This is an optimization exercise on Yosys and OpenROAD, whose aim is small area, a short achievable clock period and few clock cycles per item, not a production implementation. At most, simulation tests tie the RTL to the original design; equivalence was not proved. Some runs may be left out. An edit can pass the tests and still lose a function that they never use. No functional check of the RTL was part of runs 1 to 10.

### flow/design.v
`default_nettype none
module square_root32(
		input wire iCLOCK,
		input wire inRESET,
		input wire iDATA_REQ,
		output wire oDATA_BUSY,
		input wire [31:0] iDATA,
		output wire oDATA_VALID,
		input wire iDATA_BUSY,
		output wire [15:0] oDATA
	);
	reg b_skid_valid;
	reg [15:0] b_skid_data;
	reg b_out_valid;
	reg [15:0] b_out_data;
	wire adv = !b_skid_valid;
	reg b_v1;
	reg b_v2;
	reg b_v3;
	reg b_v4;
	reg b_v5;
	reg b_v6;
	reg b_v7;
	reg b_v8;
	wire [31:0] x0;
	reg [0:0] q1;
	reg [1:0] r1;
	reg [29:0] x1;
	wire [1:0] q2;
	wire [2:0] r2;
	wire [27:0] x2;
	reg [2:0] q3;
	reg [3:0] r3;
	reg [25:0] x3;
	wire [3:0] q4;
	wire [4:0] r4;
	wire [23:0] x4;
	reg [4:0] q5;
	reg [5:0] r5;
	reg [21:0] x5;
	wire [5:0] q6;
	wire [6:0] r6;
	wire [19:0] x6;
	reg [6:0] q7;
	reg [7:0] r7;
	reg [17:0] x7;
	wire [7:0] q8;
	wire [8:0] r8;
	wire [15:0] x8;
	reg [8:0] q9;
	reg [9:0] r9;
	reg [13:0] x9;
	wire [9:0] q10;
	wire [10:0] r10;
	wire [11:0] x10;
	reg [10:0] q11;
	reg [11:0] r11;
	reg [9:0] x11;
	wire [11:0] q12;
	wire [12:0] r12;
	wire [7:0] x12;
	reg [12:0] q13;
	reg [13:0] r13;
	reg [5:0] x13;
	wire [13:0] q14;
	wire [14:0] r14;
	wire [3:0] x14;
	reg [14:0] q15;
	reg [15:0] r15;
	reg [1:0] x15;
	wire [15:0] q16;
	assign x0 = iDATA;
	wire ge0 = (x0[31:30] != 2'b00);
	always @(posedge iCLOCK) begin
		if (adv) begin
			q1 <= {ge0};
			r1 <= (ge0 ? (x0[31:30] - 2'd1) : x0[31:30]);
			x1 <= x0[29:0];
		end
	end
	wire [3:0] t1 = {r1, x1[29:28]};
	wire [4:0] d1 = {1'b0, t1} - {2'b00, q1, 2'b01};
	wire ge1 = !d1[4];
	assign q2 = {q1, ge1};
	assign r2 = (ge1 ? d1[2:0] : t1[2:0]);
	assign x2 = x1[27:0];
	wire [4:0] t2 = {r2, x2[27:26]};
	wire [5:0] d2 = {1'b0, t2} - {2'b00, q2, 2'b01};
	wire ge2 = !d2[5];
	always @(posedge iCLOCK) begin
		if (adv) begin
			q3 <= {q2, ge2};
			r3 <= (ge2 ? d2[3:0] : t2[3:0]);
			x3 <= x2[25:0];
		end
	end
	wire [5:0] t3 = {r3, x3[25:24]};
	wire [6:0] d3 = {1'b0, t3} - {2'b00, q3, 2'b01};
	wire ge3 = !d3[6];
	assign q4 = {q3, ge3};
	assign r4 = (ge3 ? d3[4:0] : t3[4:0]);
	assign x4 = x3[23:0];
	wire [6:0] t4 = {r4, x4[23:22]};
	wire [7:0] d4 = {1'b0, t4} - {2'b00, q4, 2'b01};
	wire ge4 = !d4[7];
	always @(posedge iCLOCK) begin
		if (adv) begin
			q5 <= {q4, ge4};
			r5 <= (ge4 ? d4[5:0] : t4[5:0]);
			x5 <= x4[21:0];
		end
	end
	wire [7:0] t5 = {r5, x5[21:20]};
	wire [8:0] d5 = {1'b0, t5} - {2'b00, q5, 2'b01};
	wire ge5 = !d5[8];
	assign q6 = {q5, ge5};
	assign r6 = (ge5 ? d5[6:0] : t5[6:0]);
	assign x6 = x5[19:0];
	wire [8:0] t6 = {r6, x6[19:18]};
	wire [9:0] d6 = {1'b0, t6} - {2'b00, q6, 2'b01};
	wire ge6 = !d6[9];
	always @(posedge iCLOCK) begin
		if (adv) begin
			q7 <= {q6, ge6};
			r7 <= (ge6 ? d6[7:0] : t6[7:0]);
			x7 <= x6[17:0];
		end
	end
	wire [9:0] t7 = {r7, x7[17:16]};
	wire [10:0] d7 = {1'b0, t7} - {2'b00, q7, 2'b01};
	wire ge7 = !d7[10];
	assign q8 = {q7, ge7};
	assign r8 = (ge7 ? d7[8:0] : t7[8:0]);
	assign x8 = x7[15:0];
	wire [10:0] t8 = {r8, x8[15:14]};
	wire [11:0] d8 = {1'b0, t8} - {2'b00, q8, 2'b01};
	wire ge8 = !d8[11];
	always @(posedge iCLOCK) begin
		if (adv) begin
			q9 <= {q8, ge8};
			r9 <= (ge8 ? d8[9:0] : t8[9:0]);
			x9 <= x8[13:0];
		end
	end
	wire [11:0] t9 = {r9, x9[13:12]};
	wire [12:0] d9 = {1'b0, t9} - {2'b00, q9, 2'b01};
	wire ge9 = !d9[12];
	assign q10 = {q9, ge9};
	assign r10 = (ge9 ? d9[10:0] : t9[10:0]);
	assign x10 = x9[11:0];
	wire [12:0] t10 = {r10, x10[11:10]};
	wire [13:0] d10 = {1'b0, t10} - {2'b00, q10, 2'b01};
	wire ge10 = !d10[13];
	always @(posedge iCLOCK) begin
		if (adv) begin
			q11 <= {q10, ge10};
			r11 <= (ge10 ? d10[11:0] : t10[11:0]);
			x11 <= x10[9:0];
		end
	end
	wire [13:0] t11 = {r11, x11[9:8]};
	wire [14:0] d11 = {1'b0, t11} - {2'b00, q11, 2'b01};
	wire ge11 = !d11[14];
	assign q12 = {q11, ge11};
	assign r12 = (ge11 ? d11[12:0] : t11[12:0]);
	assign x12 = x11[7:0];
	wire [14:0] t12 = {r12, x12[7:6]};
	wire [15:0] d12 = {1'b0, t12} - {2'b00, q12, 2'b01};
	wire ge12 = !d12[15];
	always @(posedge iCLOCK) begin
		if (adv) begin
			q13 <= {q12, ge12};
			r13 <= (ge12 ? d12[13:0] : t12[13:0]);
			x13 <= x12[5:0];
		end
	end
	wire [15:0] t13 = {r13, x13[5:4]};
	wire [16:0] d13 = {1'b0, t13} - {2'b00, q13, 2'b01};
	wire ge13 = !d13[16];
	assign q14 = {q13, ge13};
	assign r14 = (ge13 ? d13[14:0] : t13[14:0]);
	assign x14 = x13[3:0];
	wire [16:0] t14 = {r14, x14[3:2]};
	wire [17:0] d14 = {1'b0, t14} - {2'b00, q14, 2'b01};
	wire ge14 = !d14[17];
	always @(posedge iCLOCK) begin
		if (adv) begin
			q15 <= {q14, ge14};
			r15 <= (ge14 ? d14[15:0] : t14[15:0]);
			x15 <= x14[1:0];
		end
	end
	wire [17:0] t15 = {r15, x15[1:0]};
	wire [18:0] d15 = {1'b0, t15} - {2'b00, q15, 2'b01};
	wire ge15 = !d15[18];
	wire [15:0] res = {q15, ge15};
	always @(posedge iCLOCK or negedge inRESET) begin
		if (!inRESET) b_v1 <= 1'b0;
		else if (adv) b_v1 <= iDATA_REQ;
	end
	always @(posedge iCLOCK or negedge inRESET) begin
		if (!inRESET) b_v2 <= 1'b0;
		else if (adv) b_v2 <= b_v1;
	end
	always @(posedge iCLOCK or negedge inRESET) begin
		if (!inRESET) b_v3 <= 1'b0;
		else if (adv) b_v3 <= b_v2;
	end
	always @(posedge iCLOCK or negedge inRESET) begin
		if (!inRESET) b_v4 <= 1'b0;
		else if (adv) b_v4 <= b_v3;
	end
	always @(posedge iCLOCK or negedge inRESET) begin
		if (!inRESET) b_v5 <= 1'b0;
		else if (adv) b_v5 <= b_v4;
	end
	always @(posedge iCLOCK or negedge inRESET) begin
		if (!inRESET) b_v6 <= 1'b0;
		else if (adv) b_v6 <= b_v5;
	end
	always @(posedge iCLOCK or negedge inRESET) begin
		if (!inRESET) b_v7 <= 1'b0;
		else if (adv) b_v7 <= b_v6;
	end
	always @(posedge iCLOCK or negedge inRESET) begin
		if (!inRESET) b_v8 <= 1'b0;
		else if (adv) b_v8 <= b_v7;
	end
	wire out_free = !b_out_valid || !iDATA_BUSY;
	always @(posedge iCLOCK or negedge inRESET) begin
		if (!inRESET) begin
			b_out_valid <= 1'b0;
			b_skid_valid <= 1'b0;
		end else if (out_free) begin
			b_out_valid <= b_skid_valid || b_v8;
			b_skid_valid <= 1'b0;
		end else if (!b_skid_valid) begin
			b_skid_valid <= b_v8;
		end
	end
	always @(posedge iCLOCK) begin
		if (out_free) b_out_data <= b_skid_valid ? b_skid_data : res;
		if (!b_skid_valid) b_skid_data <= res;
	end
	assign oDATA_BUSY = b_skid_valid;
	assign oDATA_VALID = b_out_valid;
	assign oDATA = b_out_data;
endmodule
`default_nettype wire
### flow/flow/run.sh
#!/bin/bash
# Standard layout with a larger setup margin for ORFS's timing repair, so that
# repair works towards a shorter achieved period; constraints are unchanged.
bash standard.sh SETUP_SLACK_MARGIN=10.5 finish > standard.log 2>&1
### flow/standard.sh
#!/bin/bash
# synth_recipe.tcl (not shown) runs the flow's synth.tcl, then flattens the netlist and writes it again
# the make line also repeats each setting of config.mk as NAME=value (left out here)
make -C /OpenROAD-flow-scripts/flow DESIGN_CONFIG=/design/flow/config.mk WORK_HOME=/design/flow/orfs CLKGATE_MAP_FILE= SYNTH_SCRIPT=/design/flow/synth_recipe.tcl "${@:-finish}"
### flow/config.mk
export PLATFORM = sky130hd
export DESIGN_NAME = square_root32
export DESIGN_NICKNAME = square_root32
export VERILOG_FILES = /design/flow/design.v
export SDC_FILE = /design/flow/constraint.sdc
export NUM_CORES = 4
export LEC_CHECK = 0
export CAP_MARGIN = 20
export CORE_MARGIN = 2
export CORE_UTILIZATION = 40
export SLEW_MARGIN = 20
### flow/constraint.sdc
create_clock -name core_clock -period 15.0 [get_ports {iCLOCK}]
set_input_delay 3.0000 -clock core_clock [delete_from_list [all_inputs] [get_ports {iCLOCK}]]
set_output_delay 3.0000 -clock core_clock [all_outputs]
set_load 0.01 [all_outputs]
==> flow_summary.toml, run 1 <==
[yosys]
dominant_cell_type_by_area_after_synthesis = "sky130_fd_sc_hd__edfxtp_1"
postSynth.topFlopCell = "sky130_fd_sc_hd__edfxtp_1"
syn-num-nets = 1579
synth_seq_cells = 306
synth_sequential_area_ratio = 0.544
synth_largest_type_area_fraction = 0.510
yosys_warnings = 1
synth_top_cells_by_area = "sky130_fd_sc_hd__edfxtp_1, sky130_fd_sc_hd__ha_1, sky130_fd_sc_hd__inv_1"
synth.distinct_cells = 93
synthCells = 1410
synth.cells.most_frequent = "sky130_fd_sc_hd__edfxtp_1, sky130_fd_sc_hd__inv_1, sky130_fd_sc_hd__ha_1"

[sta]
achievable-frequency_ghz = 0.227
slew_headroom = 0.347
finalMaxSlewViolations = 0
tightest_slew_ns = 0.979
setup-violations-final = 0
hold_slack_ns = 0.409
number_of_failing_hold_endpoints_at_the_final_stage = 0

[cells_and_area]
layout.area.seq_sq_mm = 0.00898
final-nonclk-buf-share = 0.0476
n_all_buffers = 95
top_area_cell_class = "sequential cells"
multi_input_area_sq_mm = 0.00718
multi_input_cells = 937
fraction_of_area_in_clock_buffers_and_inverters = 0.0556
clock_buffer_count = 41
nets_final = 1690
fill_cells = 3685
seq_cell_count = 306
drive_gt1_frac = 0.141
multi_input_area_share = 0.370
postLayoutCellArea_sq_mm = 0.0194
sh_seq_area = 0.463

[worst_hold_path]
number_of_cells_on_the_worst_hold_path = 0
worstHoldPathType = "flop to flop"
holdCritStartpoint = "x3[13]$_DFFE_PN_"
hold_end = "x5[13]$_DFFE_PN_"

[setup_path]
timing.reg2reg.worst_path_depth = 19
crit_path_start_kind = "flop"
crit_path_top_delay_cell = "sky130_fd_sc_hd__dfrtp_2"
cp_endpoint_kind = "primary output"
worstSetupPathType = "flop to primary output"
cp.arrival_ns = 1.40
timing_startpoint_of_the_critical_path = "b_skid_valid$_DFF_PN0_"
worst_setup_path_endpoint = "oDATA_BUSY"
critical_path_peak_fanout = 22
r2r-start = "q13[0]$_DFFE_PN_"
max_stage_delay_ns = 0.43

[placement]
place_congestion = 0.850
dpl-instance-area_sq_mm = 0.0176
dpl.cell_count = 1977
placement.setup.worst_slack_ns = 9.24

[clocking]
number_of_cts_inserted_buffers = 35
clock_tree.root_cell = "sky130_fd_sc_hd__clkbuf_16"
clock_insertion_delay_worst_skew_ns = 0.54
post-cts-setup-buffer-count = 24
ctsHoldBuffers = 0
clkSlewWorstSetupHoldPaths_ns = 0.06
postCtsResizedCells = 32
cts_tree = "built"
clock_tree.buffer_depth = 3

[floorplanning]
die-height_um = 207
io_pins = 54
die_area_sq_mm = 0.0429
tapcells = 532
die_width_um = 207

[global_route]
grt_util_met1 = 0.200
grt_pass1_wl_um = 53500
grt_antenna_before_repair = 0
grt_max_degree = 174
grt.overflow.total = 0

[route]
final_antenna_net_count = 0
met2_length_um = 15600
wl_met1_um = 15100
wl_um = 33000
routed-wl-met3_um = 1350
first_iter_violations = 521
remaining_drc_errors = 0
drt_pass_1_iters = 4
top_layer_in_use = "met4"
num_vias = 10900

[outcome]
status = "complete, no violations"
## run 1: cells by family after synthesis
family	Yosys count	synth area share
buffers and inverters	168	0.0403
muxes	41	0.0284
and+or+nand+nor	325	0.0955
xor gates and xnor gates	79	0.0420
DFF	306	0.544
adders and majority gates	133	0.101
AOI/OAI and AO/OA	358	0.148
## run 1: registers in the layout, indices dropped and copies added (netlist names), 13 cells and up
| signal | flops |
|---|---|
| x1 | 30 |
| x3 | 26 |
| x5 | 22 |
| x7 | 18 |
| b_out_data | 16 |
| b_skid_data | 16 |
| r15 | 16 |
| q15 | 15 |
| r13 | 14 |
| x9 | 14 |
| q13 | 13 |
## run 1: worst max-delay path, delay by kind of cell, from the launching register on
family | cells | cell delay [ns]
buffers and inverters | 2 | 0.44
DFF | 1 | 0.43
## run 1: cell usage in the layout (no fill, tap or decap), drive strengths merged, types with 23 or more instances in the layout
cell,instances
o21a,40
xor2,36
a21oi,96
mux2,31
clkdlybuf4s50,52
nand2,96
inv,144
edfxtp,280
nor3,27
nand3,23
nor2,89
clkbuf,41
xnor2,43
ha,133
o21ai,80
buf,41
Figure 1. Local utilization (run 1).
Scale: 2 px per um. The die is cut into 21 by 21 equal tiles; black is low, pale yellow is high, 0 to 100% covered.
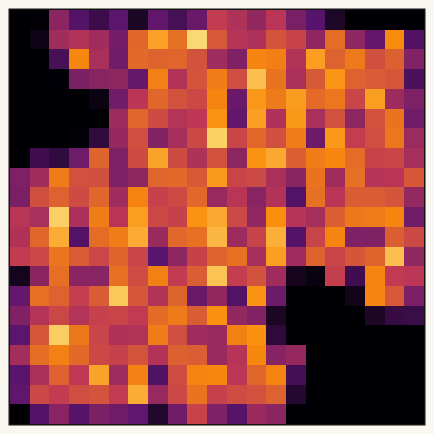
The emptiest ninth of the die: lower right. The fullest tile reaches 92%. 15% of the tiles are nearly empty.
Std-Cell Core Area: 0.0407 sq mm
effective utilization at floorplan: 0.405
final standard cell utilization of the core: 0.477

Figure 2. Track usage over the die (run 1).
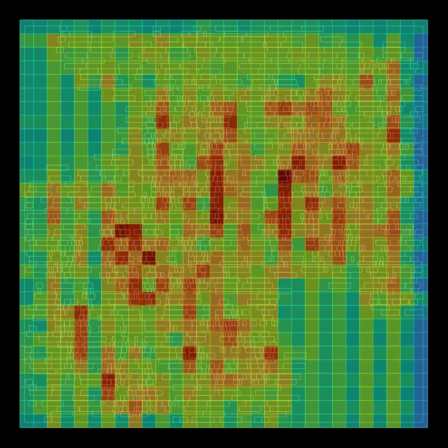
post-DR wirelength/cell: 15.9 um
GRT met2 Usage: 0.251
most congested layer reported by global routing: met2
Global Route Usage Sum: 0.152

Figure 3. Path with the least slack (run 1).
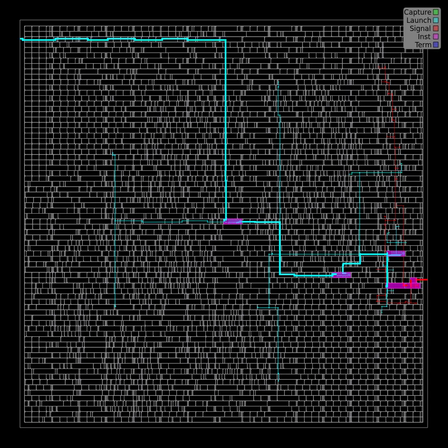
count of non-filler cells in the finished layout: 2,076
final critical-path setup slack: 10.60 ns
min cycle time layout: 4.40 ns
accumulated negative setup slack: 0 ns

==> run 2, diff against run 1 <==
==> flow/flow/run.sh (replaced) <==
#!/bin/bash
# Standard layout with a larger setup margin for ORFS's timing repair, so that
# repair works towards a shorter achieved period; constraints are unchanged.
bash standard.sh SETUP_SLACK_MARGIN=11.0 finish > standard.log 2>&1
==> run 2 against run 1 <==
Effect of this change:
- critical path depth up 16
- via count grew 4.8%
- die area unchanged
- highest routed layer unchanged
- still clean
- critical path type is now flop to flop
- final cell count grew 5.1%
==> flow_summary.toml, run 2 <==
[cells_and_area]
sh_seq_area = 0.423
seq_cell_count = 306
multi_input_area_sq_mm = 0.00818
layout.area.seq_sq_mm = 0.00898
largest_register_ffs = 30
fill_cells = 3461
register_ranked_first_by_flip_flop_count = "x1"

[outcome]
status = "complete, no violations"

[route]
top_layer_in_use = "met4"
drt_pass_1_iters = 5
first_iter_violations = 642
met2_length_um = 17400
routed-wl-met3_um = 1350

[clocking]
ctsHoldBuffers = 0
cts_tree = "built"
clock_tree.buffer_depth = 3
clock_insertion_delay_worst_skew_ns = 0.55
number_of_cts_inserted_buffers = 36
clkSlewWorstSetupHoldPaths_ns = 0.06

[yosys]
synth-simple-area-share = 0.0955
area_share_of_fa_ha_maj_cells_after_synthesis = 0.101
synth_sequential_area_ratio = 0.544
synth.distinct_cells = 93
syn-num-nets = 1579
dominant_cell_type_by_area_after_synthesis = "sky130_fd_sc_hd__edfxtp_1"
multiplexer_area_fraction_after_synthesis = 0.0284
postSynth.topFlopCell = "sky130_fd_sc_hd__edfxtp_1"
synth_top_family_by_area = "compound AO/OA/AOI/OAI gates"
synth_top_cells_by_area = "sky130_fd_sc_hd__edfxtp_1, sky130_fd_sc_hd__ha_1, sky130_fd_sc_hd__inv_1"
synth_xor_area_frac = 0.0420
synthCells = 1410

[sta]
setup-violations-final = 0
number_of_failing_hold_endpoints_at_the_final_stage = 0
hold_slack_ns = 0.402
achievable-frequency_ghz = 0.240

[global_route]
grt_pass1_wl_um = 55400
grt_max_degree = 193
grt_util_met1 = 0.205

[floorplanning]
io_pins = 54
start_util = 0.405
die_area_sq_mm = 0.0429
die_width_um = 207
core_area_sq_mm = 0.0407

[setup_path]
critical_path_buf_inv_count = 2
cpLargestDelayFamily = "compound AO/OA/AOI/OAI gates"
cp_endpoint_kind = "flop"
crit_path_top_delay_cell = "sky130_fd_sc_hd__edfxtp_1"
worstSetupPathType = "flop to flop"

[worst_hold_path]
worstHoldPathType = "flop to flop"
run 2: changes by cell type in the layout (fill, tap and decap cells not counted), sizes merged:
cell,before,now
buf,41,157
bufbuf,1,0
bufinv,3,2
clkbuf,41,46
clkdlybuf4s50,52,35
clkinvlp,5,11
dlygate4sd2,1,0
inv,144,142
nand2,96,97
run 2: per-stage QoR:
| step | setup slack, ns | area [sq um] | cells |
|---|---|---|---|
| after global placement | 10.06 | 17700 | 1976 |
| after detailed placement | 9.93 | 17700 | 1976 |
| after CTS | 10.85 | 19900 | 2110 |
| after global routing | 10.66 | 21200 | 2182 |
| final | 10.83 | 21200 | 2182 |
| after floorplan | 9.97 | 16700 | 1410 |
run 2: final timing paths:
kind / start / end
worst max register to register: q11[0]$_DFFE_PN_ / r13[8]$_DFFE_PN_
worst min register to register: x5[5]$_DFFE_PN_ / x7[5]$_DFFE_PN_
min in group asynchronous: inRESET / b_v7$_DFFE_PN0N_
worst min-delay path: x5[5]$_DFFE_PN_ / x7[5]$_DFFE_PN_
max in group asynchronous: inRESET / b_v2$_DFFE_PN0N_
worst max-delay path: q11[0]$_DFFE_PN_ / r13[8]$_DFFE_PN_
Figure 4. Local utilization (run 2).
Scale: 2 px per um. The die is cut into 21 by 21 equal tiles; black is low, pale yellow is high, 0 to 100% covered.
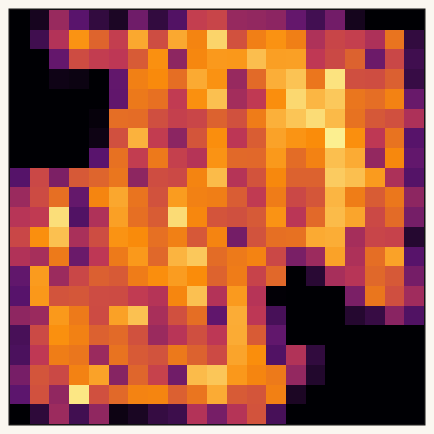
The fullest tile reaches 97%. 15% of the tiles are nearly empty. 18% of the tiles are over 75% full. The emptiest ninth of the die: lower right.
final standard cell utilization of the core: 0.522

Figure 5. Track usage over the die (run 2).
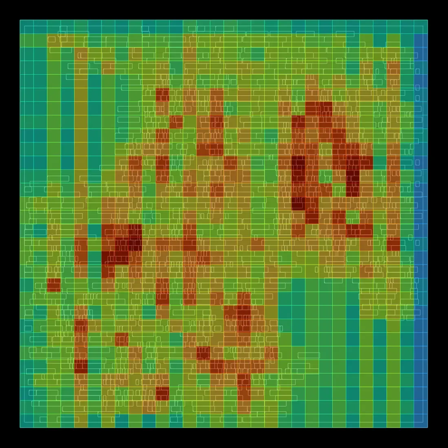
Global Route Usage Sum: 0.157
post-DR wirelength/cell: 16.2 um

Figure 6. Metal layers overlaid (run 2).
Scale: 2 px per um. Two of the layers only.
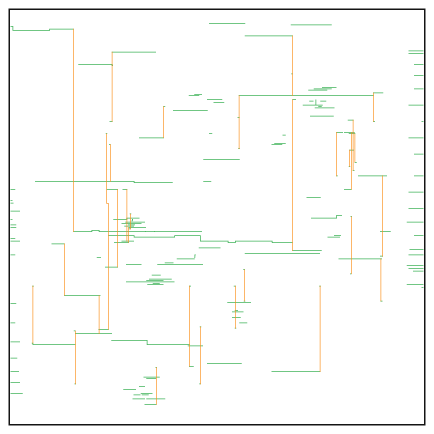
met4: drawn in orange, wire length 949 um. met3: drawn in green, wire length 1,350 um.
number of vias after detailed routing: 11,400
Total Wirelength: 35,400 um

==> run 3, diff against run 2 <==
==> flow/flow/run.sh (replaced) <==
#!/bin/bash
# Standard layout with a larger setup margin for ORFS's timing repair, so that
# repair works towards a shorter achieved period; constraints are unchanged.
bash standard.sh SETUP_SLACK_MARGIN=11.6 finish > standard.log 2>&1
==> run 3 against run 2 <==
Effect of this change:
- hold slack worse by 0.0036 ns
- final cell count increased by 1.6%
- still clean
- sequential share of layout area decreased by 1.4 points
- critical path type unchanged
- clock-buffer cell count is 4 higher
- routed wire length grew 6.5%
- die area unchanged
==> flow_summary.toml, run 3 <==
[outcome]
status = "complete, no violations"

[clocking]
clock_tree.root_cell = "sky130_fd_sc_hd__clkbuf_16"
ctsHoldBuffers = 0
number_of_cts_inserted_buffers = 36
clock_tree.buffer_depth = 3
cts_tree = "built"

[setup_path]
worst_setup_path_endpoint = "r13[12]$_DFFE_PN_"
timing_startpoint_of_the_critical_path = "q11[0]$_DFFE_PN_"
crit_path_start_kind = "flop"
total_number_of_cells_along_the_worst_setup_path = 18
r2r-start = "q11[0]$_DFFE_PN_"
max_stage_delay_ns = 0.46
worstSetupPathType = "flop to flop"
timing.reg2reg.worst_path_depth = 18
worstReg2RegEnd = "r13[12]$_DFFE_PN_"
critical_path_buf_inv_count = 3
critical_path_peak_fanout = 6
cp.arrival_ns = 4.48
cpLargestDelayFamily = "compound AO/OA/AOI/OAI gates"

[yosys]
synth_top_cells_by_area = "sky130_fd_sc_hd__edfxtp_1, sky130_fd_sc_hd__ha_1, sky130_fd_sc_hd__inv_1"
synthCells = 1410
synth_sequential_area_ratio = 0.544
synth_largest_type_area_fraction = 0.510
synth_seq_cells = 306
postSynth.topFlopCell = "sky130_fd_sc_hd__edfxtp_1"
synth.distinct_cells = 93
syn-num-nets = 1579
synth.cells.most_frequent = "sky130_fd_sc_hd__edfxtp_1, sky130_fd_sc_hd__inv_1, sky130_fd_sc_hd__ha_1"
dominant_cell_type_by_area_after_synthesis = "sky130_fd_sc_hd__edfxtp_1"

[cells_and_area]
drive_gt1_frac = 0.337
n_all_buffers = 227
layout_commonest_cell = "sky130_fd_sc_hd__edfxtp_1"
clock_buffer_count = 50
final-nonclk-buf-share = 0.0903
register_ranked_first_by_flip_flop_count = "x1"
largestRegisters = "x1 x30, x3 x26, x5 x22"
layout.area.seq_sq_mm = 0.00898
multi_input_cells = 939
mostFrequentLayoutCells = "sky130_fd_sc_hd__edfxtp_1, sky130_fd_sc_hd__buf_4, sky130_fd_sc_hd__inv_1"
nets_final = 1830
multi_input_area_sq_mm = 0.00859

[floorplanning]
core_area_sq_mm = 0.0407
io_pins = 54
tapcells = 532
die-height_um = 207
start_util = 0.405
die_width_um = 207
die_area_sq_mm = 0.0429

[global_route]
globalRouteMet2Util = 0.297
grt_pass1_wl_um = 59700
grt_util_met1 = 0.212
grt_antenna_before_repair = 0
grt.overflow.total = 0
most_congested_layer_reported_by_global_routing = "met2"
grt_max_degree = 176

[route]
first_iter_violations = 693
top_layer_in_use = "met4"
num_vias = 11800
met2_length_um = 18800
wl_um = 37700
routed-wl-met3_um = 1710
drt_pass_1_iters = 5
wl_met1_um = 16000

[sta]
hold_slack_ns = 0.399
tightest_slew_ns = 1.14
setup-violations-final = 0
number_of_failing_hold_endpoints_at_the_final_stage = 0
slew_headroom = 0.240
achievable-frequency_ghz = 0.239

[placement]
dpl-instance-area_sq_mm = 0.0180

[worst_hold_path]
hold_end = "x5[1]$_DFFE_PN_"
worstHoldPathType = "flop to flop"
-- run 3: per-stage QoR --
| step | setup slack, ns | std cells |
|---|---|---|
| floorplan | 9.97 | 1410 |
| global placement | 9.91 | 1976 |
| detailed placement | 9.80 | 1976 |
| CTS | 10.83 | 2183 |
| global route | 10.67 | 2218 |
| finish | 10.81 | 2218 |
-- run 3: repair_timing --
item                                    CTS  global route
gates resized for setup                 307            98
endpoints found under the setup margin  104            90
endpoints found under the hold margin     0             0
gates cloned                             10             0
setup buffers                           134            35
pin swaps                               103            68
-- run 3: cell families (layout without fill, tap and decap cells) --
group                    count (synthesis)  count (layout)  synth area share
buffers and inverters                  168             441            0.0403
AND/OR/NAND/NOR                        325             328            0.0955
flip-flops                             306             306             0.544
multiplexers                            41              41            0.0284
XOR/XNOR                                79              79            0.0420
AO/OA/AOI/OAI                          358             358             0.148
adder cells (fa/ha/maj)                133             133             0.101
Figure 7. Path with the least slack (run 3).
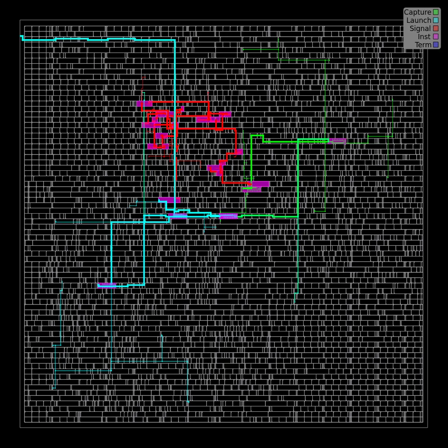
count of non-filler cells in the finished layout: 2,218
final standard cell utilization of the core: 0.540
final critical-path setup slack: 10.81 ns
min cycle time layout: 4.19 ns

Figure 8. Track usage over the die (run 3).
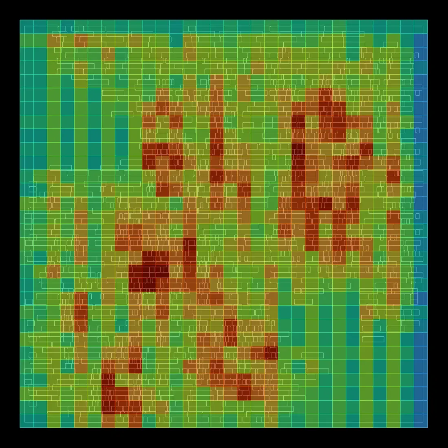
post-DR wirelength/cell: 17.0 um
met3 track utilization from global routing: 0.0288

Figure 9. Cell classes on the final placement (run 3).
Scale: 2 px per um. Fill, decap, tap and diode cells in grey.
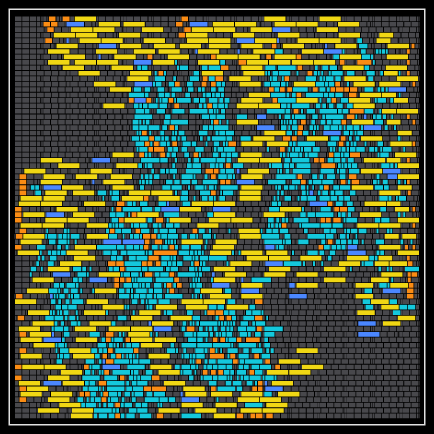
clock drivers and dummy loads: drawn in blue, cells 63. flip-flops: drawn in yellow, cells 306. other buffers and delay cells: drawn in orange, cells 227. all other logic: drawn in cyan, cells 1,090.
std cell rows: 74
Non-Filler Cell Area, Final: 0.0220 sq mm

==> run 4, diff against run 3 <==
==> flow/flow/run.sh (replaced) <==
#!/bin/bash
bash standard.sh SETUP_SLACK_MARGIN=10.5 CORE_UTILIZATION=65 BUFFER_PORTS_ARGS='-buffer_cell sky130_fd_sc_hd__buf_2' finish > standard.log 2>&1
==> run 4 against run 3 <==
Effect of this change:
- still clean
- routed wire length fell by 14%
- final area decreased by 14%
- sequential cell count is the same
- via count down 6.2%
- synthesized cell count is the same
- global-route usage rose by 7.3 points
- first-iteration DRC count grew 27%
- highest routed layer unchanged
==> flow_summary.toml, run 4 <==
[outcome]
status = "complete, no violations"

[clocking]
ctsHoldBuffers = 0
cts_tree = "built"
clkSlewWorstSetupHoldPaths_ns = 0.06
number_of_cts_inserted_buffers = 30
clock_tree.buffer_depth = 3
clock_insertion_delay_worst_skew_ns = 0.56

[sta]
tightest_slew_ns = 1.05
number_of_failing_hold_endpoints_at_the_final_stage = 0
final.setup.tns_ns = 0
finalMaxSlewViolations = 0

[placement]
dpl.cell_count = 1776
placement.setup.worst_slack_ns = 9.26
dpl-instance-area_sq_mm = 0.0171
place_congestion = 0.906

[setup_path]
worstSetupPathType = "flop to flop"
timing.reg2reg.worst_path_depth = 18
critical_path_peak_fanout = 10
cp.arrival_ns = 4.73
max_stage_delay_ns = 0.54
total_number_of_cells_along_the_worst_setup_path = 18
cpLargestDelayFamily = "simple AND/OR/NAND/NOR gates"
worst_setup_path_endpoint = "r11[4]$_DFFE_PN_"

[cells_and_area]
mostFrequentLayoutCells = "sky130_fd_sc_hd__edfxtp_1, sky130_fd_sc_hd__inv_1, sky130_fd_sc_hd__ha_1"
largestRegisters = "x1 x30, x3 x26, x5 x22"
post_layout_nonfiller_instances = 1875
multi_input_area_sq_mm = 0.00728
drive_gt1_frac = 0.182
nets_final = 1690

[yosys]
synth.cells.most_frequent = "sky130_fd_sc_hd__edfxtp_1, sky130_fd_sc_hd__inv_1, sky130_fd_sc_hd__ha_1"
dominant_cell_type_by_area_after_synthesis = "sky130_fd_sc_hd__edfxtp_1"
synth_top_cells_by_area = "sky130_fd_sc_hd__edfxtp_1, sky130_fd_sc_hd__ha_1, sky130_fd_sc_hd__inv_1"

[global_route]
grt_max_degree = 85
grt_pass1_wl_um = 51700
grt_antenna_before_repair = 0
grt.overflow.total = 0
globalRouteMet2Util = 0.376
most_congested_layer_reported_by_global_routing = "met2"

[floorplanning]
die_area_sq_mm = 0.0267
start_util = 0.659
die-height_um = 163

[route]
wl_um = 32500
final_antenna_net_count = 0
avgRoutedWirePerCell_um = 17.3
drt_pass_1_iters = 5

[worst_hold_path]
worstHoldPathType = "flop to flop"
run 4: what timing repair did:
action	4_1_cts	5_1_grt
endpoints found under the setup margin	49	54
setup buffers	18	24
gates resized for setup	28	71
cloned	0	1
pin swaps	7	18
run 4: metal layers:
metal  up-vias  share of wire
met5         -              0
met2       342           0.44
met1      5175           0.47
met3        69          0.061
li1       5468              -
met4         0          0.026
run 4: kinds of logic (layout without fill, tap and decap cells):
family,Yosys count,after routing,share of synthesized area
xor+xnor,79,79,0.0420
buf+inv,168,302,0.0403
mux,41,41,0.0284
compound gates,358,358,0.148
fa+ha+maj,133,133,0.101
simple gates,325,326,0.0955
flops,306,306,0.544
run 4: final cells by class:
cell class | count | share of cell area
clock buffers | 37 | 0.0439
clock inverters | 19 | 0.00992
inverters | 146 | 0.0316
multi-input cells | 937 | 0.385
flip-flops and latches | 306 | 0.475
well taps | 330 | 0.0218
repair buffers | 100 | 0.0333
Figure 10. Path with the least slack (run 4).
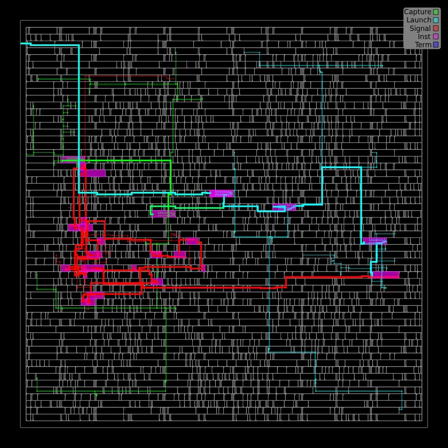
min cycle time layout: 4.43 ns
final critical-path setup slack: 10.57 ns

Figure 11. Cell classes on the final placement (run 4).
Scale: 2 px per um. Fill, decap, tap and diode cells in grey.
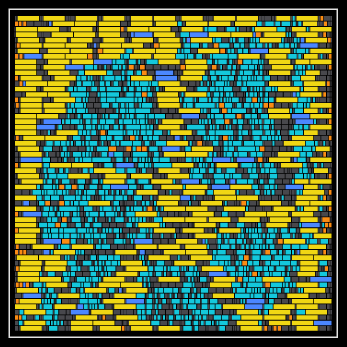
all other logic: drawn in cyan, cells 1,083. other buffers and delay cells: drawn in orange, cells 100. flip-flops: drawn in yellow, cells 306. clock drivers and dummy loads: drawn in blue, cells 56.
Std-Cell Core Area: 0.0250 sq mm
final standard cell utilization of the core: 0.755
Non-Filler Cell Area, Final: 0.0189 sq mm
std cell rows: 58

Figure 12. I/O nets highlighted (run 4).
Scale: 3 px per um.
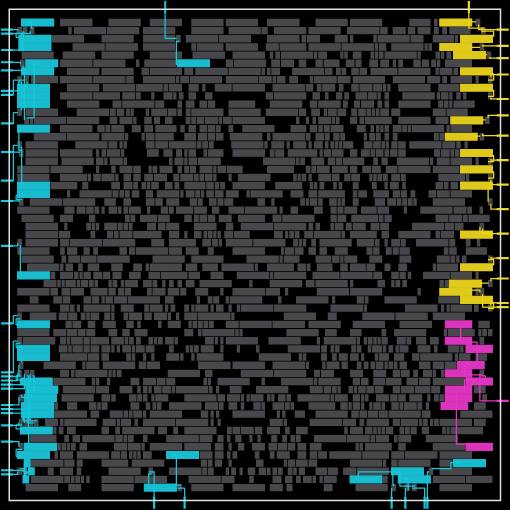
oDATA: drawn in yellow, bits 16, direction output, end cells 16, wire 140 um. inRESET: drawn in magenta, bits 1, direction input, end cells 10, wire 76.7 um. iDATA: drawn in cyan, bits 32, direction input, end cells 33, wire 490 um.
I/O pin total: 54
total of buffers placed on input and output ports: 53

==> run 5: a larger rewrite; changed files in full <==
removed: flow/flow/run.sh
removed: flow/standard.sh
==> flow/design.v <==
`default_nettype none
module square_root32(
		input wire iCLOCK,
		input wire inRESET,
		input wire iDATA_REQ,
		output wire oDATA_BUSY,
		input wire [31:0] iDATA,
		output wire oDATA_VALID,
		input wire iDATA_BUSY,
		output wire [15:0] oDATA
	);
	reg b_skid_valid;
	reg [15:0] b_skid_data;
	reg b_out_valid;
	reg [15:0] b_out_data;
	wire adv = !b_skid_valid;
	reg b_v1;
	reg b_v2;
	reg b_v3;
	reg b_v4;
	reg b_v5;
	wire [31:0] x0;
	reg [0:0] q1;
	reg [1:0] r1;
	reg [29:0] x1;
	wire [1:0] q2;
	wire [2:0] r2;
	wire [27:0] x2;
	wire [2:0] q3;
	wire [3:0] r3;
	wire [25:0] x3;
	reg [3:0] q4;
	reg [4:0] r4;
	reg [23:0] x4;
	wire [4:0] q5;
	wire [5:0] r5;
	wire [21:0] x5;
	wire [5:0] q6;
	wire [6:0] r6;
	wire [19:0] x6;
	reg [6:0] q7;
	reg [7:0] r7;
	reg [17:0] x7;
	wire [7:0] q8;
	wire [8:0] r8;
	wire [15:0] x8;
	wire [8:0] q9;
	wire [9:0] r9;
	wire [13:0] x9;
	reg [9:0] q10;
	reg [10:0] r10;
	reg [11:0] x10;
	wire [10:0] q11;
	wire [11:0] r11;
	wire [9:0] x11;
	wire [11:0] q12;
	wire [12:0] r12;
	wire [7:0] x12;
	reg [12:0] q13;
	reg [13:0] r13;
	reg [5:0] x13;
	wire [13:0] q14;
	wire [14:0] r14;
	wire [3:0] x14;
	wire [14:0] q15;
	wire [15:0] r15;
	wire [1:0] x15;
	wire [15:0] q16;
	assign x0 = iDATA;
	wire ge0 = (x0[31:30] != 2'b00);
	always @(posedge iCLOCK) begin
		if (adv) begin
			q1 <= {ge0};
			r1 <= (ge0 ? (x0[31:30] - 2'd1) : x0[31:30]);
			x1 <= x0[29:0];
		end
	end
	wire [3:0] t1 = {r1, x1[29:28]};
	wire [4:0] d1 = {1'b0, t1} - {2'b00, q1, 2'b01};
	wire ge1 = !d1[4];
	assign q2 = {q1, ge1};
	assign r2 = (ge1 ? d1[2:0] : t1[2:0]);
	assign x2 = x1[27:0];
	wire [4:0] t2 = {r2, x2[27:26]};
	wire [5:0] d2 = {1'b0, t2} - {2'b00, q2, 2'b01};
	wire ge2 = !d2[5];
	assign q3 = {q2, ge2};
	assign r3 = (ge2 ? d2[3:0] : t2[3:0]);
	assign x3 = x2[25:0];
	wire [5:0] t3 = {r3, x3[25:24]};
	wire [6:0] d3 = {1'b0, t3} - {2'b00, q3, 2'b01};
	wire ge3 = !d3[6];
	always @(posedge iCLOCK) begin
		if (adv) begin
			q4 <= {q3, ge3};
			r4 <= (ge3 ? d3[4:0] : t3[4:0]);
			x4 <= x3[23:0];
		end
	end
	wire [6:0] t4 = {r4, x4[23:22]};
	wire [7:0] d4 = {1'b0, t4} - {2'b00, q4, 2'b01};
	wire ge4 = !d4[7];
	assign q5 = {q4, ge4};
	assign r5 = (ge4 ? d4[5:0] : t4[5:0]);
	assign x5 = x4[21:0];
	wire [7:0] t5 = {r5, x5[21:20]};
	wire [8:0] d5 = {1'b0, t5} - {2'b00, q5, 2'b01};
	wire ge5 = !d5[8];
	assign q6 = {q5, ge5};
	assign r6 = (ge5 ? d5[6:0] : t5[6:0]);
	assign x6 = x5[19:0];
	wire [8:0] t6 = {r6, x6[19:18]};
	wire [9:0] d6 = {1'b0, t6} - {2'b00, q6, 2'b01};
	wire ge6 = !d6[9];
	always @(posedge iCLOCK) begin
		if (adv) begin
			q7 <= {q6, ge6};
			r7 <= (ge6 ? d6[7:0] : t6[7:0]);
			x7 <= x6[17:0];
		end
	end
	wire [9:0] t7 = {r7, x7[17:16]};
	wire [10:0] d7 = {1'b0, t7} - {2'b00, q7, 2'b01};
	wire ge7 = !d7[10];
	assign q8 = {q7, ge7};
	assign r8 = (ge7 ? d7[8:0] : t7[8:0]);
	assign x8 = x7[15:0];
	wire [10:0] t8 = {r8, x8[15:14]};
	wire [11:0] d8 = {1'b0, t8} - {2'b00, q8, 2'b01};
	wire ge8 = !d8[11];
	assign q9 = {q8, ge8};
	assign r9 = (ge8 ? d8[9:0] : t8[9:0]);
	assign x9 = x8[13:0];
	wire [11:0] t9 = {r9, x9[13:12]};
	wire [12:0] d9 = {1'b0, t9} - {2'b00, q9, 2'b01};
	wire ge9 = !d9[12];
	always @(posedge iCLOCK) begin
		if (adv) begin
			q10 <= {q9, ge9};
			r10 <= (ge9 ? d9[10:0] : t9[10:0]);
			x10 <= x9[11:0];
		end
	end
	wire [12:0] t10 = {r10, x10[11:10]};
	wire [13:0] d10 = {1'b0, t10} - {2'b00, q10, 2'b01};
	wire ge10 = !d10[13];
	assign q11 = {q10, ge10};
	assign r11 = (ge10 ? d10[11:0] : t10[11:0]);
	assign x11 = x10[9:0];
	wire [13:0] t11 = {r11, x11[9:8]};
	wire [14:0] d11 = {1'b0, t11} - {2'b00, q11, 2'b01};
	wire ge11 = !d11[14];
	assign q12 = {q11, ge11};
	assign r12 = (ge11 ? d11[12:0] : t11[12:0]);
	assign x12 = x11[7:0];
	wire [14:0] t12 = {r12, x12[7:6]};
	wire [15:0] d12 = {1'b0, t12} - {2'b00, q12, 2'b01};
	wire ge12 = !d12[15];
	always @(posedge iCLOCK) begin
		if (adv) begin
			q13 <= {q12, ge12};
			r13 <= (ge12 ? d12[13:0] : t12[13:0]);
			x13 <= x12[5:0];
		end
	end
	wire [15:0] t13 = {r13, x13[5:4]};
	wire [16:0] d13 = {1'b0, t13} - {2'b00, q13, 2'b01};
	wire ge13 = !d13[16];
	assign q14 = {q13, ge13};
	assign r14 = (ge13 ? d13[14:0] : t13[14:0]);
	assign x14 = x13[3:0];
	wire [16:0] t14 = {r14, x14[3:2]};
	wire [17:0] d14 = {1'b0, t14} - {2'b00, q14, 2'b01};
	wire ge14 = !d14[17];
	assign q15 = {q14, ge14};
	assign r15 = (ge14 ? d14[15:0] : t14[15:0]);
	assign x15 = x14[1:0];
	wire [17:0] t15 = {r15, x15[1:0]};
	wire [18:0] d15 = {1'b0, t15} - {2'b00, q15, 2'b01};
	wire ge15 = !d15[18];
	wire [15:0] res = {q15, ge15};
	always @(posedge iCLOCK or negedge inRESET) begin
		if (!inRESET) b_v1 <= 1'b0;
		else if (adv) b_v1 <= iDATA_REQ;
	end
	always @(posedge iCLOCK or negedge inRESET) begin
		if (!inRESET) b_v2 <= 1'b0;
		else if (adv) b_v2 <= b_v1;
	end
	always @(posedge iCLOCK or negedge inRESET) begin
		if (!inRESET) b_v3 <= 1'b0;
		else if (adv) b_v3 <= b_v2;
	end
	always @(posedge iCLOCK or negedge inRESET) begin
		if (!inRESET) b_v4 <= 1'b0;
		else if (adv) b_v4 <= b_v3;
	end
	always @(posedge iCLOCK or negedge inRESET) begin
		if (!inRESET) b_v5 <= 1'b0;
		else if (adv) b_v5 <= b_v4;
	end
	wire out_free = !b_out_valid || !iDATA_BUSY;
	always @(posedge iCLOCK or negedge inRESET) begin
		if (!inRESET) begin
			b_out_valid <= 1'b0;
			b_skid_valid <= 1'b0;
		end else if (out_free) begin
			b_out_valid <= b_skid_valid || b_v5;
			b_skid_valid <= 1'b0;
		end else if (!b_skid_valid) begin
			b_skid_valid <= b_v5;
		end
	end
	always @(posedge iCLOCK) begin
		if (out_free) b_out_data <= b_skid_valid ? b_skid_data : res;
		if (!b_skid_valid) b_skid_data <= res;
	end
	assign oDATA_BUSY = b_skid_valid;
	assign oDATA_VALID = b_out_valid;
	assign oDATA = b_out_data;
endmodule
`default_nettype wire
==> flow/run.sh <==
#!/bin/bash
# synth_recipe.tcl (not shown) runs the flow's synth.tcl, then flattens the netlist and writes it again
# the make line also repeats each setting of config.mk as NAME=value (left out here)
make -C /OpenROAD-flow-scripts/flow DESIGN_CONFIG=/design/flow/config.mk WORK_HOME=/design/flow/orfs CLKGATE_MAP_FILE= SYNTH_SCRIPT=/design/flow/synth_recipe.tcl finish
==> flow/config.mk <==
export PLATFORM = sky130hd
export DESIGN_NAME = square_root32
export DESIGN_NICKNAME = square_root32
export VERILOG_FILES = /design/flow/design.v
export SDC_FILE = /design/flow/constraint.sdc
export NUM_CORES = 4
export LEC_CHECK = 0
export ABC_CLOCK_PERIOD_IN_PS = 2000
export CAP_MARGIN = 20
export CORE_MARGIN = 2
export CORE_UTILIZATION = 40
export SLEW_MARGIN = 20
==> run 5 against run 4 <==
Effect of this change:
- sequential share of layout area is 8.4 points lower
- critical path depth is 7 higher
- critical endpoint is now r13[11]$_DFFE_PN_
- clock skew is 0.016 ns higher
- first-iteration DRC count is 43% lower
- largest cell class is now multi-input combinational cells
- non-clock buffer count is 42 lower
- utilization is 29 points lower
- via count is 14% lower
==> flow_summary.toml, run 5 <==
[outcome]
status = "complete, no violations"

[setup_path]
worst_setup_path_endpoint = "r13[11]$_DFFE_PN_"
cp_common_cell = "sky130_fd_sc_hd__a21o_1"
worstReg2RegEnd = "r13[11]$_DFFE_PN_"
cpLargestDelayFamily = "compound AO/OA/AOI/OAI gates"
critical_path_peak_fanout = 19
max_stage_delay_ns = 0.92
crit_path_top_delay_cell = "sky130_fd_sc_hd__a2111oi_4"
timing.reg2reg.worst_path_depth = 25
critical_path_buf_inv_count = 3
total_number_of_cells_along_the_worst_setup_path = 25
timing_startpoint_of_the_critical_path = "q10[9]$_DFFE_PN_"
cp_endpoint_kind = "flop"
cp.arrival_ns = 8.10
r2r-start = "q10[9]$_DFFE_PN_"
worstSetupPathType = "flop to flop"
ff2ff_setup_slack_ns = 7.19
crit_path_start_kind = "flop"

[yosys]
synth_top_cells_by_area = "sky130_fd_sc_hd__edfxtp_1, sky130_fd_sc_hd__ha_1, sky130_fd_sc_hd__xnor2_1"
postSynth.asyncResetShare = 0.0343
synthCells = 1265
synth.distinct_cells = 75
postSynth.topFlopCell = "sky130_fd_sc_hd__edfxtp_1"
syn-num-nets = 1434
synth_edf_count = 181
synth_largest_type_area_fraction = 0.411
yosys_warnings = 1
synth_sequential_area_ratio = 0.448
synth.cells.most_frequent = "sky130_fd_sc_hd__edfxtp_1, sky130_fd_sc_hd__ha_1, sky130_fd_sc_hd__a21oi_1, sky130_fd_sc_hd__nand2_1, sky130_fd_sc_hd__inv_1"
most_common_cell_in_the_netlist = "sky130_fd_sc_hd__edfxtp_1"
synth_seq_cells = 204
dominant_cell_type_by_area_after_synthesis = "sky130_fd_sc_hd__edfxtp_1"

[floorplanning]
die_area_sq_mm = 0.0346
die-height_um = 186
die_width_um = 186
io_pins = 54
start_util = 0.407
core_area_sq_mm = 0.0325

[route]
first_iter_violations = 503
routed-wl-met3_um = 961
met2_length_um = 12600
top_layer_in_use = "met4"
remaining_drc_errors = 0
wl_met1_um = 13500
wl_um = 27800
final_antenna_net_count = 0
drt_pass_1_iters = 5

[sta]
final.setup.tns_ns = 0
finalMaxSlewViolations = 0
number_of_failing_hold_endpoints_at_the_final_stage = 0
finalCritPeriodShare = 0.520
slew_headroom = 0.282
tightest_slew_ns = 1.08
final_period_minus_worst_setup_slack_ns = 7.81
achievable-frequency_ghz = 0.128
setup-violations-final = 0

[cells_and_area]
register_ranked_first_by_flip_flop_count = "x1"
layout_commonest_cell = "sky130_fd_sc_hd__edfxtp_1"
largestRegisters = "x1 x30, x4 x24, x7 x18"
largest_register_ffs = 30
post_layout_nonfiller_instances = 1791
drive_gt1_frac = 0.0845
mostFrequentLayoutCells = "sky130_fd_sc_hd__edfxtp_1, sky130_fd_sc_hd__ha_1, sky130_fd_sc_hd__a21oi_1, sky130_fd_sc_hd__nand2_1, sky130_fd_sc_hd__inv_1"
nets_final = 1499

[placement]
place_congestion = 0.872
port_buffers = 53
dpl.cell_count = 1745

[clocking]
post-cts-setup-buffer-count = 0
ctsHoldBuffers = 0
clock_tree.root_cell = "sky130_fd_sc_hd__clkbuf_16"
postCtsResizedCells = 0
clock_tree.buffer_depth = 3
clkSlewWorstSetupHoldPaths_ns = 0.06
cts_tree = "built"
number_of_cts_inserted_buffers = 25
clock_insertion_delay_worst_skew_ns = 0.55

[worst_hold_path]
worstHoldPathType = "flop to flop"
holdCritStartpoint = "x4[0]$_DFFE_PN_"
number_of_cells_on_the_worst_hold_path = 0
hold_end = "x7[0]$_DFFE_PN_"

[global_route]
grt_util_met1 = 0.226
gr-usage-met3 = 0.0202
grt_pass1_wl_um = 45700
grt_max_degree = 86
most_congested_layer_reported_by_global_routing = "met2"
grt.overflow.total = 0
grt_antenna_before_repair = 0
run 5: through the flow:
stage	setup slack, ns	instance area (sq um)	utilization	hold WS, ns
floorplan	8.49	13200	-	0.400
global placement	7.38	14300	0.439	0.403
detailed placement	7.22	14300	0.439	0.405
CTS	7.20	15200	0.467	0.418
global route	6.64	15200	0.467	0.419
finish	7.19	15200	0.467	0.416
run 5: final cells by class:
cell class,count,area (sq um)
Multi-Input combinational cell,943,6860
Clock buffer,32,726
Clock inverter,14,174
Timing Repair Buffer,58,568
Tap cell,442,553
Inverter,98,377
Sequential cell,204,5930
Fill cell,3052,17300
run 5: cells by family after synthesis:
| logic type | synth area share |
|---|---|
| adder cells (fa/ha/maj) | 0.126 |
| multiplexers | 0.0391 |
| AO/OA/AOI/OAI | 0.170 |
| AND/OR/NAND/NOR | 0.120 |
| XOR/XNOR | 0.0628 |
| flip-flops | 0.448 |
| buffers and inverters | 0.0339 |
Figure 13. Cell classes on the final placement (run 5).
Scale: 2 px per um. Fill, decap, tap and diode cells in grey.
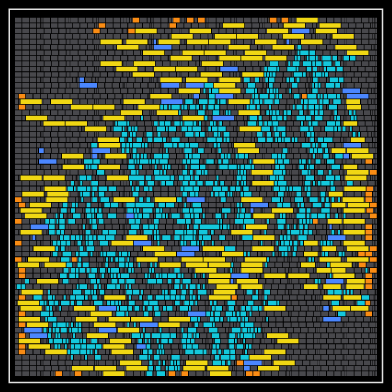
other buffers and delay cells: drawn in orange, cells 58. all other logic: drawn in cyan, cells 1,041. clock drivers and dummy loads: drawn in blue, cells 46. flip-flops: drawn in yellow, cells 204.
std cell rows: 66
Non-Filler Cell Area, Final: 0.0152 sq mm

Figure 14. Metal layers overlaid (run 5).
Scale: 2 px per um. Two of the layers only.
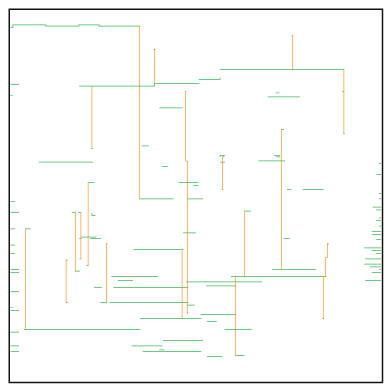
met4: drawn in orange, wire length 722 um. met3: drawn in green, wire length 961 um.
post-DR wirelength/cell: 15.5 um
number of vias after detailed routing: 9,462

Figure 15. Track usage over the die (run 5).
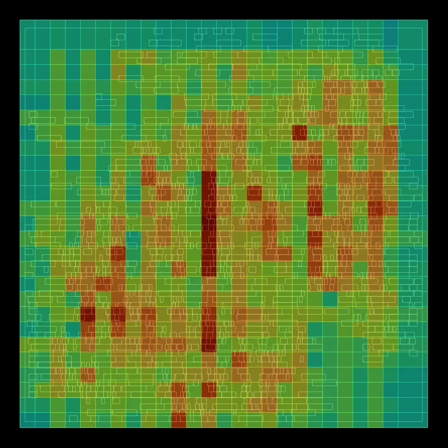
Global Route Usage Sum: 0.165
GRT met2 Usage: 0.272

## Run 6: files that changed since run 5, shown whole
removed: flow/run.sh
==> flow/design.v <==
`default_nettype none
module square_root32(
		input wire iCLOCK,
		input wire inRESET,
		input wire iDATA_REQ,
		output wire oDATA_BUSY,
		input wire [31:0] iDATA,
		output wire oDATA_VALID,
		input wire iDATA_BUSY,
		output wire [15:0] oDATA
	);
	reg b_skid_valid;
	reg [15:0] b_skid_data;
	reg b_out_valid;
	reg [15:0] b_out_data;
	wire adv = !b_skid_valid;
	reg b_v1;
	reg b_v2;
	reg b_v3;
	reg b_v4;
	reg b_v5;
	reg b_v6;
	wire [31:0] x0;
	wire [0:0] q1;
	wire [1:0] r1;
	wire [29:0] x1;
	reg [1:0] q2;
	reg [2:0] r2;
	reg [27:0] x2;
	wire [2:0] q3;
	wire [3:0] r3;
	wire [25:0] x3;
	wire [3:0] q4;
	wire [4:0] r4;
	wire [23:0] x4;
	reg [4:0] q5;
	reg [5:0] r5;
	reg [21:0] x5;
	wire [5:0] q6;
	wire [6:0] r6;
	wire [19:0] x6;
	wire [6:0] q7;
	wire [7:0] r7;
	wire [17:0] x7;
	reg [7:0] q8;
	reg [8:0] r8;
	reg [15:0] x8;
	wire [8:0] q9;
	wire [9:0] r9;
	wire [13:0] x9;
	reg [9:0] q10;
	reg [10:0] r10;
	reg [11:0] x10;
	wire [10:0] q11;
	wire [11:0] r11;
	wire [9:0] x11;
	reg [11:0] q12;
	reg [12:0] r12;
	reg [7:0] x12;
	wire [12:0] q13;
	wire [13:0] r13;
	wire [5:0] x13;
	reg [13:0] q14;
	reg [14:0] r14;
	reg [3:0] x14;
	wire [14:0] q15;
	wire [15:0] r15;
	wire [1:0] x15;
	wire [15:0] q16;
	assign x0 = iDATA;
	wire ge0 = (x0[31:30] != 2'b00);
	assign q1 = {ge0};
	assign r1 = (ge0 ? (x0[31:30] - 2'd1) : x0[31:30]);
	assign x1 = x0[29:0];
	wire [3:0] t1 = {r1, x1[29:28]};
	wire [4:0] d1 = {1'b0, t1} - {2'b00, q1, 2'b01};
	wire ge1 = !d1[4];
	always @(posedge iCLOCK) begin
		if (adv) begin
			q2 <= {q1, ge1};
			r2 <= (ge1 ? d1[2:0] : t1[2:0]);
			x2 <= x1[27:0];
		end
	end
	wire [4:0] t2 = {r2, x2[27:26]};
	wire [5:0] d2 = {1'b0, t2} - {2'b00, q2, 2'b01};
	wire ge2 = !d2[5];
	assign q3 = {q2, ge2};
	assign r3 = (ge2 ? d2[3:0] : t2[3:0]);
	assign x3 = x2[25:0];
	wire [5:0] t3 = {r3, x3[25:24]};
	wire [6:0] d3 = {1'b0, t3} - {2'b00, q3, 2'b01};
	wire ge3 = !d3[6];
	assign q4 = {q3, ge3};
	assign r4 = (ge3 ? d3[4:0] : t3[4:0]);
	assign x4 = x3[23:0];
	wire [6:0] t4 = {r4, x4[23:22]};
	wire [7:0] d4 = {1'b0, t4} - {2'b00, q4, 2'b01};
	wire ge4 = !d4[7];
	always @(posedge iCLOCK) begin
		if (adv) begin
			q5 <= {q4, ge4};
			r5 <= (ge4 ? d4[5:0] : t4[5:0]);
			x5 <= x4[21:0];
		end
	end
	wire [7:0] t5 = {r5, x5[21:20]};
	wire [8:0] d5 = {1'b0, t5} - {2'b00, q5, 2'b01};
	wire ge5 = !d5[8];
	assign q6 = {q5, ge5};
	assign r6 = (ge5 ? d5[6:0] : t5[6:0]);
	assign x6 = x5[19:0];
	wire [8:0] t6 = {r6, x6[19:18]};
	wire [9:0] d6 = {1'b0, t6} - {2'b00, q6, 2'b01};
	wire ge6 = !d6[9];
	assign q7 = {q6, ge6};
	assign r7 = (ge6 ? d6[7:0] : t6[7:0]);
	assign x7 = x6[17:0];
	wire [9:0] t7 = {r7, x7[17:16]};
	wire [10:0] d7 = {1'b0, t7} - {2'b00, q7, 2'b01};
	wire ge7 = !d7[10];
	always @(posedge iCLOCK) begin
		if (adv) begin
			q8 <= {q7, ge7};
			r8 <= (ge7 ? d7[8:0] : t7[8:0]);
			x8 <= x7[15:0];
		end
	end
	wire [10:0] t8 = {r8, x8[15:14]};
	wire [11:0] d8 = {1'b0, t8} - {2'b00, q8, 2'b01};
	wire ge8 = !d8[11];
	assign q9 = {q8, ge8};
	assign r9 = (ge8 ? d8[9:0] : t8[9:0]);
	assign x9 = x8[13:0];
	wire [11:0] t9 = {r9, x9[13:12]};
	wire [12:0] d9 = {1'b0, t9} - {2'b00, q9, 2'b01};
	wire ge9 = !d9[12];
	always @(posedge iCLOCK) begin
		if (adv) begin
			q10 <= {q9, ge9};
			r10 <= (ge9 ? d9[10:0] : t9[10:0]);
			x10 <= x9[11:0];
		end
	end
	wire [12:0] t10 = {r10, x10[11:10]};
	wire [13:0] d10 = {1'b0, t10} - {2'b00, q10, 2'b01};
	wire ge10 = !d10[13];
	assign q11 = {q10, ge10};
	assign r11 = (ge10 ? d10[11:0] : t10[11:0]);
	assign x11 = x10[9:0];
	wire [13:0] t11 = {r11, x11[9:8]};
	wire [14:0] d11 = {1'b0, t11} - {2'b00, q11, 2'b01};
	wire ge11 = !d11[14];
	always @(posedge iCLOCK) begin
		if (adv) begin
			q12 <= {q11, ge11};
			r12 <= (ge11 ? d11[12:0] : t11[12:0]);
			x12 <= x11[7:0];
		end
	end
	wire [14:0] t12 = {r12, x12[7:6]};
	wire [15:0] d12 = {1'b0, t12} - {2'b00, q12, 2'b01};
	wire ge12 = !d12[15];
	assign q13 = {q12, ge12};
	assign r13 = (ge12 ? d12[13:0] : t12[13:0]);
	assign x13 = x12[5:0];
	wire [15:0] t13 = {r13, x13[5:4]};
	wire [16:0] d13 = {1'b0, t13} - {2'b00, q13, 2'b01};
	wire ge13 = !d13[16];
	always @(posedge iCLOCK) begin
		if (adv) begin
			q14 <= {q13, ge13};
			r14 <= (ge13 ? d13[14:0] : t13[14:0]);
			x14 <= x13[3:0];
		end
	end
	wire [16:0] t14 = {r14, x14[3:2]};
	wire [17:0] d14 = {1'b0, t14} - {2'b00, q14, 2'b01};
	wire ge14 = !d14[17];
	assign q15 = {q14, ge14};
	assign r15 = (ge14 ? d14[15:0] : t14[15:0]);
	assign x15 = x14[1:0];
	wire [17:0] t15 = {r15, x15[1:0]};
	wire [18:0] d15 = {1'b0, t15} - {2'b00, q15, 2'b01};
	wire ge15 = !d15[18];
	wire [15:0] res = {q15, ge15};
	always @(posedge iCLOCK or negedge inRESET) begin
		if (!inRESET) b_v1 <= 1'b0;
		else if (adv) b_v1 <= iDATA_REQ;
	end
	always @(posedge iCLOCK or negedge inRESET) begin
		if (!inRESET) b_v2 <= 1'b0;
		else if (adv) b_v2 <= b_v1;
	end
	always @(posedge iCLOCK or negedge inRESET) begin
		if (!inRESET) b_v3 <= 1'b0;
		else if (adv) b_v3 <= b_v2;
	end
	always @(posedge iCLOCK or negedge inRESET) begin
		if (!inRESET) b_v4 <= 1'b0;
		else if (adv) b_v4 <= b_v3;
	end
	always @(posedge iCLOCK or negedge inRESET) begin
		if (!inRESET) b_v5 <= 1'b0;
		else if (adv) b_v5 <= b_v4;
	end
	always @(posedge iCLOCK or negedge inRESET) begin
		if (!inRESET) b_v6 <= 1'b0;
		else if (adv) b_v6 <= b_v5;
	end
	wire out_free = !b_out_valid || !iDATA_BUSY;
	always @(posedge iCLOCK or negedge inRESET) begin
		if (!inRESET) begin
			b_out_valid <= 1'b0;
			b_skid_valid <= 1'b0;
		end else if (out_free) begin
			b_out_valid <= b_skid_valid || b_v6;
			b_skid_valid <= 1'b0;
		end else if (!b_skid_valid) begin
			b_skid_valid <= b_v6;
		end
	end
	always @(posedge iCLOCK) begin
		if (out_free) b_out_data <= b_skid_valid ? b_skid_data : res;
		if (!b_skid_valid) b_skid_data <= res;
	end
	assign oDATA_BUSY = b_skid_valid;
	assign oDATA_VALID = b_out_valid;
	assign oDATA = b_out_data;
endmodule
`default_nettype wire
==> flow/flow/run.sh <==
#!/bin/bash
bash standard.sh SETUP_SLACK_MARGIN=10.9 finish > standard.log 2>&1
==> flow/standard.sh <==
#!/bin/bash
# synth_recipe.tcl (not shown) runs the flow's synth.tcl, then flattens the netlist and writes it again
# the make line also repeats each setting of config.mk as NAME=value (left out here)
make -C /OpenROAD-flow-scripts/flow DESIGN_CONFIG=/design/flow/config.mk WORK_HOME=/design/flow/orfs CLKGATE_MAP_FILE= SYNTH_SCRIPT=/design/flow/synth_recipe.tcl "${@:-finish}"
==> flow/config.mk <==
export PLATFORM = sky130hd
export DESIGN_NAME = square_root32
export DESIGN_NICKNAME = square_root32
export VERILOG_FILES = /design/flow/design.v
export SDC_FILE = /design/flow/constraint.sdc
export NUM_CORES = 4
export LEC_CHECK = 0
export ABC_AREA = 1
export CAP_MARGIN = 20
export CORE_MARGIN = 2
export CORE_UTILIZATION = 40
export CTS_BUF_LIST = sky130_fd_sc_hd__clkbuf_8
export SLEW_MARGIN = 20
==> run 6 against run 5 <==
Effect of this change:
- setup slack better by 3.6 ns
- hold slack got worse by 0.021 ns
- highest routed layer unchanged
- global-route usage grew 0.30 points
- critical path type unchanged
- synthesized cell count grew 26%
- final cell count grew 25%
- routed wire length increased by 16%
==> flow_summary.toml, run 6 <==
[yosys]
synth_largest_type_area_fraction = 0.441
synth_sequential_area_ratio = 0.477
synth.cells.most_frequent = "sky130_fd_sc_hd__nand2_1, sky130_fd_sc_hd__edfxtp_1, sky130_fd_sc_hd__inv_1"
synth_seq_cells = 238
postSynth.topFlopCell = "sky130_fd_sc_hd__edfxtp_1"
most_common_cell_in_the_netlist = "sky130_fd_sc_hd__nand2_1"
synth.distinct_cells = 53
yosys_warnings = 1
synthCells = 1600
syn-num-nets = 1769
synth_top_cells_by_area = "sky130_fd_sc_hd__edfxtp_1, sky130_fd_sc_hd__ha_1, sky130_fd_sc_hd__nand2_1"
postSynth.asyncResetShare = 0.0336
dominant_cell_type_by_area_after_synthesis = "sky130_fd_sc_hd__edfxtp_1"
synth_edf_count = 214

[sta]
tightest_slew_ns = 1.01
finalMaxSlewViolations = 0
final.setup.tns_ns = 0
number_of_failing_hold_endpoints_at_the_final_stage = 0
achievable-frequency_ghz = 0.235
finalCritPeriodShare = 0.284
setup-violations-final = 0

[cells_and_area]
largest_register_ffs = 28
layout.area.seq_sq_mm = 0.00695
drive_gt1_frac = 0.153
post-route-util = 0.484
layout_commonest_cell = "sky130_fd_sc_hd__nand2_1"
register_ranked_first_by_flip_flop_count = "x2"
mostFrequentLayoutCells = "sky130_fd_sc_hd__nand2_1, sky130_fd_sc_hd__edfxtp_1, sky130_fd_sc_hd__inv_1"
postLayoutCellArea_sq_mm = 0.0173
nets_final = 1910
post_layout_nonfiller_instances = 2237

[floorplanning]
core_area_sq_mm = 0.0357
io_pins = 54
die_area_sq_mm = 0.0380
start_util = 0.408
die_width_um = 195

[setup_path]
critical_path_peak_fanout = 6
crit_path_start_kind = "flop"
worst_setup_path_endpoint = "r8[4]$_DFFE_PN_"
timing_startpoint_of_the_critical_path = "q5[2]$_DFFE_PN_"
total_number_of_cells_along_the_worst_setup_path = 24
critical_path_buf_inv_count = 8
ff2ff_setup_slack_ns = 10.74
cp_common_cell = "sky130_fd_sc_hd__nand2_1"
worstSetupPathType = "flop to flop"
cp.arrival_ns = 4.61
max_stage_delay_ns = 0.41
cpLargestDelayFamily = "buffers and inverters"

[clocking]
clkSlewWorstSetupHoldPaths_ns = 0.07
clock_tree.buffer_depth = 3
clock_tree.root_cell = "sky130_fd_sc_hd__clkbuf_8"
clock_insertion_delay_worst_skew_ns = 0.60

[global_route]
grt_pass1_wl_um = 52100
grt_antenna_before_repair = 0
grt_max_degree = 145

[route]
first_iter_violations = 606
final_antenna_net_count = 0
drt_pass_1_iters = 5

[worst_hold_path]
hold_end = "x10[2]$_DFFE_PN_"
worstHoldPathType = "flop to flop"

[placement]
dpl.cell_count = 2101
place_congestion = 0.840
port_buffers = 53
placement.setup.worst_slack_ns = 10.18

[outcome]
status = "complete, no violations"
-- run 6: final cells by class --
cell class	instances	area share
tap	461	0.0333
inverter	214	0.0485
timing repair inverter	3	0.00108
sequential	238	0.402
multi-input combinational	1133	0.417
clock inverter	36	0.0128
timing repair buffer	108	0.0509
clock buffer	44	0.0350
-- run 6: logic make-up after synthesis --
family | share of synthesized area
DFF | 0.477
AOI/OAI and AO/OA | 0.107
adders and majority gates | 0.114
and+or+nand+nor | 0.193
xor gates and xnor gates | 0.0479
buffers and inverters | 0.0610
-- run 6: routing by layer --
layer / track usage / wire (um)
met1: 0.219 / 14900
met2: 0.284 / 15100
met3: 0.0347 / 1520
met4: 0.0475 / 626
met5: 0 / 0
-- run 6: repair_timing --
action	CTS	global route
gates resized for setup	149	46
endpoints found under the hold margin	0	0
hold buffers	0	0
setup endpoints to repair	62	68
cloned	3	0
setup buffers	36	17
pin swaps	31	28
Figure 16. I/O nets highlighted (run 6).
Scale: 3 px per um.
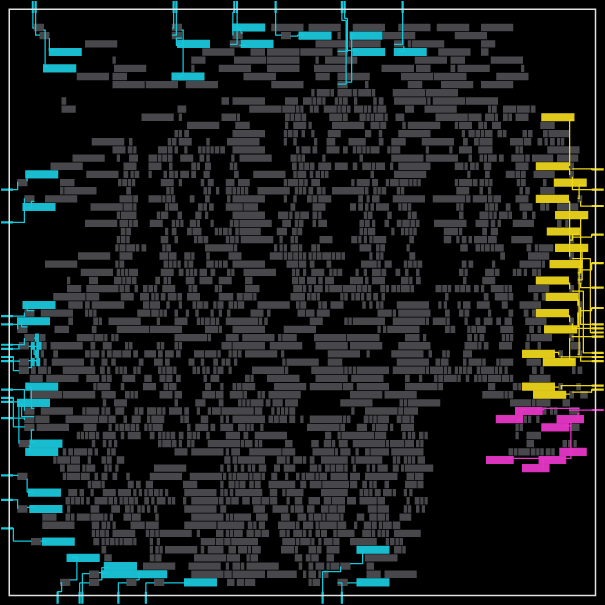
oDATA: drawn in yellow, bits 16, direction output, end cells 16, wire 315 um. inRESET: drawn in magenta, bits 1, direction input, end cells 8, wire 66.8 um. iDATA: drawn in cyan, bits 32, direction input, end cells 34, wire 485 um.

Figure 17. Cell classes on the final placement (run 6).
Scale: 2 px per um. Fill, decap, tap and diode cells in grey.
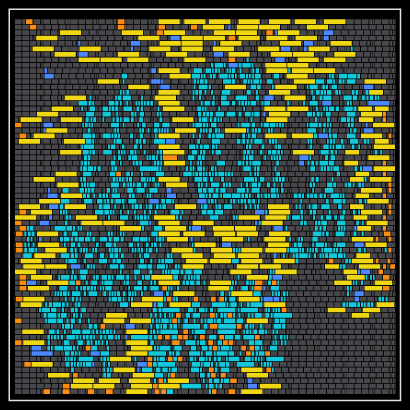
other buffers and delay cells: drawn in orange, cells 108. flip-flops: drawn in yellow, cells 238. all other logic: drawn in cyan, cells 1,350. clock drivers and dummy loads: drawn in blue, cells 80.
sequential portion of the cell area: 0.402
std cell rows: 69

Figure 18. Metal layers overlaid (run 6).
Scale: 2 px per um. Two of the layers only.
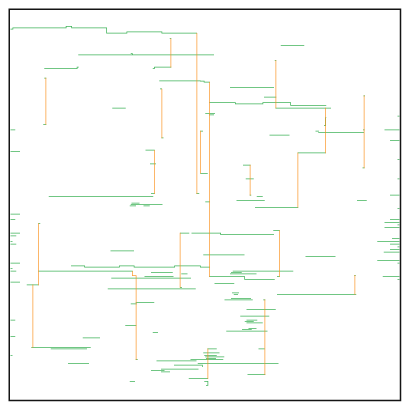
met4: drawn in orange, wire length 627 um. met3: drawn in green, wire length 1,520 um.
number of vias after detailed routing: 11,200
Global Route Usage Sum: 0.169
Total Wirelength: 32,200 um
post-DR wirelength/cell: 14.4 um

==> run 7, diff against run 6 <==
--- a/flow/design.v
+++ b/flow/design.v
@@ -175,15 +175,13 @@
 		end
 	end
 	wire [16:0] t14 = {r14, x14[3:2]};
-	wire [17:0] d14 = {1'b0, t14} - {2'b00, q14, 2'b01};
-	wire ge14 = !d14[17];
-	assign q15 = {q14, ge14};
-	assign r15 = (ge14 ? d14[15:0] : t14[15:0]);
-	assign x15 = x14[1:0];
-	wire [17:0] t15 = {r15, x15[1:0]};
-	wire [18:0] d15 = {1'b0, t15} - {2'b00, q15, 2'b01};
-	wire ge15 = !d15[18];
-	wire [15:0] res = {q15, ge15};
+	wire [18:0] t15s = {t14, x14[1:0]};
+	wire ge14 = t14 >= {q14, 2'b01};
+	wire ge15_0 = t15s >= {q14, 3'b001};
+	wire [19:0] k15_1 = {q14, 4'b0000} + {q14, 3'b000} + 20'd9;
+	wire ge15_1 = {1'b0, t15s} >= k15_1;
+	wire ge15 = ge14 ? ge15_1 : ge15_0;
+	wire [15:0] res = {q14, ge14, ge15};
 	always @(posedge iCLOCK or negedge inRESET) begin
 		if (!inRESET) b_v1 <= 1'b0;
 		else if (adv) b_v1 <= iDATA_REQ;
==> run 7 against run 6 <==
Effect of this change:
- still clean
- sequential cell count unchanged
- register-to-register slack better by 0.08 ns
- clock-buffer cell count rose by 2
- first-iteration DRC count increased by 8.9%
- critical path depth fell by 22
- setup slack improved by 0.0071 ns
- final area rose by 3.5%
- clock skew increased by 0.0058 ns
- fmax is 0.17% higher
- critical endpoint is now oDATA_BUSY
==> flow_summary.toml, run 7 <==
[clocking]
cts_tree = "built"
clock_tree.root_cell = "sky130_fd_sc_hd__clkbuf_8"
clkSlewWorstSetupHoldPaths_ns = 0.06
number_of_cts_inserted_buffers = 44

[floorplanning]
std_cell_rows = 70
start_util = 0.408
io_pins = 54
die_width_um = 198

[cells_and_area]
fill_cells = 3427
layout.area.seq_sq_mm = 0.00695
largestRegisters = "x2 x28, x5 x22"
register_ranked_first_by_flip_flop_count = "x2"

[yosys]
synthCells = 1614
synth_seq_cells = 238
synth_sequential_area_ratio = 0.463
synth_largest_type_area_fraction = 0.428
synth.cells.most_frequent = "sky130_fd_sc_hd__nand2_1, sky130_fd_sc_hd__edfxtp_1, sky130_fd_sc_hd__inv_1"
synth_edf_count = 214
postSynth.topFlopCell = "sky130_fd_sc_hd__edfxtp_1"
most_common_cell_in_the_netlist = "sky130_fd_sc_hd__nand2_1"
dominant_cell_type_by_area_after_synthesis = "sky130_fd_sc_hd__edfxtp_1"
yosys_warnings = 1
synth.distinct_cells = 56

[placement]
placement.setup.worst_slack_ns = 10.37
dpl.cell_count = 2120
port_buffers = 53
dpl-instance-area_sq_mm = 0.0161

[setup_path]
worst_setup_path_endpoint = "oDATA_BUSY"
critical_path_peak_fanout = 2
max_stage_delay_ns = 0.42
total_number_of_cells_along_the_worst_setup_path = 2
cpLargestDelayFamily = "flip-flops"
crit_path_start_kind = "flop"
r2r-start = "r5[1]$_DFFE_PN_"
crit_path_top_delay_cell = "sky130_fd_sc_hd__dfrtp_2"
timing_startpoint_of_the_critical_path = "b_skid_valid$_DFF_PN0_"
timing.reg2reg.worst_path_depth = 27
cp_endpoint_kind = "primary output"
cp.arrival_ns = 1.25
worstSetupPathType = "flop to primary output"

[global_route]
gr-usage-met3 = 0.0359
grt_pass1_wl_um = 53300
grt_antenna_before_repair = 0
grt_max_degree = 127
grt_util_met1 = 0.220
globalRouteMet2Util = 0.277

[sta]
setup-violations-final = 0
finalMaxSlewViolations = 0
final.setup.tns_ns = 0
achievable-frequency_ghz = 0.235
number_of_failing_hold_endpoints_at_the_final_stage = 0
finalCritPeriodShare = 0.283

[worst_hold_path]
number_of_cells_on_the_worst_hold_path = 0
holdCritStartpoint = "x8[1]$_DFFE_PN_"
hold_end = "x10[1]$_DFFE_PN_"
worstHoldPathType = "flop to flop"

[route]
wl_met1_um = 15200
met2_length_um = 15200
top_layer_in_use = "met4"
first_iter_violations = 660
drt_pass_1_iters = 5
avgRoutedWirePerCell_um = 14.9
routed-wl-met3_um = 1830
final_antenna_net_count = 0

[outcome]
status = "complete, no violations"
[run 7: cell types whose count changed after synthesis, sizes merged, moves of 5 or more]
cell	before	now
a21oi	97	112
a31oi	10	5
ha	133	163
inv	210	200
nand2	395	380
o21ai	139	131
[run 7: what timing repair did]
item / CTS / global route
pin swaps: 14 / 42
setup buffers: 25 / 34
gates cloned: 6 / 2
endpoints found under the setup margin: 61 / 68
gates resized for setup: 132 / 80
hold endpoints to repair: 0 / 0
hold buffers: 0 / 0
[run 7: cell families (layout without fill, tap and decap cells)]
kind of cell | count (synthesis) | after routing | synth area share
muxes | 1 | 1 | 0.000667
adders and majority gates | 164 | 164 | 0.137
buffers and inverters | 219 | 397 | 0.0577
xor gates and xnor gates | 83 | 83 | 0.0495
AOI/OAI and AO/OA | 290 | 290 | 0.108
and+or+nand+nor | 619 | 620 | 0.184
DFF | 238 | 238 | 0.463
[run 7: final cells by class]
cell class / instances / area share
multi-input cells: 1158 / 0.429
flip-flops and latches: 238 / 0.388
repair buffers: 116 / 0.0567
clock inverters: 28 / 0.0108
repair inverters: 5 / 0.00210
well taps: 468 / 0.0327
clock buffers: 46 / 0.0354
inverters: 202 / 0.0449
Figure 19. Cell classes on the final placement (run 7).
Scale: 2 px per um. Fill, decap, tap and diode cells in grey.
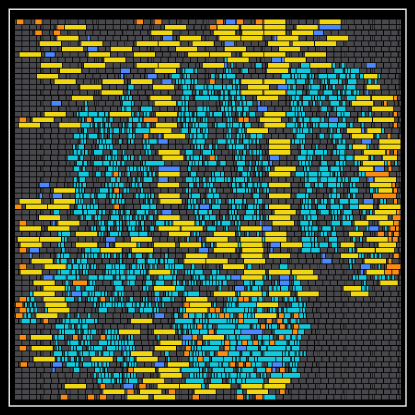
flip-flops: drawn in yellow, cells 238. other buffers and delay cells: drawn in orange, cells 116. all other logic: drawn in cyan, cells 1,365. clock drivers and dummy loads: drawn in blue, cells 74.
sequential portion of the cell area: 0.388
Std-Cell Core Area: 0.0368 sq mm
Non-Filler Cell Area, Final: 0.0179 sq mm

Figure 20. Path with the least slack (run 7).
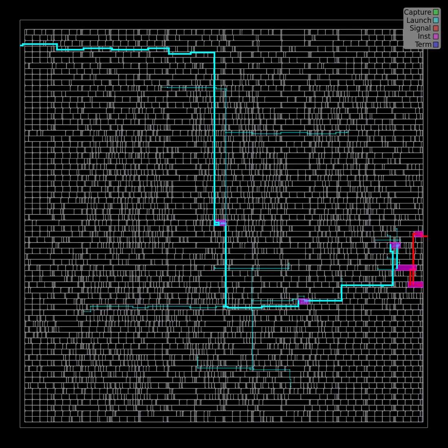
min cycle time layout: 4.25 ns
final standard cell utilization of the core: 0.487
count of non-filler cells in the finished layout: 2,261

Figure 21. Metal layers overlaid (run 7).
Scale: 2 px per um. Two of the layers only.
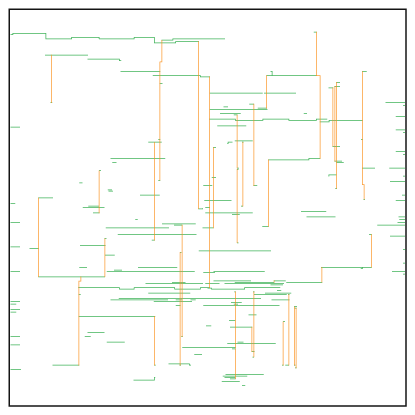
met3: drawn in green, wire length 1,830 um. met4: drawn in orange, wire length 1,300 um.
number of vias after detailed routing: 11,500
Total Wirelength: 33,600 um
Global Route Usage Sum: 0.170

==> run 8, diff against run 7 <==
--- a/flow/design.v
+++ b/flow/design.v
@@ -107,15 +107,16 @@
 	wire [7:0] t5 = {r5, x5[21:20]};
 	wire [8:0] d5 = {1'b0, t5} - {2'b00, q5, 2'b01};
 	wire ge5 = !d5[8];
-	assign q6 = {q5, ge5};
-	assign r6 = (ge5 ? d5[6:0] : t5[6:0]);
-	assign x6 = x5[19:0];
-	wire [8:0] t6 = {r6, x6[19:18]};
-	wire [9:0] d6 = {1'b0, t6} - {2'b00, q6, 2'b01};
-	wire ge6 = !d6[9];
-	assign q7 = {q6, ge6};
-	assign r7 = (ge6 ? d6[7:0] : t6[7:0]);
-	assign x7 = x6[17:0];
+	wire [9:0] u5 = {t5, x5[19:18]};
+	wire [10:0] e5 = {1'b0, u5} - {2'b00, q5, 3'b001};
+	wire [9:0] k5 = {q5, 4'b0000} + {q5, 3'b000} + 9;
+	wire [10:0] f5 = {1'b0, u5} - {1'b0, k5};
+	wire g0_5 = !e5[10];
+	wire g1_5 = !f5[10];
+	wire ge6 = ge5 ? g1_5 : g0_5;
+	assign q7 = {q5, ge5, ge6};
+	assign r7 = (ge5 ? (g1_5 ? f5[7:0] : {d5[5:0], x5[19:18]}) : (g0_5 ? e5[7:0] : u5[7:0]));
+	assign x7 = x5[17:0];
 	wire [9:0] t7 = {r7, x7[17:16]};
 	wire [10:0] d7 = {1'b0, t7} - {2'b00, q7, 2'b01};
 	wire ge7 = !d7[10];
@@ -175,13 +176,15 @@
 		end
 	end
 	wire [16:0] t14 = {r14, x14[3:2]};
-	wire [18:0] t15s = {t14, x14[1:0]};
-	wire ge14 = t14 >= {q14, 2'b01};
-	wire ge15_0 = t15s >= {q14, 3'b001};
-	wire [19:0] k15_1 = {q14, 4'b0000} + {q14, 3'b000} + 20'd9;
-	wire ge15_1 = {1'b0, t15s} >= k15_1;
-	wire ge15 = ge14 ? ge15_1 : ge15_0;
-	wire [15:0] res = {q14, ge14, ge15};
+	wire [17:0] d14 = {1'b0, t14} - {2'b00, q14, 2'b01};
+	wire ge14 = !d14[17];
+	assign q15 = {q14, ge14};
+	assign r15 = (ge14 ? d14[15:0] : t14[15:0]);
+	assign x15 = x14[1:0];
+	wire [17:0] t15 = {r15, x15[1:0]};
+	wire [18:0] d15 = {1'b0, t15} - {2'b00, q15, 2'b01};
+	wire ge15 = !d15[18];
+	wire [15:0] res = {q15, ge15};
 	always @(posedge iCLOCK or negedge inRESET) begin
 		if (!inRESET) b_v1 <= 1'b0;
 		else if (adv) b_v1 <= iDATA_REQ;
==> run 8 against run 7 <==
Effect of this change:
- still clean on timing, DRC and antenna
- non-clock buffer count fell by 22
- global-route usage rose by 0.80 points
- setup slack better by 0.033 ns
- final cell count grew 8.2%
- routed wire length increased by 7.2%
- fmax increased by 0.77%
- register-to-register slack better by 0.30 ns
- sequential share of layout area is essentially flat
- critical path type unchanged
- largest cell class unchanged
==> flow_summary.toml, run 8 <==
[outcome]
status = "complete, no violations"

[floorplanning]
io_pins = 54
die_area_sq_mm = 0.0402
die-height_um = 200

[yosys]
syn-num-nets = 1974
synth.distinct_cells = 48
area_share_of_fa_ha_maj_cells_after_synthesis = 0.128
synth_top_family_by_area = "simple AND/OR/NAND/NOR gates"
multiplexer_area_fraction_after_synthesis = 0
synth_sequential_area_ratio = 0.450
synth_xor_area_frac = 0.0408
synth-simple-area-share = 0.215
synthCells = 1783
synth.cells.most_frequent = "sky130_fd_sc_hd__nand2_1, sky130_fd_sc_hd__inv_1, sky130_fd_sc_hd__edfxtp_1"
synth_largest_type_area_fraction = 0.416
postSynth.topFlopCell = "sky130_fd_sc_hd__edfxtp_1"
most_common_cell_in_the_netlist = "sky130_fd_sc_hd__nand2_1"
synth_top_cells_by_area = "sky130_fd_sc_hd__edfxtp_1, sky130_fd_sc_hd__ha_1, sky130_fd_sc_hd__nand2_1"
synth_seq_cells = 238
dominant_cell_type_by_area_after_synthesis = "sky130_fd_sc_hd__edfxtp_1"
synth_edf_count = 214
synth_area_in_compound_gates = 0.0964
postSynth.asyncResetShare = 0.0336

[sta]
rsz0062_at_grt = "true"
hold_slack_ns = 0.386
achievable-frequency_ghz = 0.237
slew_headroom = 0.308
finalMaxSlewViolations = 0
tightest_slew_ns = 1.04
final.setup.tns_ns = 0
number_of_failing_hold_endpoints_at_the_final_stage = 0
setup-violations-final = 0

[setup_path]
crit_path_start_kind = "flop"
cp.arrival_ns = 1.22
cp_endpoint_kind = "primary output"
worstSetupPathType = "flop to primary output"
critical_path_peak_fanout = 2
cpLargestDelayFamily = "flip-flops"
crit_path_top_delay_cell = "sky130_fd_sc_hd__dfrtp_4"
max_stage_delay_ns = 0.48

[placement]
place_congestion = 0.901
placement.setup.worst_slack_ns = 10.49
dpl-instance-area_sq_mm = 0.0165
dpl.hpwl_um = 26100
port_buffers = 53
dpl.cell_count = 2325

[global_route]
globalRouteMet2Util = 0.278
grt.overflow.total = 0
grt_pass1_wl_um = 58500
grt_antenna_before_repair = 0
most_congested_layer_reported_by_global_routing = "met2"
grt_max_degree = 190
gr-usage-met3 = 0.0325
grt_util_met1 = 0.246

[cells_and_area]
mostFrequentLayoutCells = "sky130_fd_sc_hd__nand2_1, sky130_fd_sc_hd__inv_1, sky130_fd_sc_hd__edfxtp_1"
register_ranked_first_by_flip_flop_count = "x2"
postLayoutCellArea_sq_mm = 0.0179
multi_input_area_sq_mm = 0.00772
drive_gt1_frac = 0.113
fill_cells = 3704
largestRegisters = "x2 x28, x5 x22"
layout.area.seq_sq_mm = 0.00695
nets_final = 2094

[route]
avgRoutedWirePerCell_um = 14.7
wl_um = 36000
final_antenna_net_count = 0
top_layer_in_use = "met4"
met2_length_um = 15900
wl_met1_um = 17300
drt_pass_1_iters = 5
first_iter_violations = 625
route.detailed.vias_per_inst = 4.99
num_vias = 12200
routed-wl-met3_um = 1770
remaining_drc_errors = 0

[clocking]
clock_tree.root_cell = "sky130_fd_sc_hd__clkbuf_8"
clock_tree.buffer_depth = 3
ctsHoldBuffers = 0
clkSlewWorstSetupHoldPaths_ns = 0.05
post-cts-setup-buffer-count = 16
cts_tree = "built"
postCtsResizedCells = 97
number_of_cts_inserted_buffers = 44
clock_insertion_delay_worst_skew_ns = 0.63

[run]
drv.max_cap_violation_count = 0

[worst_hold_path]
worstHoldPathType = "flop to flop"
run 8: cell count changes after synthesis, moves of 12 or more:
cell	before	now
sky130_fd_sc_hd__nand2_1	357	468
sky130_fd_sc_hd__nand3_1	90	135
sky130_fd_sc_hd__inv_1	196	243
sky130_fd_sc_hd__ha_1	163	150
sky130_fd_sc_hd__o21ai_1	14	2
run 8: worst paths after layout:
path | from | to | slack (ns) | cells past startpoint
worst min register to register | x5[2]$_DFFE_PN_ | x8[2]$_DFFE_PN_ | 0.39 | 0
worst max-delay path | b_skid_valid$_DFF_PN0_ | oDATA_BUSY | 10.78 | 1
worst min-delay path | x5[2]$_DFFE_PN_ | x8[2]$_DFFE_PN_ | 0.39 | 0
worst max register to register | q5[3]$_DFFE_PN_ | r8[4]$_DFFE_PN_ | 11.12 | 23
min in group asynchronous | inRESET | b_v6$_DFFE_PN0N_ | 2.67 | 1
max in group asynchronous | inRESET | b_skid_valid$_DFF_PN0_ | 12.03 | 1
run 8: layout make-up:
class                      count  share of cell area
timing repair inverter         3             0.00126
timing repair buffer          94              0.0430
clock inverter                30              0.0107
multi-input combinational   1276               0.431
clock buffer                  49              0.0376
inverter                     246              0.0532
sequential                   238               0.388
tap                          511              0.0357
Figure 22. Path with the least slack (run 8).
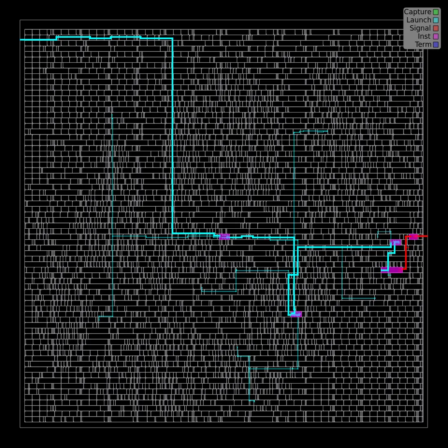
count of non-filler cells in the finished layout: 2,447
min cycle time layout: 4.22 ns
final critical-path setup slack: 10.78 ns

Figure 23. Cell classes on the final placement (run 8).
Scale: 2 px per um. Fill, decap, tap and diode cells in grey.
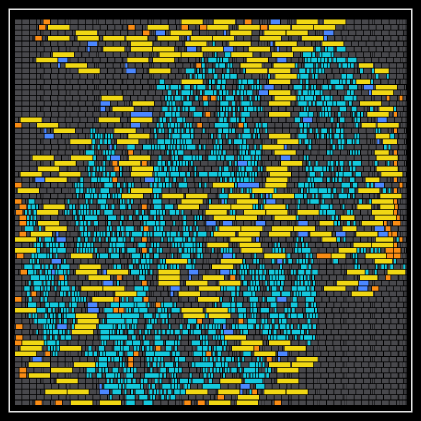
other buffers and delay cells: drawn in orange, cells 94. flip-flops: drawn in yellow, cells 238. all other logic: drawn in cyan, cells 1,525. clock drivers and dummy loads: drawn in blue, cells 79.
std cell rows: 71
final standard cell utilization of the core: 0.474

Figure 24. Local utilization (run 8).
Scale: 2 px per um. The die is cut into 20 by 20 equal tiles; black is low, pale yellow is high, 0 to 100% covered.
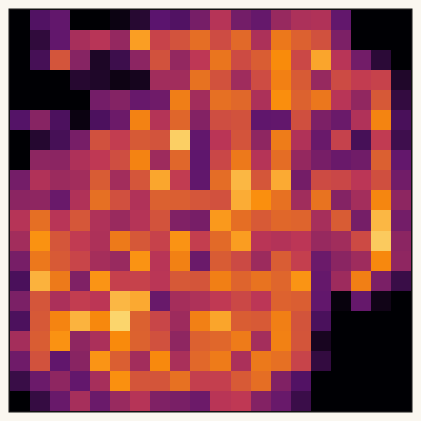
11% of the tiles are nearly empty. The fullest tile reaches 91%. 6.8% of the tiles are over 75% full.
effective utilization at floorplan: 0.408
Std-Cell Core Area: 0.0378 sq mm

==> run 9, diff against run 8 <==
--- a/flow/design.v
+++ b/flow/design.v
@@ -24,7 +24,8 @@
 	wire [0:0] q1;
 	wire [1:0] r1;
 	wire [29:0] x1;
-	reg [1:0] q2;
+	reg [1:0] qn2;
+	wire [1:0] q2 = ~qn2;
 	reg [2:0] r2;
 	reg [27:0] x2;
 	wire [2:0] q3;
@@ -33,7 +34,8 @@
 	wire [3:0] q4;
 	wire [4:0] r4;
 	wire [23:0] x4;
-	reg [4:0] q5;
+	reg [4:0] qn5;
+	wire [4:0] q5 = ~qn5;
 	reg [5:0] r5;
 	reg [21:0] x5;
 	wire [5:0] q6;
@@ -42,25 +44,29 @@
 	wire [6:0] q7;
 	wire [7:0] r7;
 	wire [17:0] x7;
-	reg [7:0] q8;
+	reg [7:0] qn8;
+	wire [7:0] q8 = ~qn8;
 	reg [8:0] r8;
 	reg [15:0] x8;
 	wire [8:0] q9;
 	wire [9:0] r9;
 	wire [13:0] x9;
-	reg [9:0] q10;
+	reg [9:0] qn10;
+	wire [9:0] q10 = ~qn10;
 	reg [10:0] r10;
 	reg [11:0] x10;
 	wire [10:0] q11;
 	wire [11:0] r11;
 	wire [9:0] x11;
-	reg [11:0] q12;
+	reg [11:0] qn12;
+	wire [11:0] q12 = ~qn12;
 	reg [12:0] r12;
 	reg [7:0] x12;
 	wire [12:0] q13;
 	wire [13:0] r13;
 	wire [5:0] x13;
-	reg [13:0] q14;
+	reg [13:0] qn14;
+	wire [13:0] q14 = ~qn14;
 	reg [14:0] r14;
 	reg [3:0] x14;
 	wire [14:0] q15;
@@ -77,7 +83,7 @@
 	wire ge1 = !d1[4];
 	always @(posedge iCLOCK) begin
 		if (adv) begin
-			q2 <= {q1, ge1};
+			qn2 <= ~{q1, ge1};
 			r2 <= (ge1 ? d1[2:0] : t1[2:0]);
 			x2 <= x1[27:0];
 		end
@@ -99,7 +105,7 @@
 	wire ge4 = !d4[7];
 	always @(posedge iCLOCK) begin
 		if (adv) begin
-			q5 <= {q4, ge4};
+			qn5 <= ~{q4, ge4};
 			r5 <= (ge4 ? d4[5:0] : t4[5:0]);
 			x5 <= x4[21:0];
 		end
@@ -107,22 +113,21 @@
 	wire [7:0] t5 = {r5, x5[21:20]};
 	wire [8:0] d5 = {1'b0, t5} - {2'b00, q5, 2'b01};
 	wire ge5 = !d5[8];
-	wire [9:0] u5 = {t5, x5[19:18]};
-	wire [10:0] e5 = {1'b0, u5} - {2'b00, q5, 3'b001};
-	wire [9:0] k5 = {q5, 4'b0000} + {q5, 3'b000} + 9;
-	wire [10:0] f5 = {1'b0, u5} - {1'b0, k5};
-	wire g0_5 = !e5[10];
-	wire g1_5 = !f5[10];
-	wire ge6 = ge5 ? g1_5 : g0_5;
-	assign q7 = {q5, ge5, ge6};
-	assign r7 = (ge5 ? (g1_5 ? f5[7:0] : {d5[5:0], x5[19:18]}) : (g0_5 ? e5[7:0] : u5[7:0]));
-	assign x7 = x5[17:0];
+	assign q6 = {q5, ge5};
+	assign r6 = (ge5 ? d5[6:0] : t5[6:0]);
+	assign x6 = x5[19:0];
+	wire [8:0] t6 = {r6, x6[19:18]};
+	wire [9:0] d6 = {1'b0, t6} - {2'b00, q6, 2'b01};
+	wire ge6 = !d6[9];
+	assign q7 = {q6, ge6};
+	assign r7 = (ge6 ? d6[7:0] : t6[7:0]);
+	assign x7 = x6[17:0];
 	wire [9:0] t7 = {r7, x7[17:16]};
 	wire [10:0] d7 = {1'b0, t7} - {2'b00, q7, 2'b01};
 	wire ge7 = !d7[10];
 	always @(posedge iCLOCK) begin
 		if (adv) begin
-			q8 <= {q7, ge7};
+			qn8 <= ~{q7, ge7};
 			r8 <= (ge7 ? d7[8:0] : t7[8:0]);
 			x8 <= x7[15:0];
 		end
@@ -138,7 +143,7 @@
 	wire ge9 = !d9[12];
 	always @(posedge iCLOCK) begin
 		if (adv) begin
-			q10 <= {q9, ge9};
+			qn10 <= ~{q9, ge9};
 			r10 <= (ge9 ? d9[10:0] : t9[10:0]);
 			x10 <= x9[11:0];
 		end
@@ -154,7 +159,7 @@
 	wire ge11 = !d11[14];
 	always @(posedge iCLOCK) begin
 		if (adv) begin
-			q12 <= {q11, ge11};
+			qn12 <= ~{q11, ge11};
 			r12 <= (ge11 ? d11[12:0] : t11[12:0]);
 			x12 <= x11[7:0];
 		end
@@ -170,7 +175,7 @@
 	wire ge13 = !d13[16];
 	always @(posedge iCLOCK) begin
 		if (adv) begin
-			q14 <= {q13, ge13};
+			qn14 <= ~{q13, ge13};
 			r14 <= (ge13 ? d13[14:0] : t13[14:0]);
 			x14 <= x13[3:0];
 		end
==> run 9 against run 8 <==
Effect of this change:
- still clean
- via count down 11%
- clock skew is 0.032 ns lower
- critical path depth rose by 1
- synthesized cell count is 16% lower
- sequential cell count is the same
- non-clock buffer count is 41 higher
- fmax about the same
- largest cell class unchanged
==> flow_summary.toml, run 9 <==
[outcome]
status = "complete, no violations"

[yosys]
synth_xor_area_frac = 0.0521
synthesis.area_sq_mm = 0.0142
synth_sequential_area_ratio = 0.488
synth.cells.most_frequent = "sky130_fd_sc_hd__nand2_1, sky130_fd_sc_hd__edfxtp_1, sky130_fd_sc_hd__inv_1"
postSynth.topFlopCell = "sky130_fd_sc_hd__edfxtp_1"
syn-num-nets = 1676
synthCells = 1506
synth_seq_cells = 238
synth_edf_count = 214
synth.distinct_cells = 53
multiplexer_area_fraction_after_synthesis = 0
dominant_cell_type_by_area_after_synthesis = "sky130_fd_sc_hd__edfxtp_1"
most_common_cell_in_the_netlist = "sky130_fd_sc_hd__nand2_1"
synth_top_family_by_area = "simple AND/OR/NAND/NOR gates"
synth_top_cells_by_area = "sky130_fd_sc_hd__edfxtp_1, sky130_fd_sc_hd__ha_1, sky130_fd_sc_hd__nand2_1"
area_share_of_fa_ha_maj_cells_after_synthesis = 0.118
synth-simple-area-share = 0.173
synth_area_in_compound_gates = 0.122
yosys_warnings = 1
synth_largest_type_area_fraction = 0.451
postSynth.asyncResetShare = 0.0336

[cells_and_area]
mostFrequentLayoutCells = "sky130_fd_sc_hd__nand2_1, sky130_fd_sc_hd__edfxtp_1, sky130_fd_sc_hd__inv_1"
postLayoutCellArea_sq_mm = 0.0173
drive_gt1_frac = 0.176
post_layout_nonfiller_instances = 2164
nets_final = 1843
largest_register_ffs = 28
layout_commonest_cell = "sky130_fd_sc_hd__nand2_1"
largestRegisters = "x2 x28, x5 x22"
register_ranked_first_by_flip_flop_count = "x2"
fill_cells = 3252

[setup_path]
worst_setup_path_endpoint = "oDATA_BUSY"
cpLargestDelayFamily = "flip-flops"
critical_path_peak_fanout = 2
cp_endpoint_kind = "primary output"
timing.reg2reg.worst_path_depth = 30
worstReg2RegEnd = "r8[5]$_DFFE_PN_"
worstSetupPathType = "flop to primary output"
total_number_of_cells_along_the_worst_setup_path = 2
crit_path_top_delay_cell = "sky130_fd_sc_hd__dfrtp_2"
timing_startpoint_of_the_critical_path = "b_skid_valid$_DFF_PN0_"
ff2ff_setup_slack_ns = 10.80
critical_path_buf_inv_count = 2
r2r-start = "r5[0]$_DFFE_PN_"
cp.arrival_ns = 1.22
max_stage_delay_ns = 0.42
crit_path_start_kind = "flop"
required_time_worst_endpoint_ns = 12.00

[placement]
placement.setup.worst_slack_ns = 10.18
dpl.hpwl_um = 22200
port_buffers = 53
dpl.cell_count = 2004
place_congestion = 0.882
dpl-instance-area_sq_mm = 0.0153

[sta]
hold_slack_ns = 0.415
fin_ws_ns = 10.78
rsz0062_at_grt = "true"
achievable-frequency_ghz = 0.237
number_of_failing_hold_endpoints_at_the_final_stage = 0
setup-violations-final = 0
final_period_minus_worst_setup_slack_ns = 4.22
slew_headroom = 0.454
tightest_slew_ns = 0.819
finalMaxSlewViolations = 0
final.setup.tns_ns = 0
finalCritPeriodShare = 0.281

[worst_hold_path]
hold_end = "x8[14]$_DFFE_PN_"
worstHoldPathType = "flop to flop"
number_of_cells_on_the_worst_hold_path = 0
holdCritStartpoint = "x5[14]$_DFFE_PN_"

[global_route]
grt_antenna_before_repair = 0
grt_pass1_wl_um = 51500
grt_pass1_vias = 10600
grt.overflow.total = 0
grt_max_degree = 116

[route]
remaining_drc_errors = 0
route.detailed.vias_per_inst = 5.03
drt_pass_1_iters = 5
final_antenna_net_count = 0
first_iter_violations = 582

[floorplanning]
die_area_sq_mm = 0.0371
io_pins = 54
die_width_um = 193
die-height_um = 193
std_cell_rows = 69
core_area_sq_mm = 0.0353

[clocking]
postCtsResizedCells = 158
clock_insertion_delay_worst_skew_ns = 0.58
clkSlewWorstSetupHoldPaths_ns = 0.06
number_of_cts_inserted_buffers = 44
ctsHoldBuffers = 0
cts_tree = "built"
clock_tree.buffer_depth = 3
clock_tree.root_cell = "sky130_fd_sc_hd__clkbuf_8"
post-cts-setup-buffer-count = 49

[run]
drv.max_cap_violation_count = 0
## run 9: changes by cell type after synthesis, moves of 16 or more
cell,delta
sky130_fd_sc_hd__ha_1,-16
sky130_fd_sc_hd__inv_1,-97
sky130_fd_sc_hd__nand2_1,-123
sky130_fd_sc_hd__nand3_1,-58
sky130_fd_sc_hd__nor2_1,-21
sky130_fd_sc_hd__o21ai_0,+18
sky130_fd_sc_hd__o21ai_1,+18
## run 9: area by class of cell
| cell class | instances | area (sq um) | share of cell area |
|---|---|---|---|
| multi-input cells | 1096 | 7110 | 0.411 |
| flip-flops and latches | 238 | 6950 | 0.402 |
| repair buffers | 135 | 1180 | 0.0680 |
| clock buffers | 46 | 633 | 0.0366 |
| inverters | 154 | 619 | 0.0358 |
| well taps | 461 | 577 | 0.0334 |
| clock inverters | 30 | 205 | 0.0119 |
| repair inverters | 4 | 28.8 | 0.00166 |
## run 9: routing by layer
layer  GRT usage  share of wire  up-vias
met4      0.0678          0.033        0
met1       0.227           0.45     4996
met5           0              0        -
met3      0.0364          0.052       79
li1            -              -     5583
met2       0.284           0.47      230
Figure 25. Local utilization (run 9).
Scale: 2 px per um. The die is cut into 19 by 19 equal tiles; black is low, pale yellow is high, 0 to 100% covered.
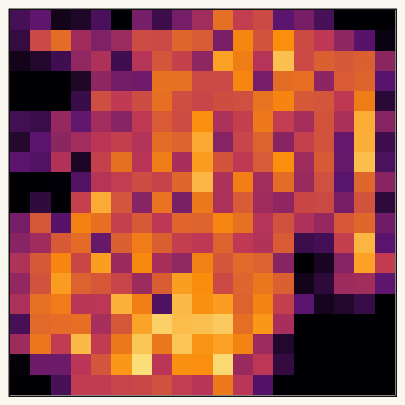
The fullest tile reaches 93%. 11% of the tiles are nearly empty. The emptiest ninth of the die: lower right. 11% of the tiles are over 75% full.
final standard cell utilization of the core: 0.490
effective utilization at floorplan: 0.403

Figure 26. Metal layers overlaid (run 9).
Scale: 2 px per um. Two of the layers only.
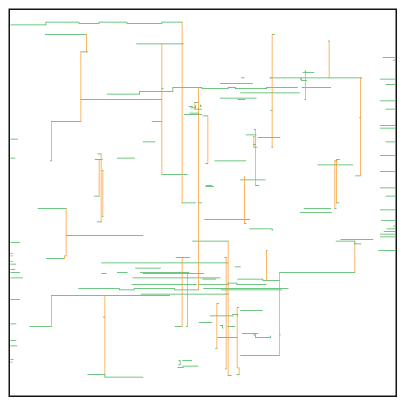
met4: drawn in orange, wire length 1,060 um. met3: drawn in green, wire length 1,650 um.
number of vias after detailed routing: 10,900
Global Route Usage Sum: 0.174
post-DR wirelength/cell: 14.8 um
Total Wirelength: 31,900 um

Figure 27. Track usage over the die (run 9).
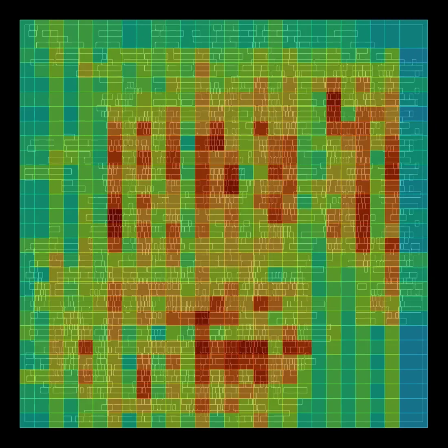
M1 GR Usage: 0.227
met3 track utilization from global routing: 0.0364

==> run 10, diff against run 9 <==
--- a/flow/config.mk
+++ b/flow/config.mk
@@ -8,6 +8,8 @@
 export ABC_AREA = 1
 export CAP_MARGIN = 20
 export CORE_MARGIN = 2
-export CORE_UTILIZATION = 40
-export CTS_BUF_LIST = sky130_fd_sc_hd__clkbuf_8
+export CORE_UTILIZATION = 55
+export CTS_BUF_LIST = sky130_fd_sc_hd__clkbuf_16
+export CTS_CLUSTER_DIAMETER = 80
+export CTS_CLUSTER_SIZE = 28
 export SLEW_MARGIN = 20
==> run 10 against run 9 <==
Effect of this change:
- fmax shrank 4.6%
- final area shrank 1.9%
- critical path depth grew 24
- non-clock buffer count grew 10
- register-to-register slack lost 0.22 ns
- first-iteration DRC count grew 17%
- via count grew 0.53%
- clock skew grew 0.0085 ns
- final cell count shrank 7.7%
- setup slack lost 0.20 ns
==> flow_summary.toml, run 10 <==
[outcome]
status = "complete, no violations"

[yosys]
dominant_cell_type_by_area_after_synthesis = "sky130_fd_sc_hd__edfxtp_1"
synth_edf_count = 214
postSynth.topFlopCell = "sky130_fd_sc_hd__edfxtp_1"
area_share_of_fa_ha_maj_cells_after_synthesis = 0.118
synthCells = 1506
most_common_cell_in_the_netlist = "sky130_fd_sc_hd__nand2_1"
postSynth.asyncResetShare = 0.0336
syn-num-nets = 1676
synth_seq_cells = 238
synth_sequential_area_ratio = 0.488
synth.distinct_cells = 53

[clocking]
cts_tree = "built"
clkSlewWorstSetupHoldPaths_ns = 0.10
ctsHoldBuffers = 0
clock_insertion_delay_worst_skew_ns = 0.52

[floorplanning]
std_cell_rows = 58
io_pins = 54
die_width_um = 165
die_area_sq_mm = 0.0272

[sta]
final_period_minus_worst_setup_slack_ns = 4.42
fin_ws_ns = 10.58
final.setup.tns_ns = 0
finalMaxSlewViolations = 0
achievable-frequency_ghz = 0.226
setup-violations-final = 0

[placement]
port_buffers = 53
dpl.hpwl_um = 22000
place_congestion = 0.882

[global_route]
grt_pass1_wl_um = 49300
gr-usage-met3 = 0.0213
most_congested_layer_reported_by_global_routing = "met2"
grt_pass1_vias = 9969

[route]
first_iter_violations = 681
remaining_drc_errors = 0
num_vias = 10900
wl_met1_um = 15200
met2_length_um = 14600

[setup_path]
ff2ff_setup_slack_ns = 10.58
cp.arrival_ns = 4.70
critical_path_peak_fanout = 7
timing_startpoint_of_the_critical_path = "qn5[0]$_DFFE_PN_"
crit_path_start_kind = "flop"
worst_setup_path_endpoint = "r8[3]$_DFFE_PN_"
cpLargestDelayFamily = "buffers and inverters"
cp_endpoint_kind = "flop"
crit_path_top_delay_cell = "sky130_fd_sc_hd__edfxtp_1"
max_stage_delay_ns = 0.47

[cells_and_area]
fill_cells = 2017
layout_commonest_cell = "sky130_fd_sc_hd__nand2_1"
nets_final = 1828

[worst_hold_path]
holdCritStartpoint = "x2[16]$_DFFE_PN_"
worstHoldPathType = "flop to flop"
-- run 10: cell types whose count changed in the layout (fill, tap and decap cells not counted), sizes merged --
| cell | previous run | this run |
|---|---|---|
| bufbuf | 2 | 0 |
| nand3 | 83 | 84 |
| clkinvlp | 6 | 8 |
| clkbuf | 46 | 15 |
| bufinv | 3 | 0 |
| buf | 98 | 110 |
| inv | 164 | 155 |
| clkinv | 15 | 9 |
-- run 10: area by class of cell --
type	count	area, sq um	area share
inverters	154	637	0.0376
well taps	330	413	0.0243
clock inverters	11	135	0.00797
clock buffers	15	375	0.0221
multi-input cells	1097	7240	0.427
repair inverters	7	48.8	0.00288
repair buffers	145	1170	0.0688
flip-flops and latches	238	6950	0.410
-- run 10: repair_timing --
action / CTS / global route
setup buffers: 54 / 35
gates cloned: 4 / 5
resized for setup: 151 / 88
pin swaps: 37 / 43
setup endpoints to repair: 68 / 61
Figure 28. Track usage over the die (run 10).
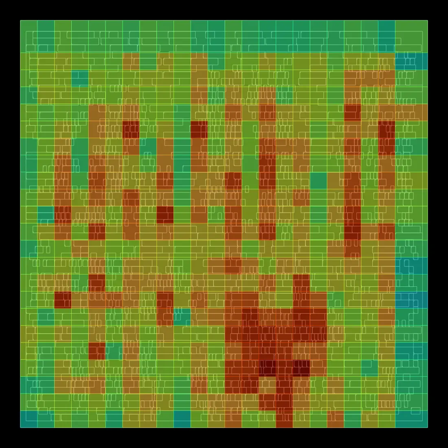
GRT met2 Usage: 0.369
M1 GR Usage: 0.331
post-DR wirelength/cell: 16.0 um

Figure 29. Cell classes on the final placement (run 10).
Scale: 2 px per um. Fill, decap, tap and diode cells in grey.
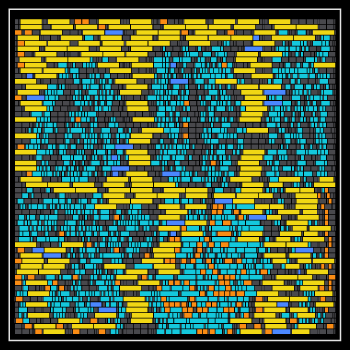
all other logic: drawn in cyan, cells 1,258. clock drivers and dummy loads: drawn in blue, cells 26. flip-flops: drawn in yellow, cells 238. other buffers and delay cells: drawn in orange, cells 145.
Std-Cell Core Area: 0.0253 sq mm
final standard cell utilization of the core: 0.670
sequential portion of the cell area: 0.410
Non-Filler Cell Area, Final: 0.0170 sq mm

Figure 30. Local utilization (run 10).
Scale: 2 px per um. The die is cut into 16 by 16 equal tiles; black is low, pale yellow is high, 0 to 100% covered.
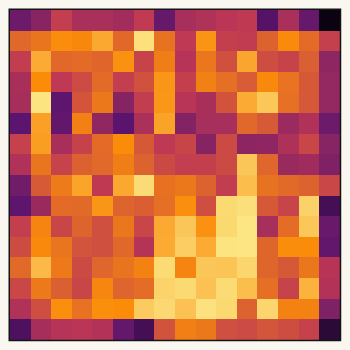
The fullest tile reaches 95%. The densest ninth of the die: bottom centre. The mean over all tiles is 61%.
effective utilization at floorplan: 0.562

--- run 11 (changed files replaced; the others as in run 10) ---
==> flow/design.v <==
`default_nettype none
module square_root32(
		input wire iCLOCK,
		input wire inRESET,
		input wire iDATA_REQ,
		output wire oDATA_BUSY,
		input wire [31:0] iDATA,
		output wire oDATA_VALID,
		input wire iDATA_BUSY,
		output wire [15:0] oDATA
	);
	reg b_skid_valid;
	reg [15:0] b_skid_data;
	reg b_out_valid;
	reg [15:0] b_out_data;
	wire adv = !b_skid_valid;
	reg b_v1;
	reg b_v2;
	reg b_v3;
	reg b_v4;
	reg b_v5;
	reg b_v6;
	reg b_v7;
	wire [31:0] x0;
	wire [0:0] q1;
	wire [1:0] r1;
	wire [29:0] x1;
	reg [1:0] qn2;
	wire [1:0] q2 = ~qn2;
	reg [2:0] r2;
	reg [27:0] x2;
	wire [2:0] q3;
	wire [3:0] r3;
	wire [25:0] x3;
	wire [3:0] q4;
	wire [4:0] r4;
	wire [23:0] x4;
	reg [4:0] qn5;
	wire [4:0] q5 = ~qn5;
	reg [5:0] r5;
	reg [21:0] x5;
	wire [5:0] q6;
	wire [6:0] r6;
	wire [19:0] x6;
	reg [6:0] qn7;
	wire [6:0] q7 = ~qn7;
	reg [7:0] r7;
	reg [17:0] x7;
	wire [7:0] q8;
	wire [8:0] r8;
	wire [15:0] x8;
	reg [8:0] qn9;
	wire [8:0] q9 = ~qn9;
	reg [9:0] r9;
	reg [13:0] x9;
	wire [9:0] q10;
	wire [10:0] r10;
	wire [11:0] x10;
	reg [10:0] qn11;
	wire [10:0] q11 = ~qn11;
	reg [11:0] r11;
	reg [9:0] x11;
	wire [11:0] q12;
	wire [12:0] r12;
	wire [7:0] x12;
	reg [12:0] qn13;
	wire [12:0] q13 = ~qn13;
	reg [13:0] r13;
	reg [5:0] x13;
	wire [13:0] q14;
	wire [14:0] r14;
	wire [3:0] x14;
	reg [14:0] qn15;
	wire [14:0] q15 = ~qn15;
	reg [15:0] r15;
	reg [1:0] x15;
	wire [15:0] q16;
	assign x0 = iDATA;
	wire ge0 = (x0[31:30] != 2'b00);
	assign q1 = {ge0};
	assign r1 = (ge0 ? (x0[31:30] - 2'd1) : x0[31:30]);
	assign x1 = x0[29:0];
	wire [3:0] t1 = {r1, x1[29:28]};
	wire [4:0] d1 = {1'b0, t1} - {2'b00, q1, 2'b01};
	wire ge1 = !d1[4];
	always @(posedge iCLOCK) begin
		if (adv) begin
			qn2 <= ~{q1, ge1};
			r2 <= (ge1 ? d1[2:0] : t1[2:0]);
			x2 <= x1[27:0];
		end
	end
	wire [4:0] t2 = {r2, x2[27:26]};
	wire [5:0] d2 = {1'b0, t2} - {2'b00, q2, 2'b01};
	wire ge2 = !d2[5];
	assign q3 = {q2, ge2};
	assign r3 = (ge2 ? d2[3:0] : t2[3:0]);
	assign x3 = x2[25:0];
	wire [5:0] t3 = {r3, x3[25:24]};
	wire [6:0] d3 = {1'b0, t3} - {2'b00, q3, 2'b01};
	wire ge3 = !d3[6];
	assign q4 = {q3, ge3};
	assign r4 = (ge3 ? d3[4:0] : t3[4:0]);
	assign x4 = x3[23:0];
	wire [6:0] t4 = {r4, x4[23:22]};
	wire [7:0] d4 = {1'b0, t4} - {2'b00, q4, 2'b01};
	wire ge4 = !d4[7];
	always @(posedge iCLOCK) begin
		if (adv) begin
			qn5 <= ~{q4, ge4};
			r5 <= (ge4 ? d4[5:0] : t4[5:0]);
			x5 <= x4[21:0];
		end
	end
	wire [7:0] t5 = {r5, x5[21:20]};
	wire [8:0] d5 = {1'b0, t5} - {2'b00, q5, 2'b01};
	wire ge5 = !d5[8];
	assign q6 = {q5, ge5};
	assign r6 = (ge5 ? d5[6:0] : t5[6:0]);
	assign x6 = x5[19:0];
	wire [8:0] t6 = {r6, x6[19:18]};
	wire [9:0] d6 = {1'b0, t6} - {2'b00, q6, 2'b01};
	wire ge6 = !d6[9];
	always @(posedge iCLOCK) begin
		if (adv) begin
			qn7 <= ~{q6, ge6};
			r7 <= (ge6 ? d6[7:0] : t6[7:0]);
			x7 <= x6[17:0];
		end
	end
	wire [9:0] t7 = {r7, x7[17:16]};
	wire [10:0] d7 = {1'b0, t7} - {2'b00, q7, 2'b01};
	wire ge7 = !d7[10];
	assign q8 = {q7, ge7};
	assign r8 = (ge7 ? d7[8:0] : t7[8:0]);
	assign x8 = x7[15:0];
	wire [10:0] t8 = {r8, x8[15:14]};
	wire [11:0] d8 = {1'b0, t8} - {2'b00, q8, 2'b01};
	wire ge8 = !d8[11];
	always @(posedge iCLOCK) begin
		if (adv) begin
			qn9 <= ~{q8, ge8};
			r9 <= (ge8 ? d8[9:0] : t8[9:0]);
			x9 <= x8[13:0];
		end
	end
	wire [11:0] t9 = {r9, x9[13:12]};
	wire [12:0] d9 = {1'b0, t9} - {2'b00, q9, 2'b01};
	wire ge9 = !d9[12];
	assign q10 = {q9, ge9};
	assign r10 = (ge9 ? d9[10:0] : t9[10:0]);
	assign x10 = x9[11:0];
	wire [12:0] t10 = {r10, x10[11:10]};
	wire [13:0] d10 = {1'b0, t10} - {2'b00, q10, 2'b01};
	wire ge10 = !d10[13];
	always @(posedge iCLOCK) begin
		if (adv) begin
			qn11 <= ~{q10, ge10};
			r11 <= (ge10 ? d10[11:0] : t10[11:0]);
			x11 <= x10[9:0];
		end
	end
	wire [13:0] t11 = {r11, x11[9:8]};
	wire [14:0] d11 = {1'b0, t11} - {2'b00, q11, 2'b01};
	wire ge11 = !d11[14];
	assign q12 = {q11, ge11};
	assign r12 = (ge11 ? d11[12:0] : t11[12:0]);
	assign x12 = x11[7:0];
	wire [14:0] t12 = {r12, x12[7:6]};
	wire [15:0] d12 = {1'b0, t12} - {2'b00, q12, 2'b01};
	wire ge12 = !d12[15];
	always @(posedge iCLOCK) begin
		if (adv) begin
			qn13 <= ~{q12, ge12};
			r13 <= (ge12 ? d12[13:0] : t12[13:0]);
			x13 <= x12[5:0];
		end
	end
	wire [15:0] t13 = {r13, x13[5:4]};
	wire [16:0] d13 = {1'b0, t13} - {2'b00, q13, 2'b01};
	wire ge13 = !d13[16];
	assign q14 = {q13, ge13};
	assign r14 = (ge13 ? d13[14:0] : t13[14:0]);
	assign x14 = x13[3:0];
	wire [16:0] t14 = {r14, x14[3:2]};
	wire [17:0] d14 = {1'b0, t14} - {2'b00, q14, 2'b01};
	wire ge14 = !d14[17];
	always @(posedge iCLOCK) begin
		if (adv) begin
			qn15 <= ~{q14, ge14};
			r15 <= (ge14 ? d14[15:0] : t14[15:0]);
			x15 <= x14[1:0];
		end
	end
	wire [17:0] t15 = {r15, x15[1:0]};
	wire [18:0] d15 = {1'b0, t15} - {2'b00, q15, 2'b01};
	wire ge15 = !d15[18];
	wire [15:0] res = {q15, ge15};
	always @(posedge iCLOCK or negedge inRESET) begin
		if (!inRESET) b_v1 <= 1'b0;
		else if (adv) b_v1 <= iDATA_REQ;
	end
	always @(posedge iCLOCK or negedge inRESET) begin
		if (!inRESET) b_v2 <= 1'b0;
		else if (adv) b_v2 <= b_v1;
	end
	always @(posedge iCLOCK or negedge inRESET) begin
		if (!inRESET) b_v3 <= 1'b0;
		else if (adv) b_v3 <= b_v2;
	end
	always @(posedge iCLOCK or negedge inRESET) begin
		if (!inRESET) b_v4 <= 1'b0;
		else if (adv) b_v4 <= b_v3;
	end
	always @(posedge iCLOCK or negedge inRESET) begin
		if (!inRESET) b_v5 <= 1'b0;
		else if (adv) b_v5 <= b_v4;
	end
	always @(posedge iCLOCK or negedge inRESET) begin
		if (!inRESET) b_v6 <= 1'b0;
		else if (adv) b_v6 <= b_v5;
	end
	always @(posedge iCLOCK or negedge inRESET) begin
		if (!inRESET) b_v7 <= 1'b0;
		else if (adv) b_v7 <= b_v6;
	end
	wire out_free = !b_out_valid || !iDATA_BUSY;
	always @(posedge iCLOCK or negedge inRESET) begin
		if (!inRESET) begin
			b_out_valid <= 1'b0;
			b_skid_valid <= 1'b0;
		end else if (out_free) begin
			b_out_valid <= b_skid_valid || b_v7;
			b_skid_valid <= 1'b0;
		end else if (!b_skid_valid) begin
			b_skid_valid <= b_v7;
		end
	end
	always @(posedge iCLOCK) begin
		if (out_free) b_out_data <= b_skid_valid ? b_skid_data : res;
		if (!b_skid_valid) b_skid_data <= res;
	end
	assign oDATA_BUSY = b_skid_valid;
	assign oDATA_VALID = b_out_valid;
	assign oDATA = b_out_data;
endmodule
`default_nettype wire
==> flow/config.mk <==
export PLATFORM = sky130hd
export DESIGN_NAME = square_root32
export DESIGN_NICKNAME = square_root32
export VERILOG_FILES = /design/flow/design.v
export SDC_FILE = /design/flow/constraint.sdc
export NUM_CORES = 4
export LEC_CHECK = 0
export ABC_AREA = 1
export CAP_MARGIN = 20
export CORE_MARGIN = 2
export CORE_UTILIZATION = 40
export CTS_BUF_LIST = sky130_fd_sc_hd__clkbuf_8
export SLEW_MARGIN = 20
==> run 11 against run 10 <==
Effect of this change:
- critical path depth fell by 25
- area after synthesis rose by 6.8%
- global-route usage fell by 6.4 points
- utilization fell by 20 points
- highest routed layer unchanged
- largest cell class is now sequential cells
==> flow_summary.toml, run 11 <==
[clocking]
postCtsResizedCells = 85
clkSlewWorstSetupHoldPaths_ns = 0.06
clock_tree.buffer_depth = 3
cts_tree = "built"
number_of_cts_inserted_buffers = 48
clock_insertion_delay_worst_skew_ns = 0.61
clock_tree.root_cell = "sky130_fd_sc_hd__clkbuf_8"

[sta]
fin_ws_ns = 10.89
number_of_failing_hold_endpoints_at_the_final_stage = 0
slew_headroom = 0.425
rsz0062_at_grt = "true"
achievable-frequency_ghz = 0.243
setup-violations-final = 0
final_period_minus_worst_setup_slack_ns = 4.11
finalMaxSlewViolations = 0
tightest_slew_ns = 0.862
final.setup.tns_ns = 0

[route]
top_layer_in_use = "met4"
remaining_drc_errors = 0
num_vias = 11100
route.detailed.vias_per_inst = 4.98
final_antenna_net_count = 0
wl_met1_um = 15000
met2_length_um = 15100

[yosys]
synth_xor_area_frac = 0.0409
synth-simple-area-share = 0.172
synth_area_in_compound_gates = 0.106
most_common_cell_in_the_netlist = "sky130_fd_sc_hd__nand2_1"
dominant_cell_type_by_area_after_synthesis = "sky130_fd_sc_hd__edfxtp_1"
synth.distinct_cells = 50
synth_largest_type_area_fraction = 0.487
yosys_warnings = 1
area_share_of_fa_ha_maj_cells_after_synthesis = 0.109
synth_top_cells_by_area = "sky130_fd_sc_hd__edfxtp_1, sky130_fd_sc_hd__ha_1, sky130_fd_sc_hd__nand2_1"
synthesis.area_sq_mm = 0.0152
synth_sequential_area_ratio = 0.523
synth_edf_count = 247
synth.cells.most_frequent = "sky130_fd_sc_hd__nand2_1, sky130_fd_sc_hd__edfxtp_1, sky130_fd_sc_hd__inv_1"
synth_top_family_by_area = "simple AND/OR/NAND/NOR gates"
postSynth.topFlopCell = "sky130_fd_sc_hd__edfxtp_1"

[cells_and_area]
multi_input_cells = 1106
layout.area.seq_sq_mm = 0.00796
mostFrequentLayoutCells = "sky130_fd_sc_hd__nand2_1, sky130_fd_sc_hd__edfxtp_1, sky130_fd_sc_hd__inv_1"
nets_final = 1845
seq_cell_count = 272
largest_register_ffs = 28
fill_cells = 3540
inverters = 168
register_ranked_first_by_flip_flop_count = "x2"
layout_commonest_cell = "sky130_fd_sc_hd__nand2_1"
post_layout_nonfiller_instances = 2227
final-nonclk-buf-share = 0.0361
largestRegisters = "x2 x28, x5 x22, x7 x18"
clock_buffer_count = 53
fraction_of_area_in_clock_buffers_and_inverters = 0.0567
n_all_buffers = 80

[floorplanning]
die-height_um = 199
io_pins = 54
start_util = 0.405
die_width_um = 199
tapcells = 511
die_area_sq_mm = 0.0396

[run]
drv.max_cap_violation_count = 0

[worst_hold_path]
number_of_cells_on_the_worst_hold_path = 0
worstHoldPathType = "flop to flop"
hold_end = "x5[12]$_DFFE_PN_"
holdCritStartpoint = "x2[12]$_DFFE_PN_"

[placement]
dpl.cell_count = 2108
dpl.hpwl_um = 23100
port_buffers = 53

[global_route]
globalRouteMet2Util = 0.268
grt.overflow.total = 0
gr-usage-met3 = 0.0283
most_congested_layer_reported_by_global_routing = "met2"
grt_pass1_wl_um = 51600
grt_max_degree = 126

[setup_path]
critical_path_peak_fanout = 1
required_time_worst_endpoint_ns = 12.00
max_stage_delay_ns = 0.36
worstSetupPathType = "flop to primary output"
crit_path_start_kind = "flop"
ff2ff_setup_slack_ns = 11.13
cpLargestDelayFamily = "flip-flops"
worstReg2RegEnd = "r5[2]$_DFFE_PN_"
timing.reg2reg.worst_path_depth = 24
cp_endpoint_kind = "primary output"
cp.arrival_ns = 1.11

[outcome]
status = "complete, no violations"
Testbench counts for the RTL of run 11, summed over its fixed seeds: cycles 12,064, items 12,000.
==> run 11: cell count changes after synthesis, sizes merged, moves of 4 or more <==
cell,previous run,this run
nand3,83,94
a21oi,105,99
nor3,10,14
or2,12,16
o21bai,10,17
o21ai,155,131
edfxtp,214,247
xor2,56,46
inv,152,164
a221oi,0,4
nand2,359,384
==> run 11: how the worst max path moves through the flow <==
| stage | start | end | depth (start not counted) |
|---|---|---|---|
| finish | b_out_data[3]$_DFFE_PN_ | oDATA[3] | 1 |
| global route | b_out_data[3]$_DFFE_PN_ | oDATA[3] | 1 |
| CTS | b_out_data[3]$_DFFE_PN_ | oDATA[3] | 1 |
| detailed placement | iDATA[28] | r2[0]$_DFFE_PN_ | 6 |
| global placement | iDATA[28] | r2[0]$_DFFE_PN_ | 6 |
| floorplan | iDATA[28] | r2[0]$_DFFE_PN_ | 5 |
Figure 31. Cell classes on the final placement (run 11).
Scale: 2 px per um. Fill, decap, tap and diode cells in grey.
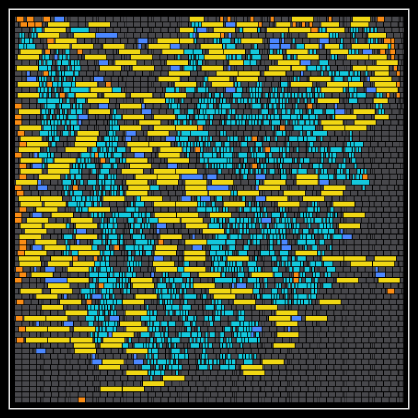
all other logic: drawn in cyan, cells 1,274. clock drivers and dummy loads: drawn in blue, cells 90. other buffers and delay cells: drawn in orange, cells 80. flip-flops: drawn in yellow, cells 272.
final standard cell utilization of the core: 0.471
Std-Cell Core Area: 0.0376 sq mm
sequential portion of the cell area: 0.450
Non-Filler Cell Area, Final: 0.0177 sq mm

Figure 32. Track usage over the die (run 11).
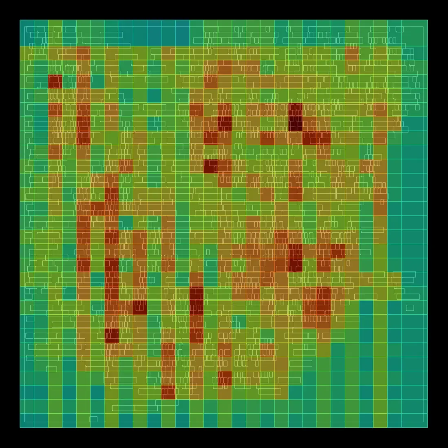
Global Route Usage Sum: 0.164
post-DR wirelength/cell: 14.6 um
M1 GR Usage: 0.214

Figure 33. I/O nets highlighted (run 11).
Scale: 3 px per um.
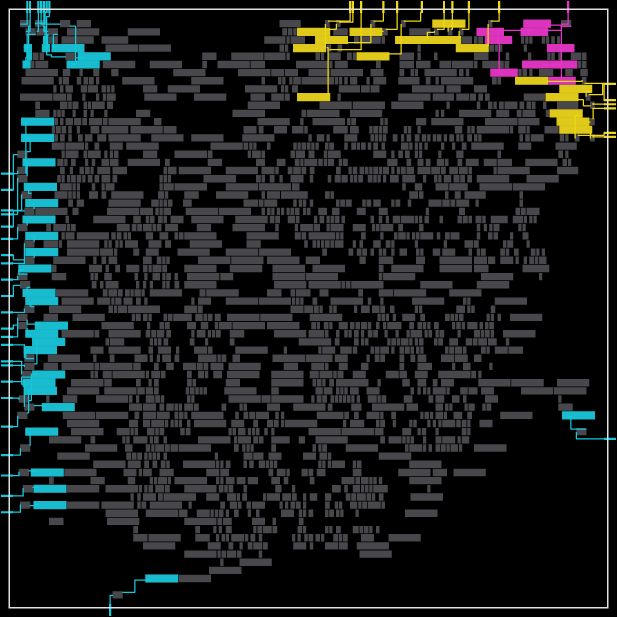
iDATA: drawn in cyan, bits 32, direction input, end cells 35, wire 458 um. inRESET: drawn in magenta, bits 1, direction input, end cells 9, wire 72.1 um. oDATA: drawn in yellow, bits 16, direction output, end cells 16, wire 258 um.

==> run 12, diff against run 11 <==
--- a/flow/config.mk
+++ b/flow/config.mk
@@ -9,5 +9,7 @@
 export CAP_MARGIN = 20
 export CORE_MARGIN = 2
 export CORE_UTILIZATION = 40
-export CTS_BUF_LIST = sky130_fd_sc_hd__clkbuf_8
+export CTS_BUF_LIST = sky130_fd_sc_hd__clkbuf_16
+export CTS_CLUSTER_DIAMETER = 60
+export CTS_CLUSTER_SIZE = 20
 export SLEW_MARGIN = 20
==> run 12 against run 11 <==
Effect of this change:
- still clean
- hold slack about the same
- via count down 1.2%
- critical path type unchanged
- largest cell class unchanged
==> flow_summary.toml, run 12 <==
[yosys]
most_common_cell_in_the_netlist = "sky130_fd_sc_hd__nand2_1"
postSynth.asyncResetShare = 0.0331
synth_seq_cells = 272
synth_largest_type_area_fraction = 0.487
multiplexer_area_fraction_after_synthesis = 0
synth.distinct_cells = 50
synth.cells.most_frequent = "sky130_fd_sc_hd__nand2_1, sky130_fd_sc_hd__edfxtp_1, sky130_fd_sc_hd__inv_1"
postSynth.topFlopCell = "sky130_fd_sc_hd__edfxtp_1"
dominant_cell_type_by_area_after_synthesis = "sky130_fd_sc_hd__edfxtp_1"
synth_area_in_compound_gates = 0.106
synthesis.area_sq_mm = 0.0152
synthCells = 1559
synth_sequential_area_ratio = 0.523
synth_xor_area_frac = 0.0409

[route]
routed-wl-met3_um = 1220
top_layer_in_use = "met4"
drt_pass_1_iters = 5
remaining_drc_errors = 0
final_antenna_net_count = 0
route.detailed.vias_per_inst = 5.00
met2_length_um = 14900

[clocking]
clkSlewWorstSetupHoldPaths_ns = 0.08
ctsHoldBuffers = 0
clock_insertion_delay_worst_skew_ns = 0.57
cts_tree = "built"

[worst_hold_path]
number_of_cells_on_the_worst_hold_path = 0
worstHoldPathType = "flop to flop"
holdCritStartpoint = "x7[5]$_DFFE_PN_"

[sta]
final.setup.tns_ns = 0
achievable-frequency_ghz = 0.244
rsz0062_at_grt = "true"
hold_slack_ns = 0.410
finalMaxSlewViolations = 0

[floorplanning]
die_area_sq_mm = 0.0396
die-height_um = 199
io_pins = 54

[setup_path]
worstReg2RegEnd = "r15[12]$_DFFE_PN_"
crit_path_top_delay_cell = "sky130_fd_sc_hd__edfxtp_1"
critical_path_buf_inv_count = 1
worst_setup_path_endpoint = "oDATA[3]"
timing_startpoint_of_the_critical_path = "b_out_data[3]$_DFFE_PN_"
r2r-start = "qn13[1]$_DFFE_PN_"
ff2ff_setup_slack_ns = 11.10
max_stage_delay_ns = 0.37
timing.reg2reg.worst_path_depth = 20
total_number_of_cells_along_the_worst_setup_path = 1
cpLargestDelayFamily = "flip-flops"

[global_route]
grt_pass1_wl_um = 51100
globalRouteMet2Util = 0.271
grt_antenna_before_repair = 0
grt_max_degree = 126

[placement]
dpl.hpwl_um = 23100
port_buffers = 53
dpl-instance-area_sq_mm = 0.0163

[cells_and_area]
fill_cells = 3499
largest_register_ffs = 28
mostFrequentLayoutCells = "sky130_fd_sc_hd__nand2_1, sky130_fd_sc_hd__edfxtp_1, sky130_fd_sc_hd__inv_1"

[run]
drv.max_cap_violation_count = 0

[outcome]
status = "complete, no violations"
-- run 12: cell count changes in the layout (fill, tap and decap cells not counted), moves of 3 or more --
cell	delta
sky130_fd_sc_hd__bufinv_16	-3
sky130_fd_sc_hd__buf_4	+6
sky130_fd_sc_hd__clkinv_8	+7
sky130_fd_sc_hd__clkbuf_8	-53
sky130_fd_sc_hd__inv_1	-13
sky130_fd_sc_hd__clkinv_2	-16
sky130_fd_sc_hd__inv_6	+3
sky130_fd_sc_hd__inv_16	+4
sky130_fd_sc_hd__clkbuf_16	+27
-- run 12: final cells by class --
cell class | count | area, sq um | share of cell area
Clock buffer | 27 | 676 | 0.0381
Clock inverter | 22 | 314 | 0.0177
Inverter | 165 | 664 | 0.0375
Multi-Input combinational cell | 1106 | 6740 | 0.381
Sequential cell | 272 | 7960 | 0.449
Tap cell | 511 | 639 | 0.0361
Timing Repair Buffer | 86 | 698 | 0.0394
Timing Repair inverter | 3 | 20.0 | 0.00113
-- run 12: per-stage QoR --
stage,cells,setup slack [ns],utilization
finish,2192,10.91,0.471
global route,2192,10.81,0.471
CTS,2163,10.87,0.460
detailed placement,2108,10.56,0.434
global placement,2108,10.61,0.434
floorplan,1559,11.13,-
Figure 34. Local utilization (run 12).
Scale: 2 px per um. The die is cut into 20 by 20 equal tiles; black is low, pale yellow is high, 0 to 100% covered.
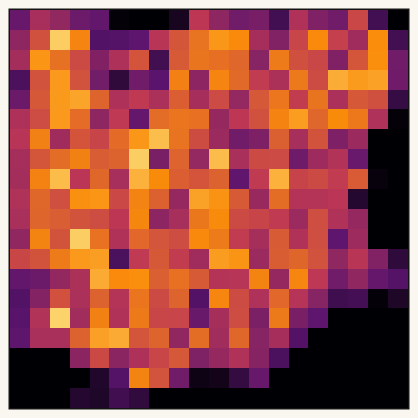
The mean over all tiles is 43%. The emptiest ninth of the die: lower right. 8.5% of the tiles are over 75% full. The fullest tile reaches 90%. 16% of the tiles are nearly empty.
final standard cell utilization of the core: 0.471
effective utilization at floorplan: 0.405

Figure 35. Cell classes on the final placement (run 12).
Scale: 2 px per um. Fill, decap, tap and diode cells in grey.
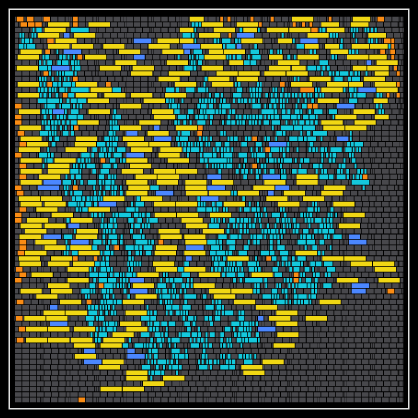
all other logic: drawn in cyan, cells 1,274. flip-flops: drawn in yellow, cells 272. other buffers and delay cells: drawn in orange, cells 86. clock drivers and dummy loads: drawn in blue, cells 49.
sequential portion of the cell area: 0.449
Non-Filler Cell Area, Final: 0.0177 sq mm

Figure 36. Metal layers overlaid (run 12).
Scale: 2 px per um. Two of the layers only.
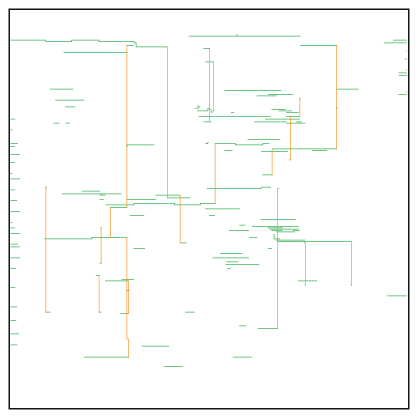
met4: drawn in orange, wire length 670 um. met3: drawn in green, wire length 1,220 um.
Total Wirelength: 31,700 um
post-DR wirelength/cell: 14.5 um
Global Route Usage Sum: 0.160
number of vias after detailed routing: 11,000

==> static timing again, ports no longer ideal <==
The flow's constraints put no driver on any port. The routed layouts listed below were extracted and timed again, unchanged, in two steps.
Step 1 assumes that a clkbuf_16 drives the clock port and a buf_2 every other input.
Step 2 moves the port delays by t, midway between the first and last clock arrival at a register: inputs arrive t later, outputs are due t later. That takes back most of the time a late clock gives input paths.
Slacks: ideal ports / drivers / drivers and shift; pairs: ideal ports / drivers.
run	t (ns)	slack for setup (ns)	worst data-port slew with drivers (ns)
run 1	0.580	10.604 / 10.550 / 10.638	0.03
run 2	0.593	10.828 / 10.828 / 10.679	0.03
run 3	0.592	10.811 / 10.811 / 10.811	0.03
run 4	0.599	10.570 / 10.570 / 10.570	0.03
run 5	0.580	7.195 / 7.195 / 7.195	0.04
run 6	0.633	10.745 / 10.745 / 10.576	0.04
run 7	0.629	10.752 / 10.703 / 10.570	0.04
run 8	0.651	10.784 / 10.733 / 10.526	0.04
run 9	0.621	10.784 / 10.735 / 10.561	0.04
run 10	0.550	10.581 / 10.581 / 10.553	0.05
run 11	0.643	10.892 / 10.844 / 10.566	0.04
run 12	0.617	10.907 / 10.858 / 10.566	0.04
After both steps every run listed still meets setup and hold. For run 12, which loses most, drivers alone change the setup slack by -0.049 ns; drivers and shift together by -0.341 ns.
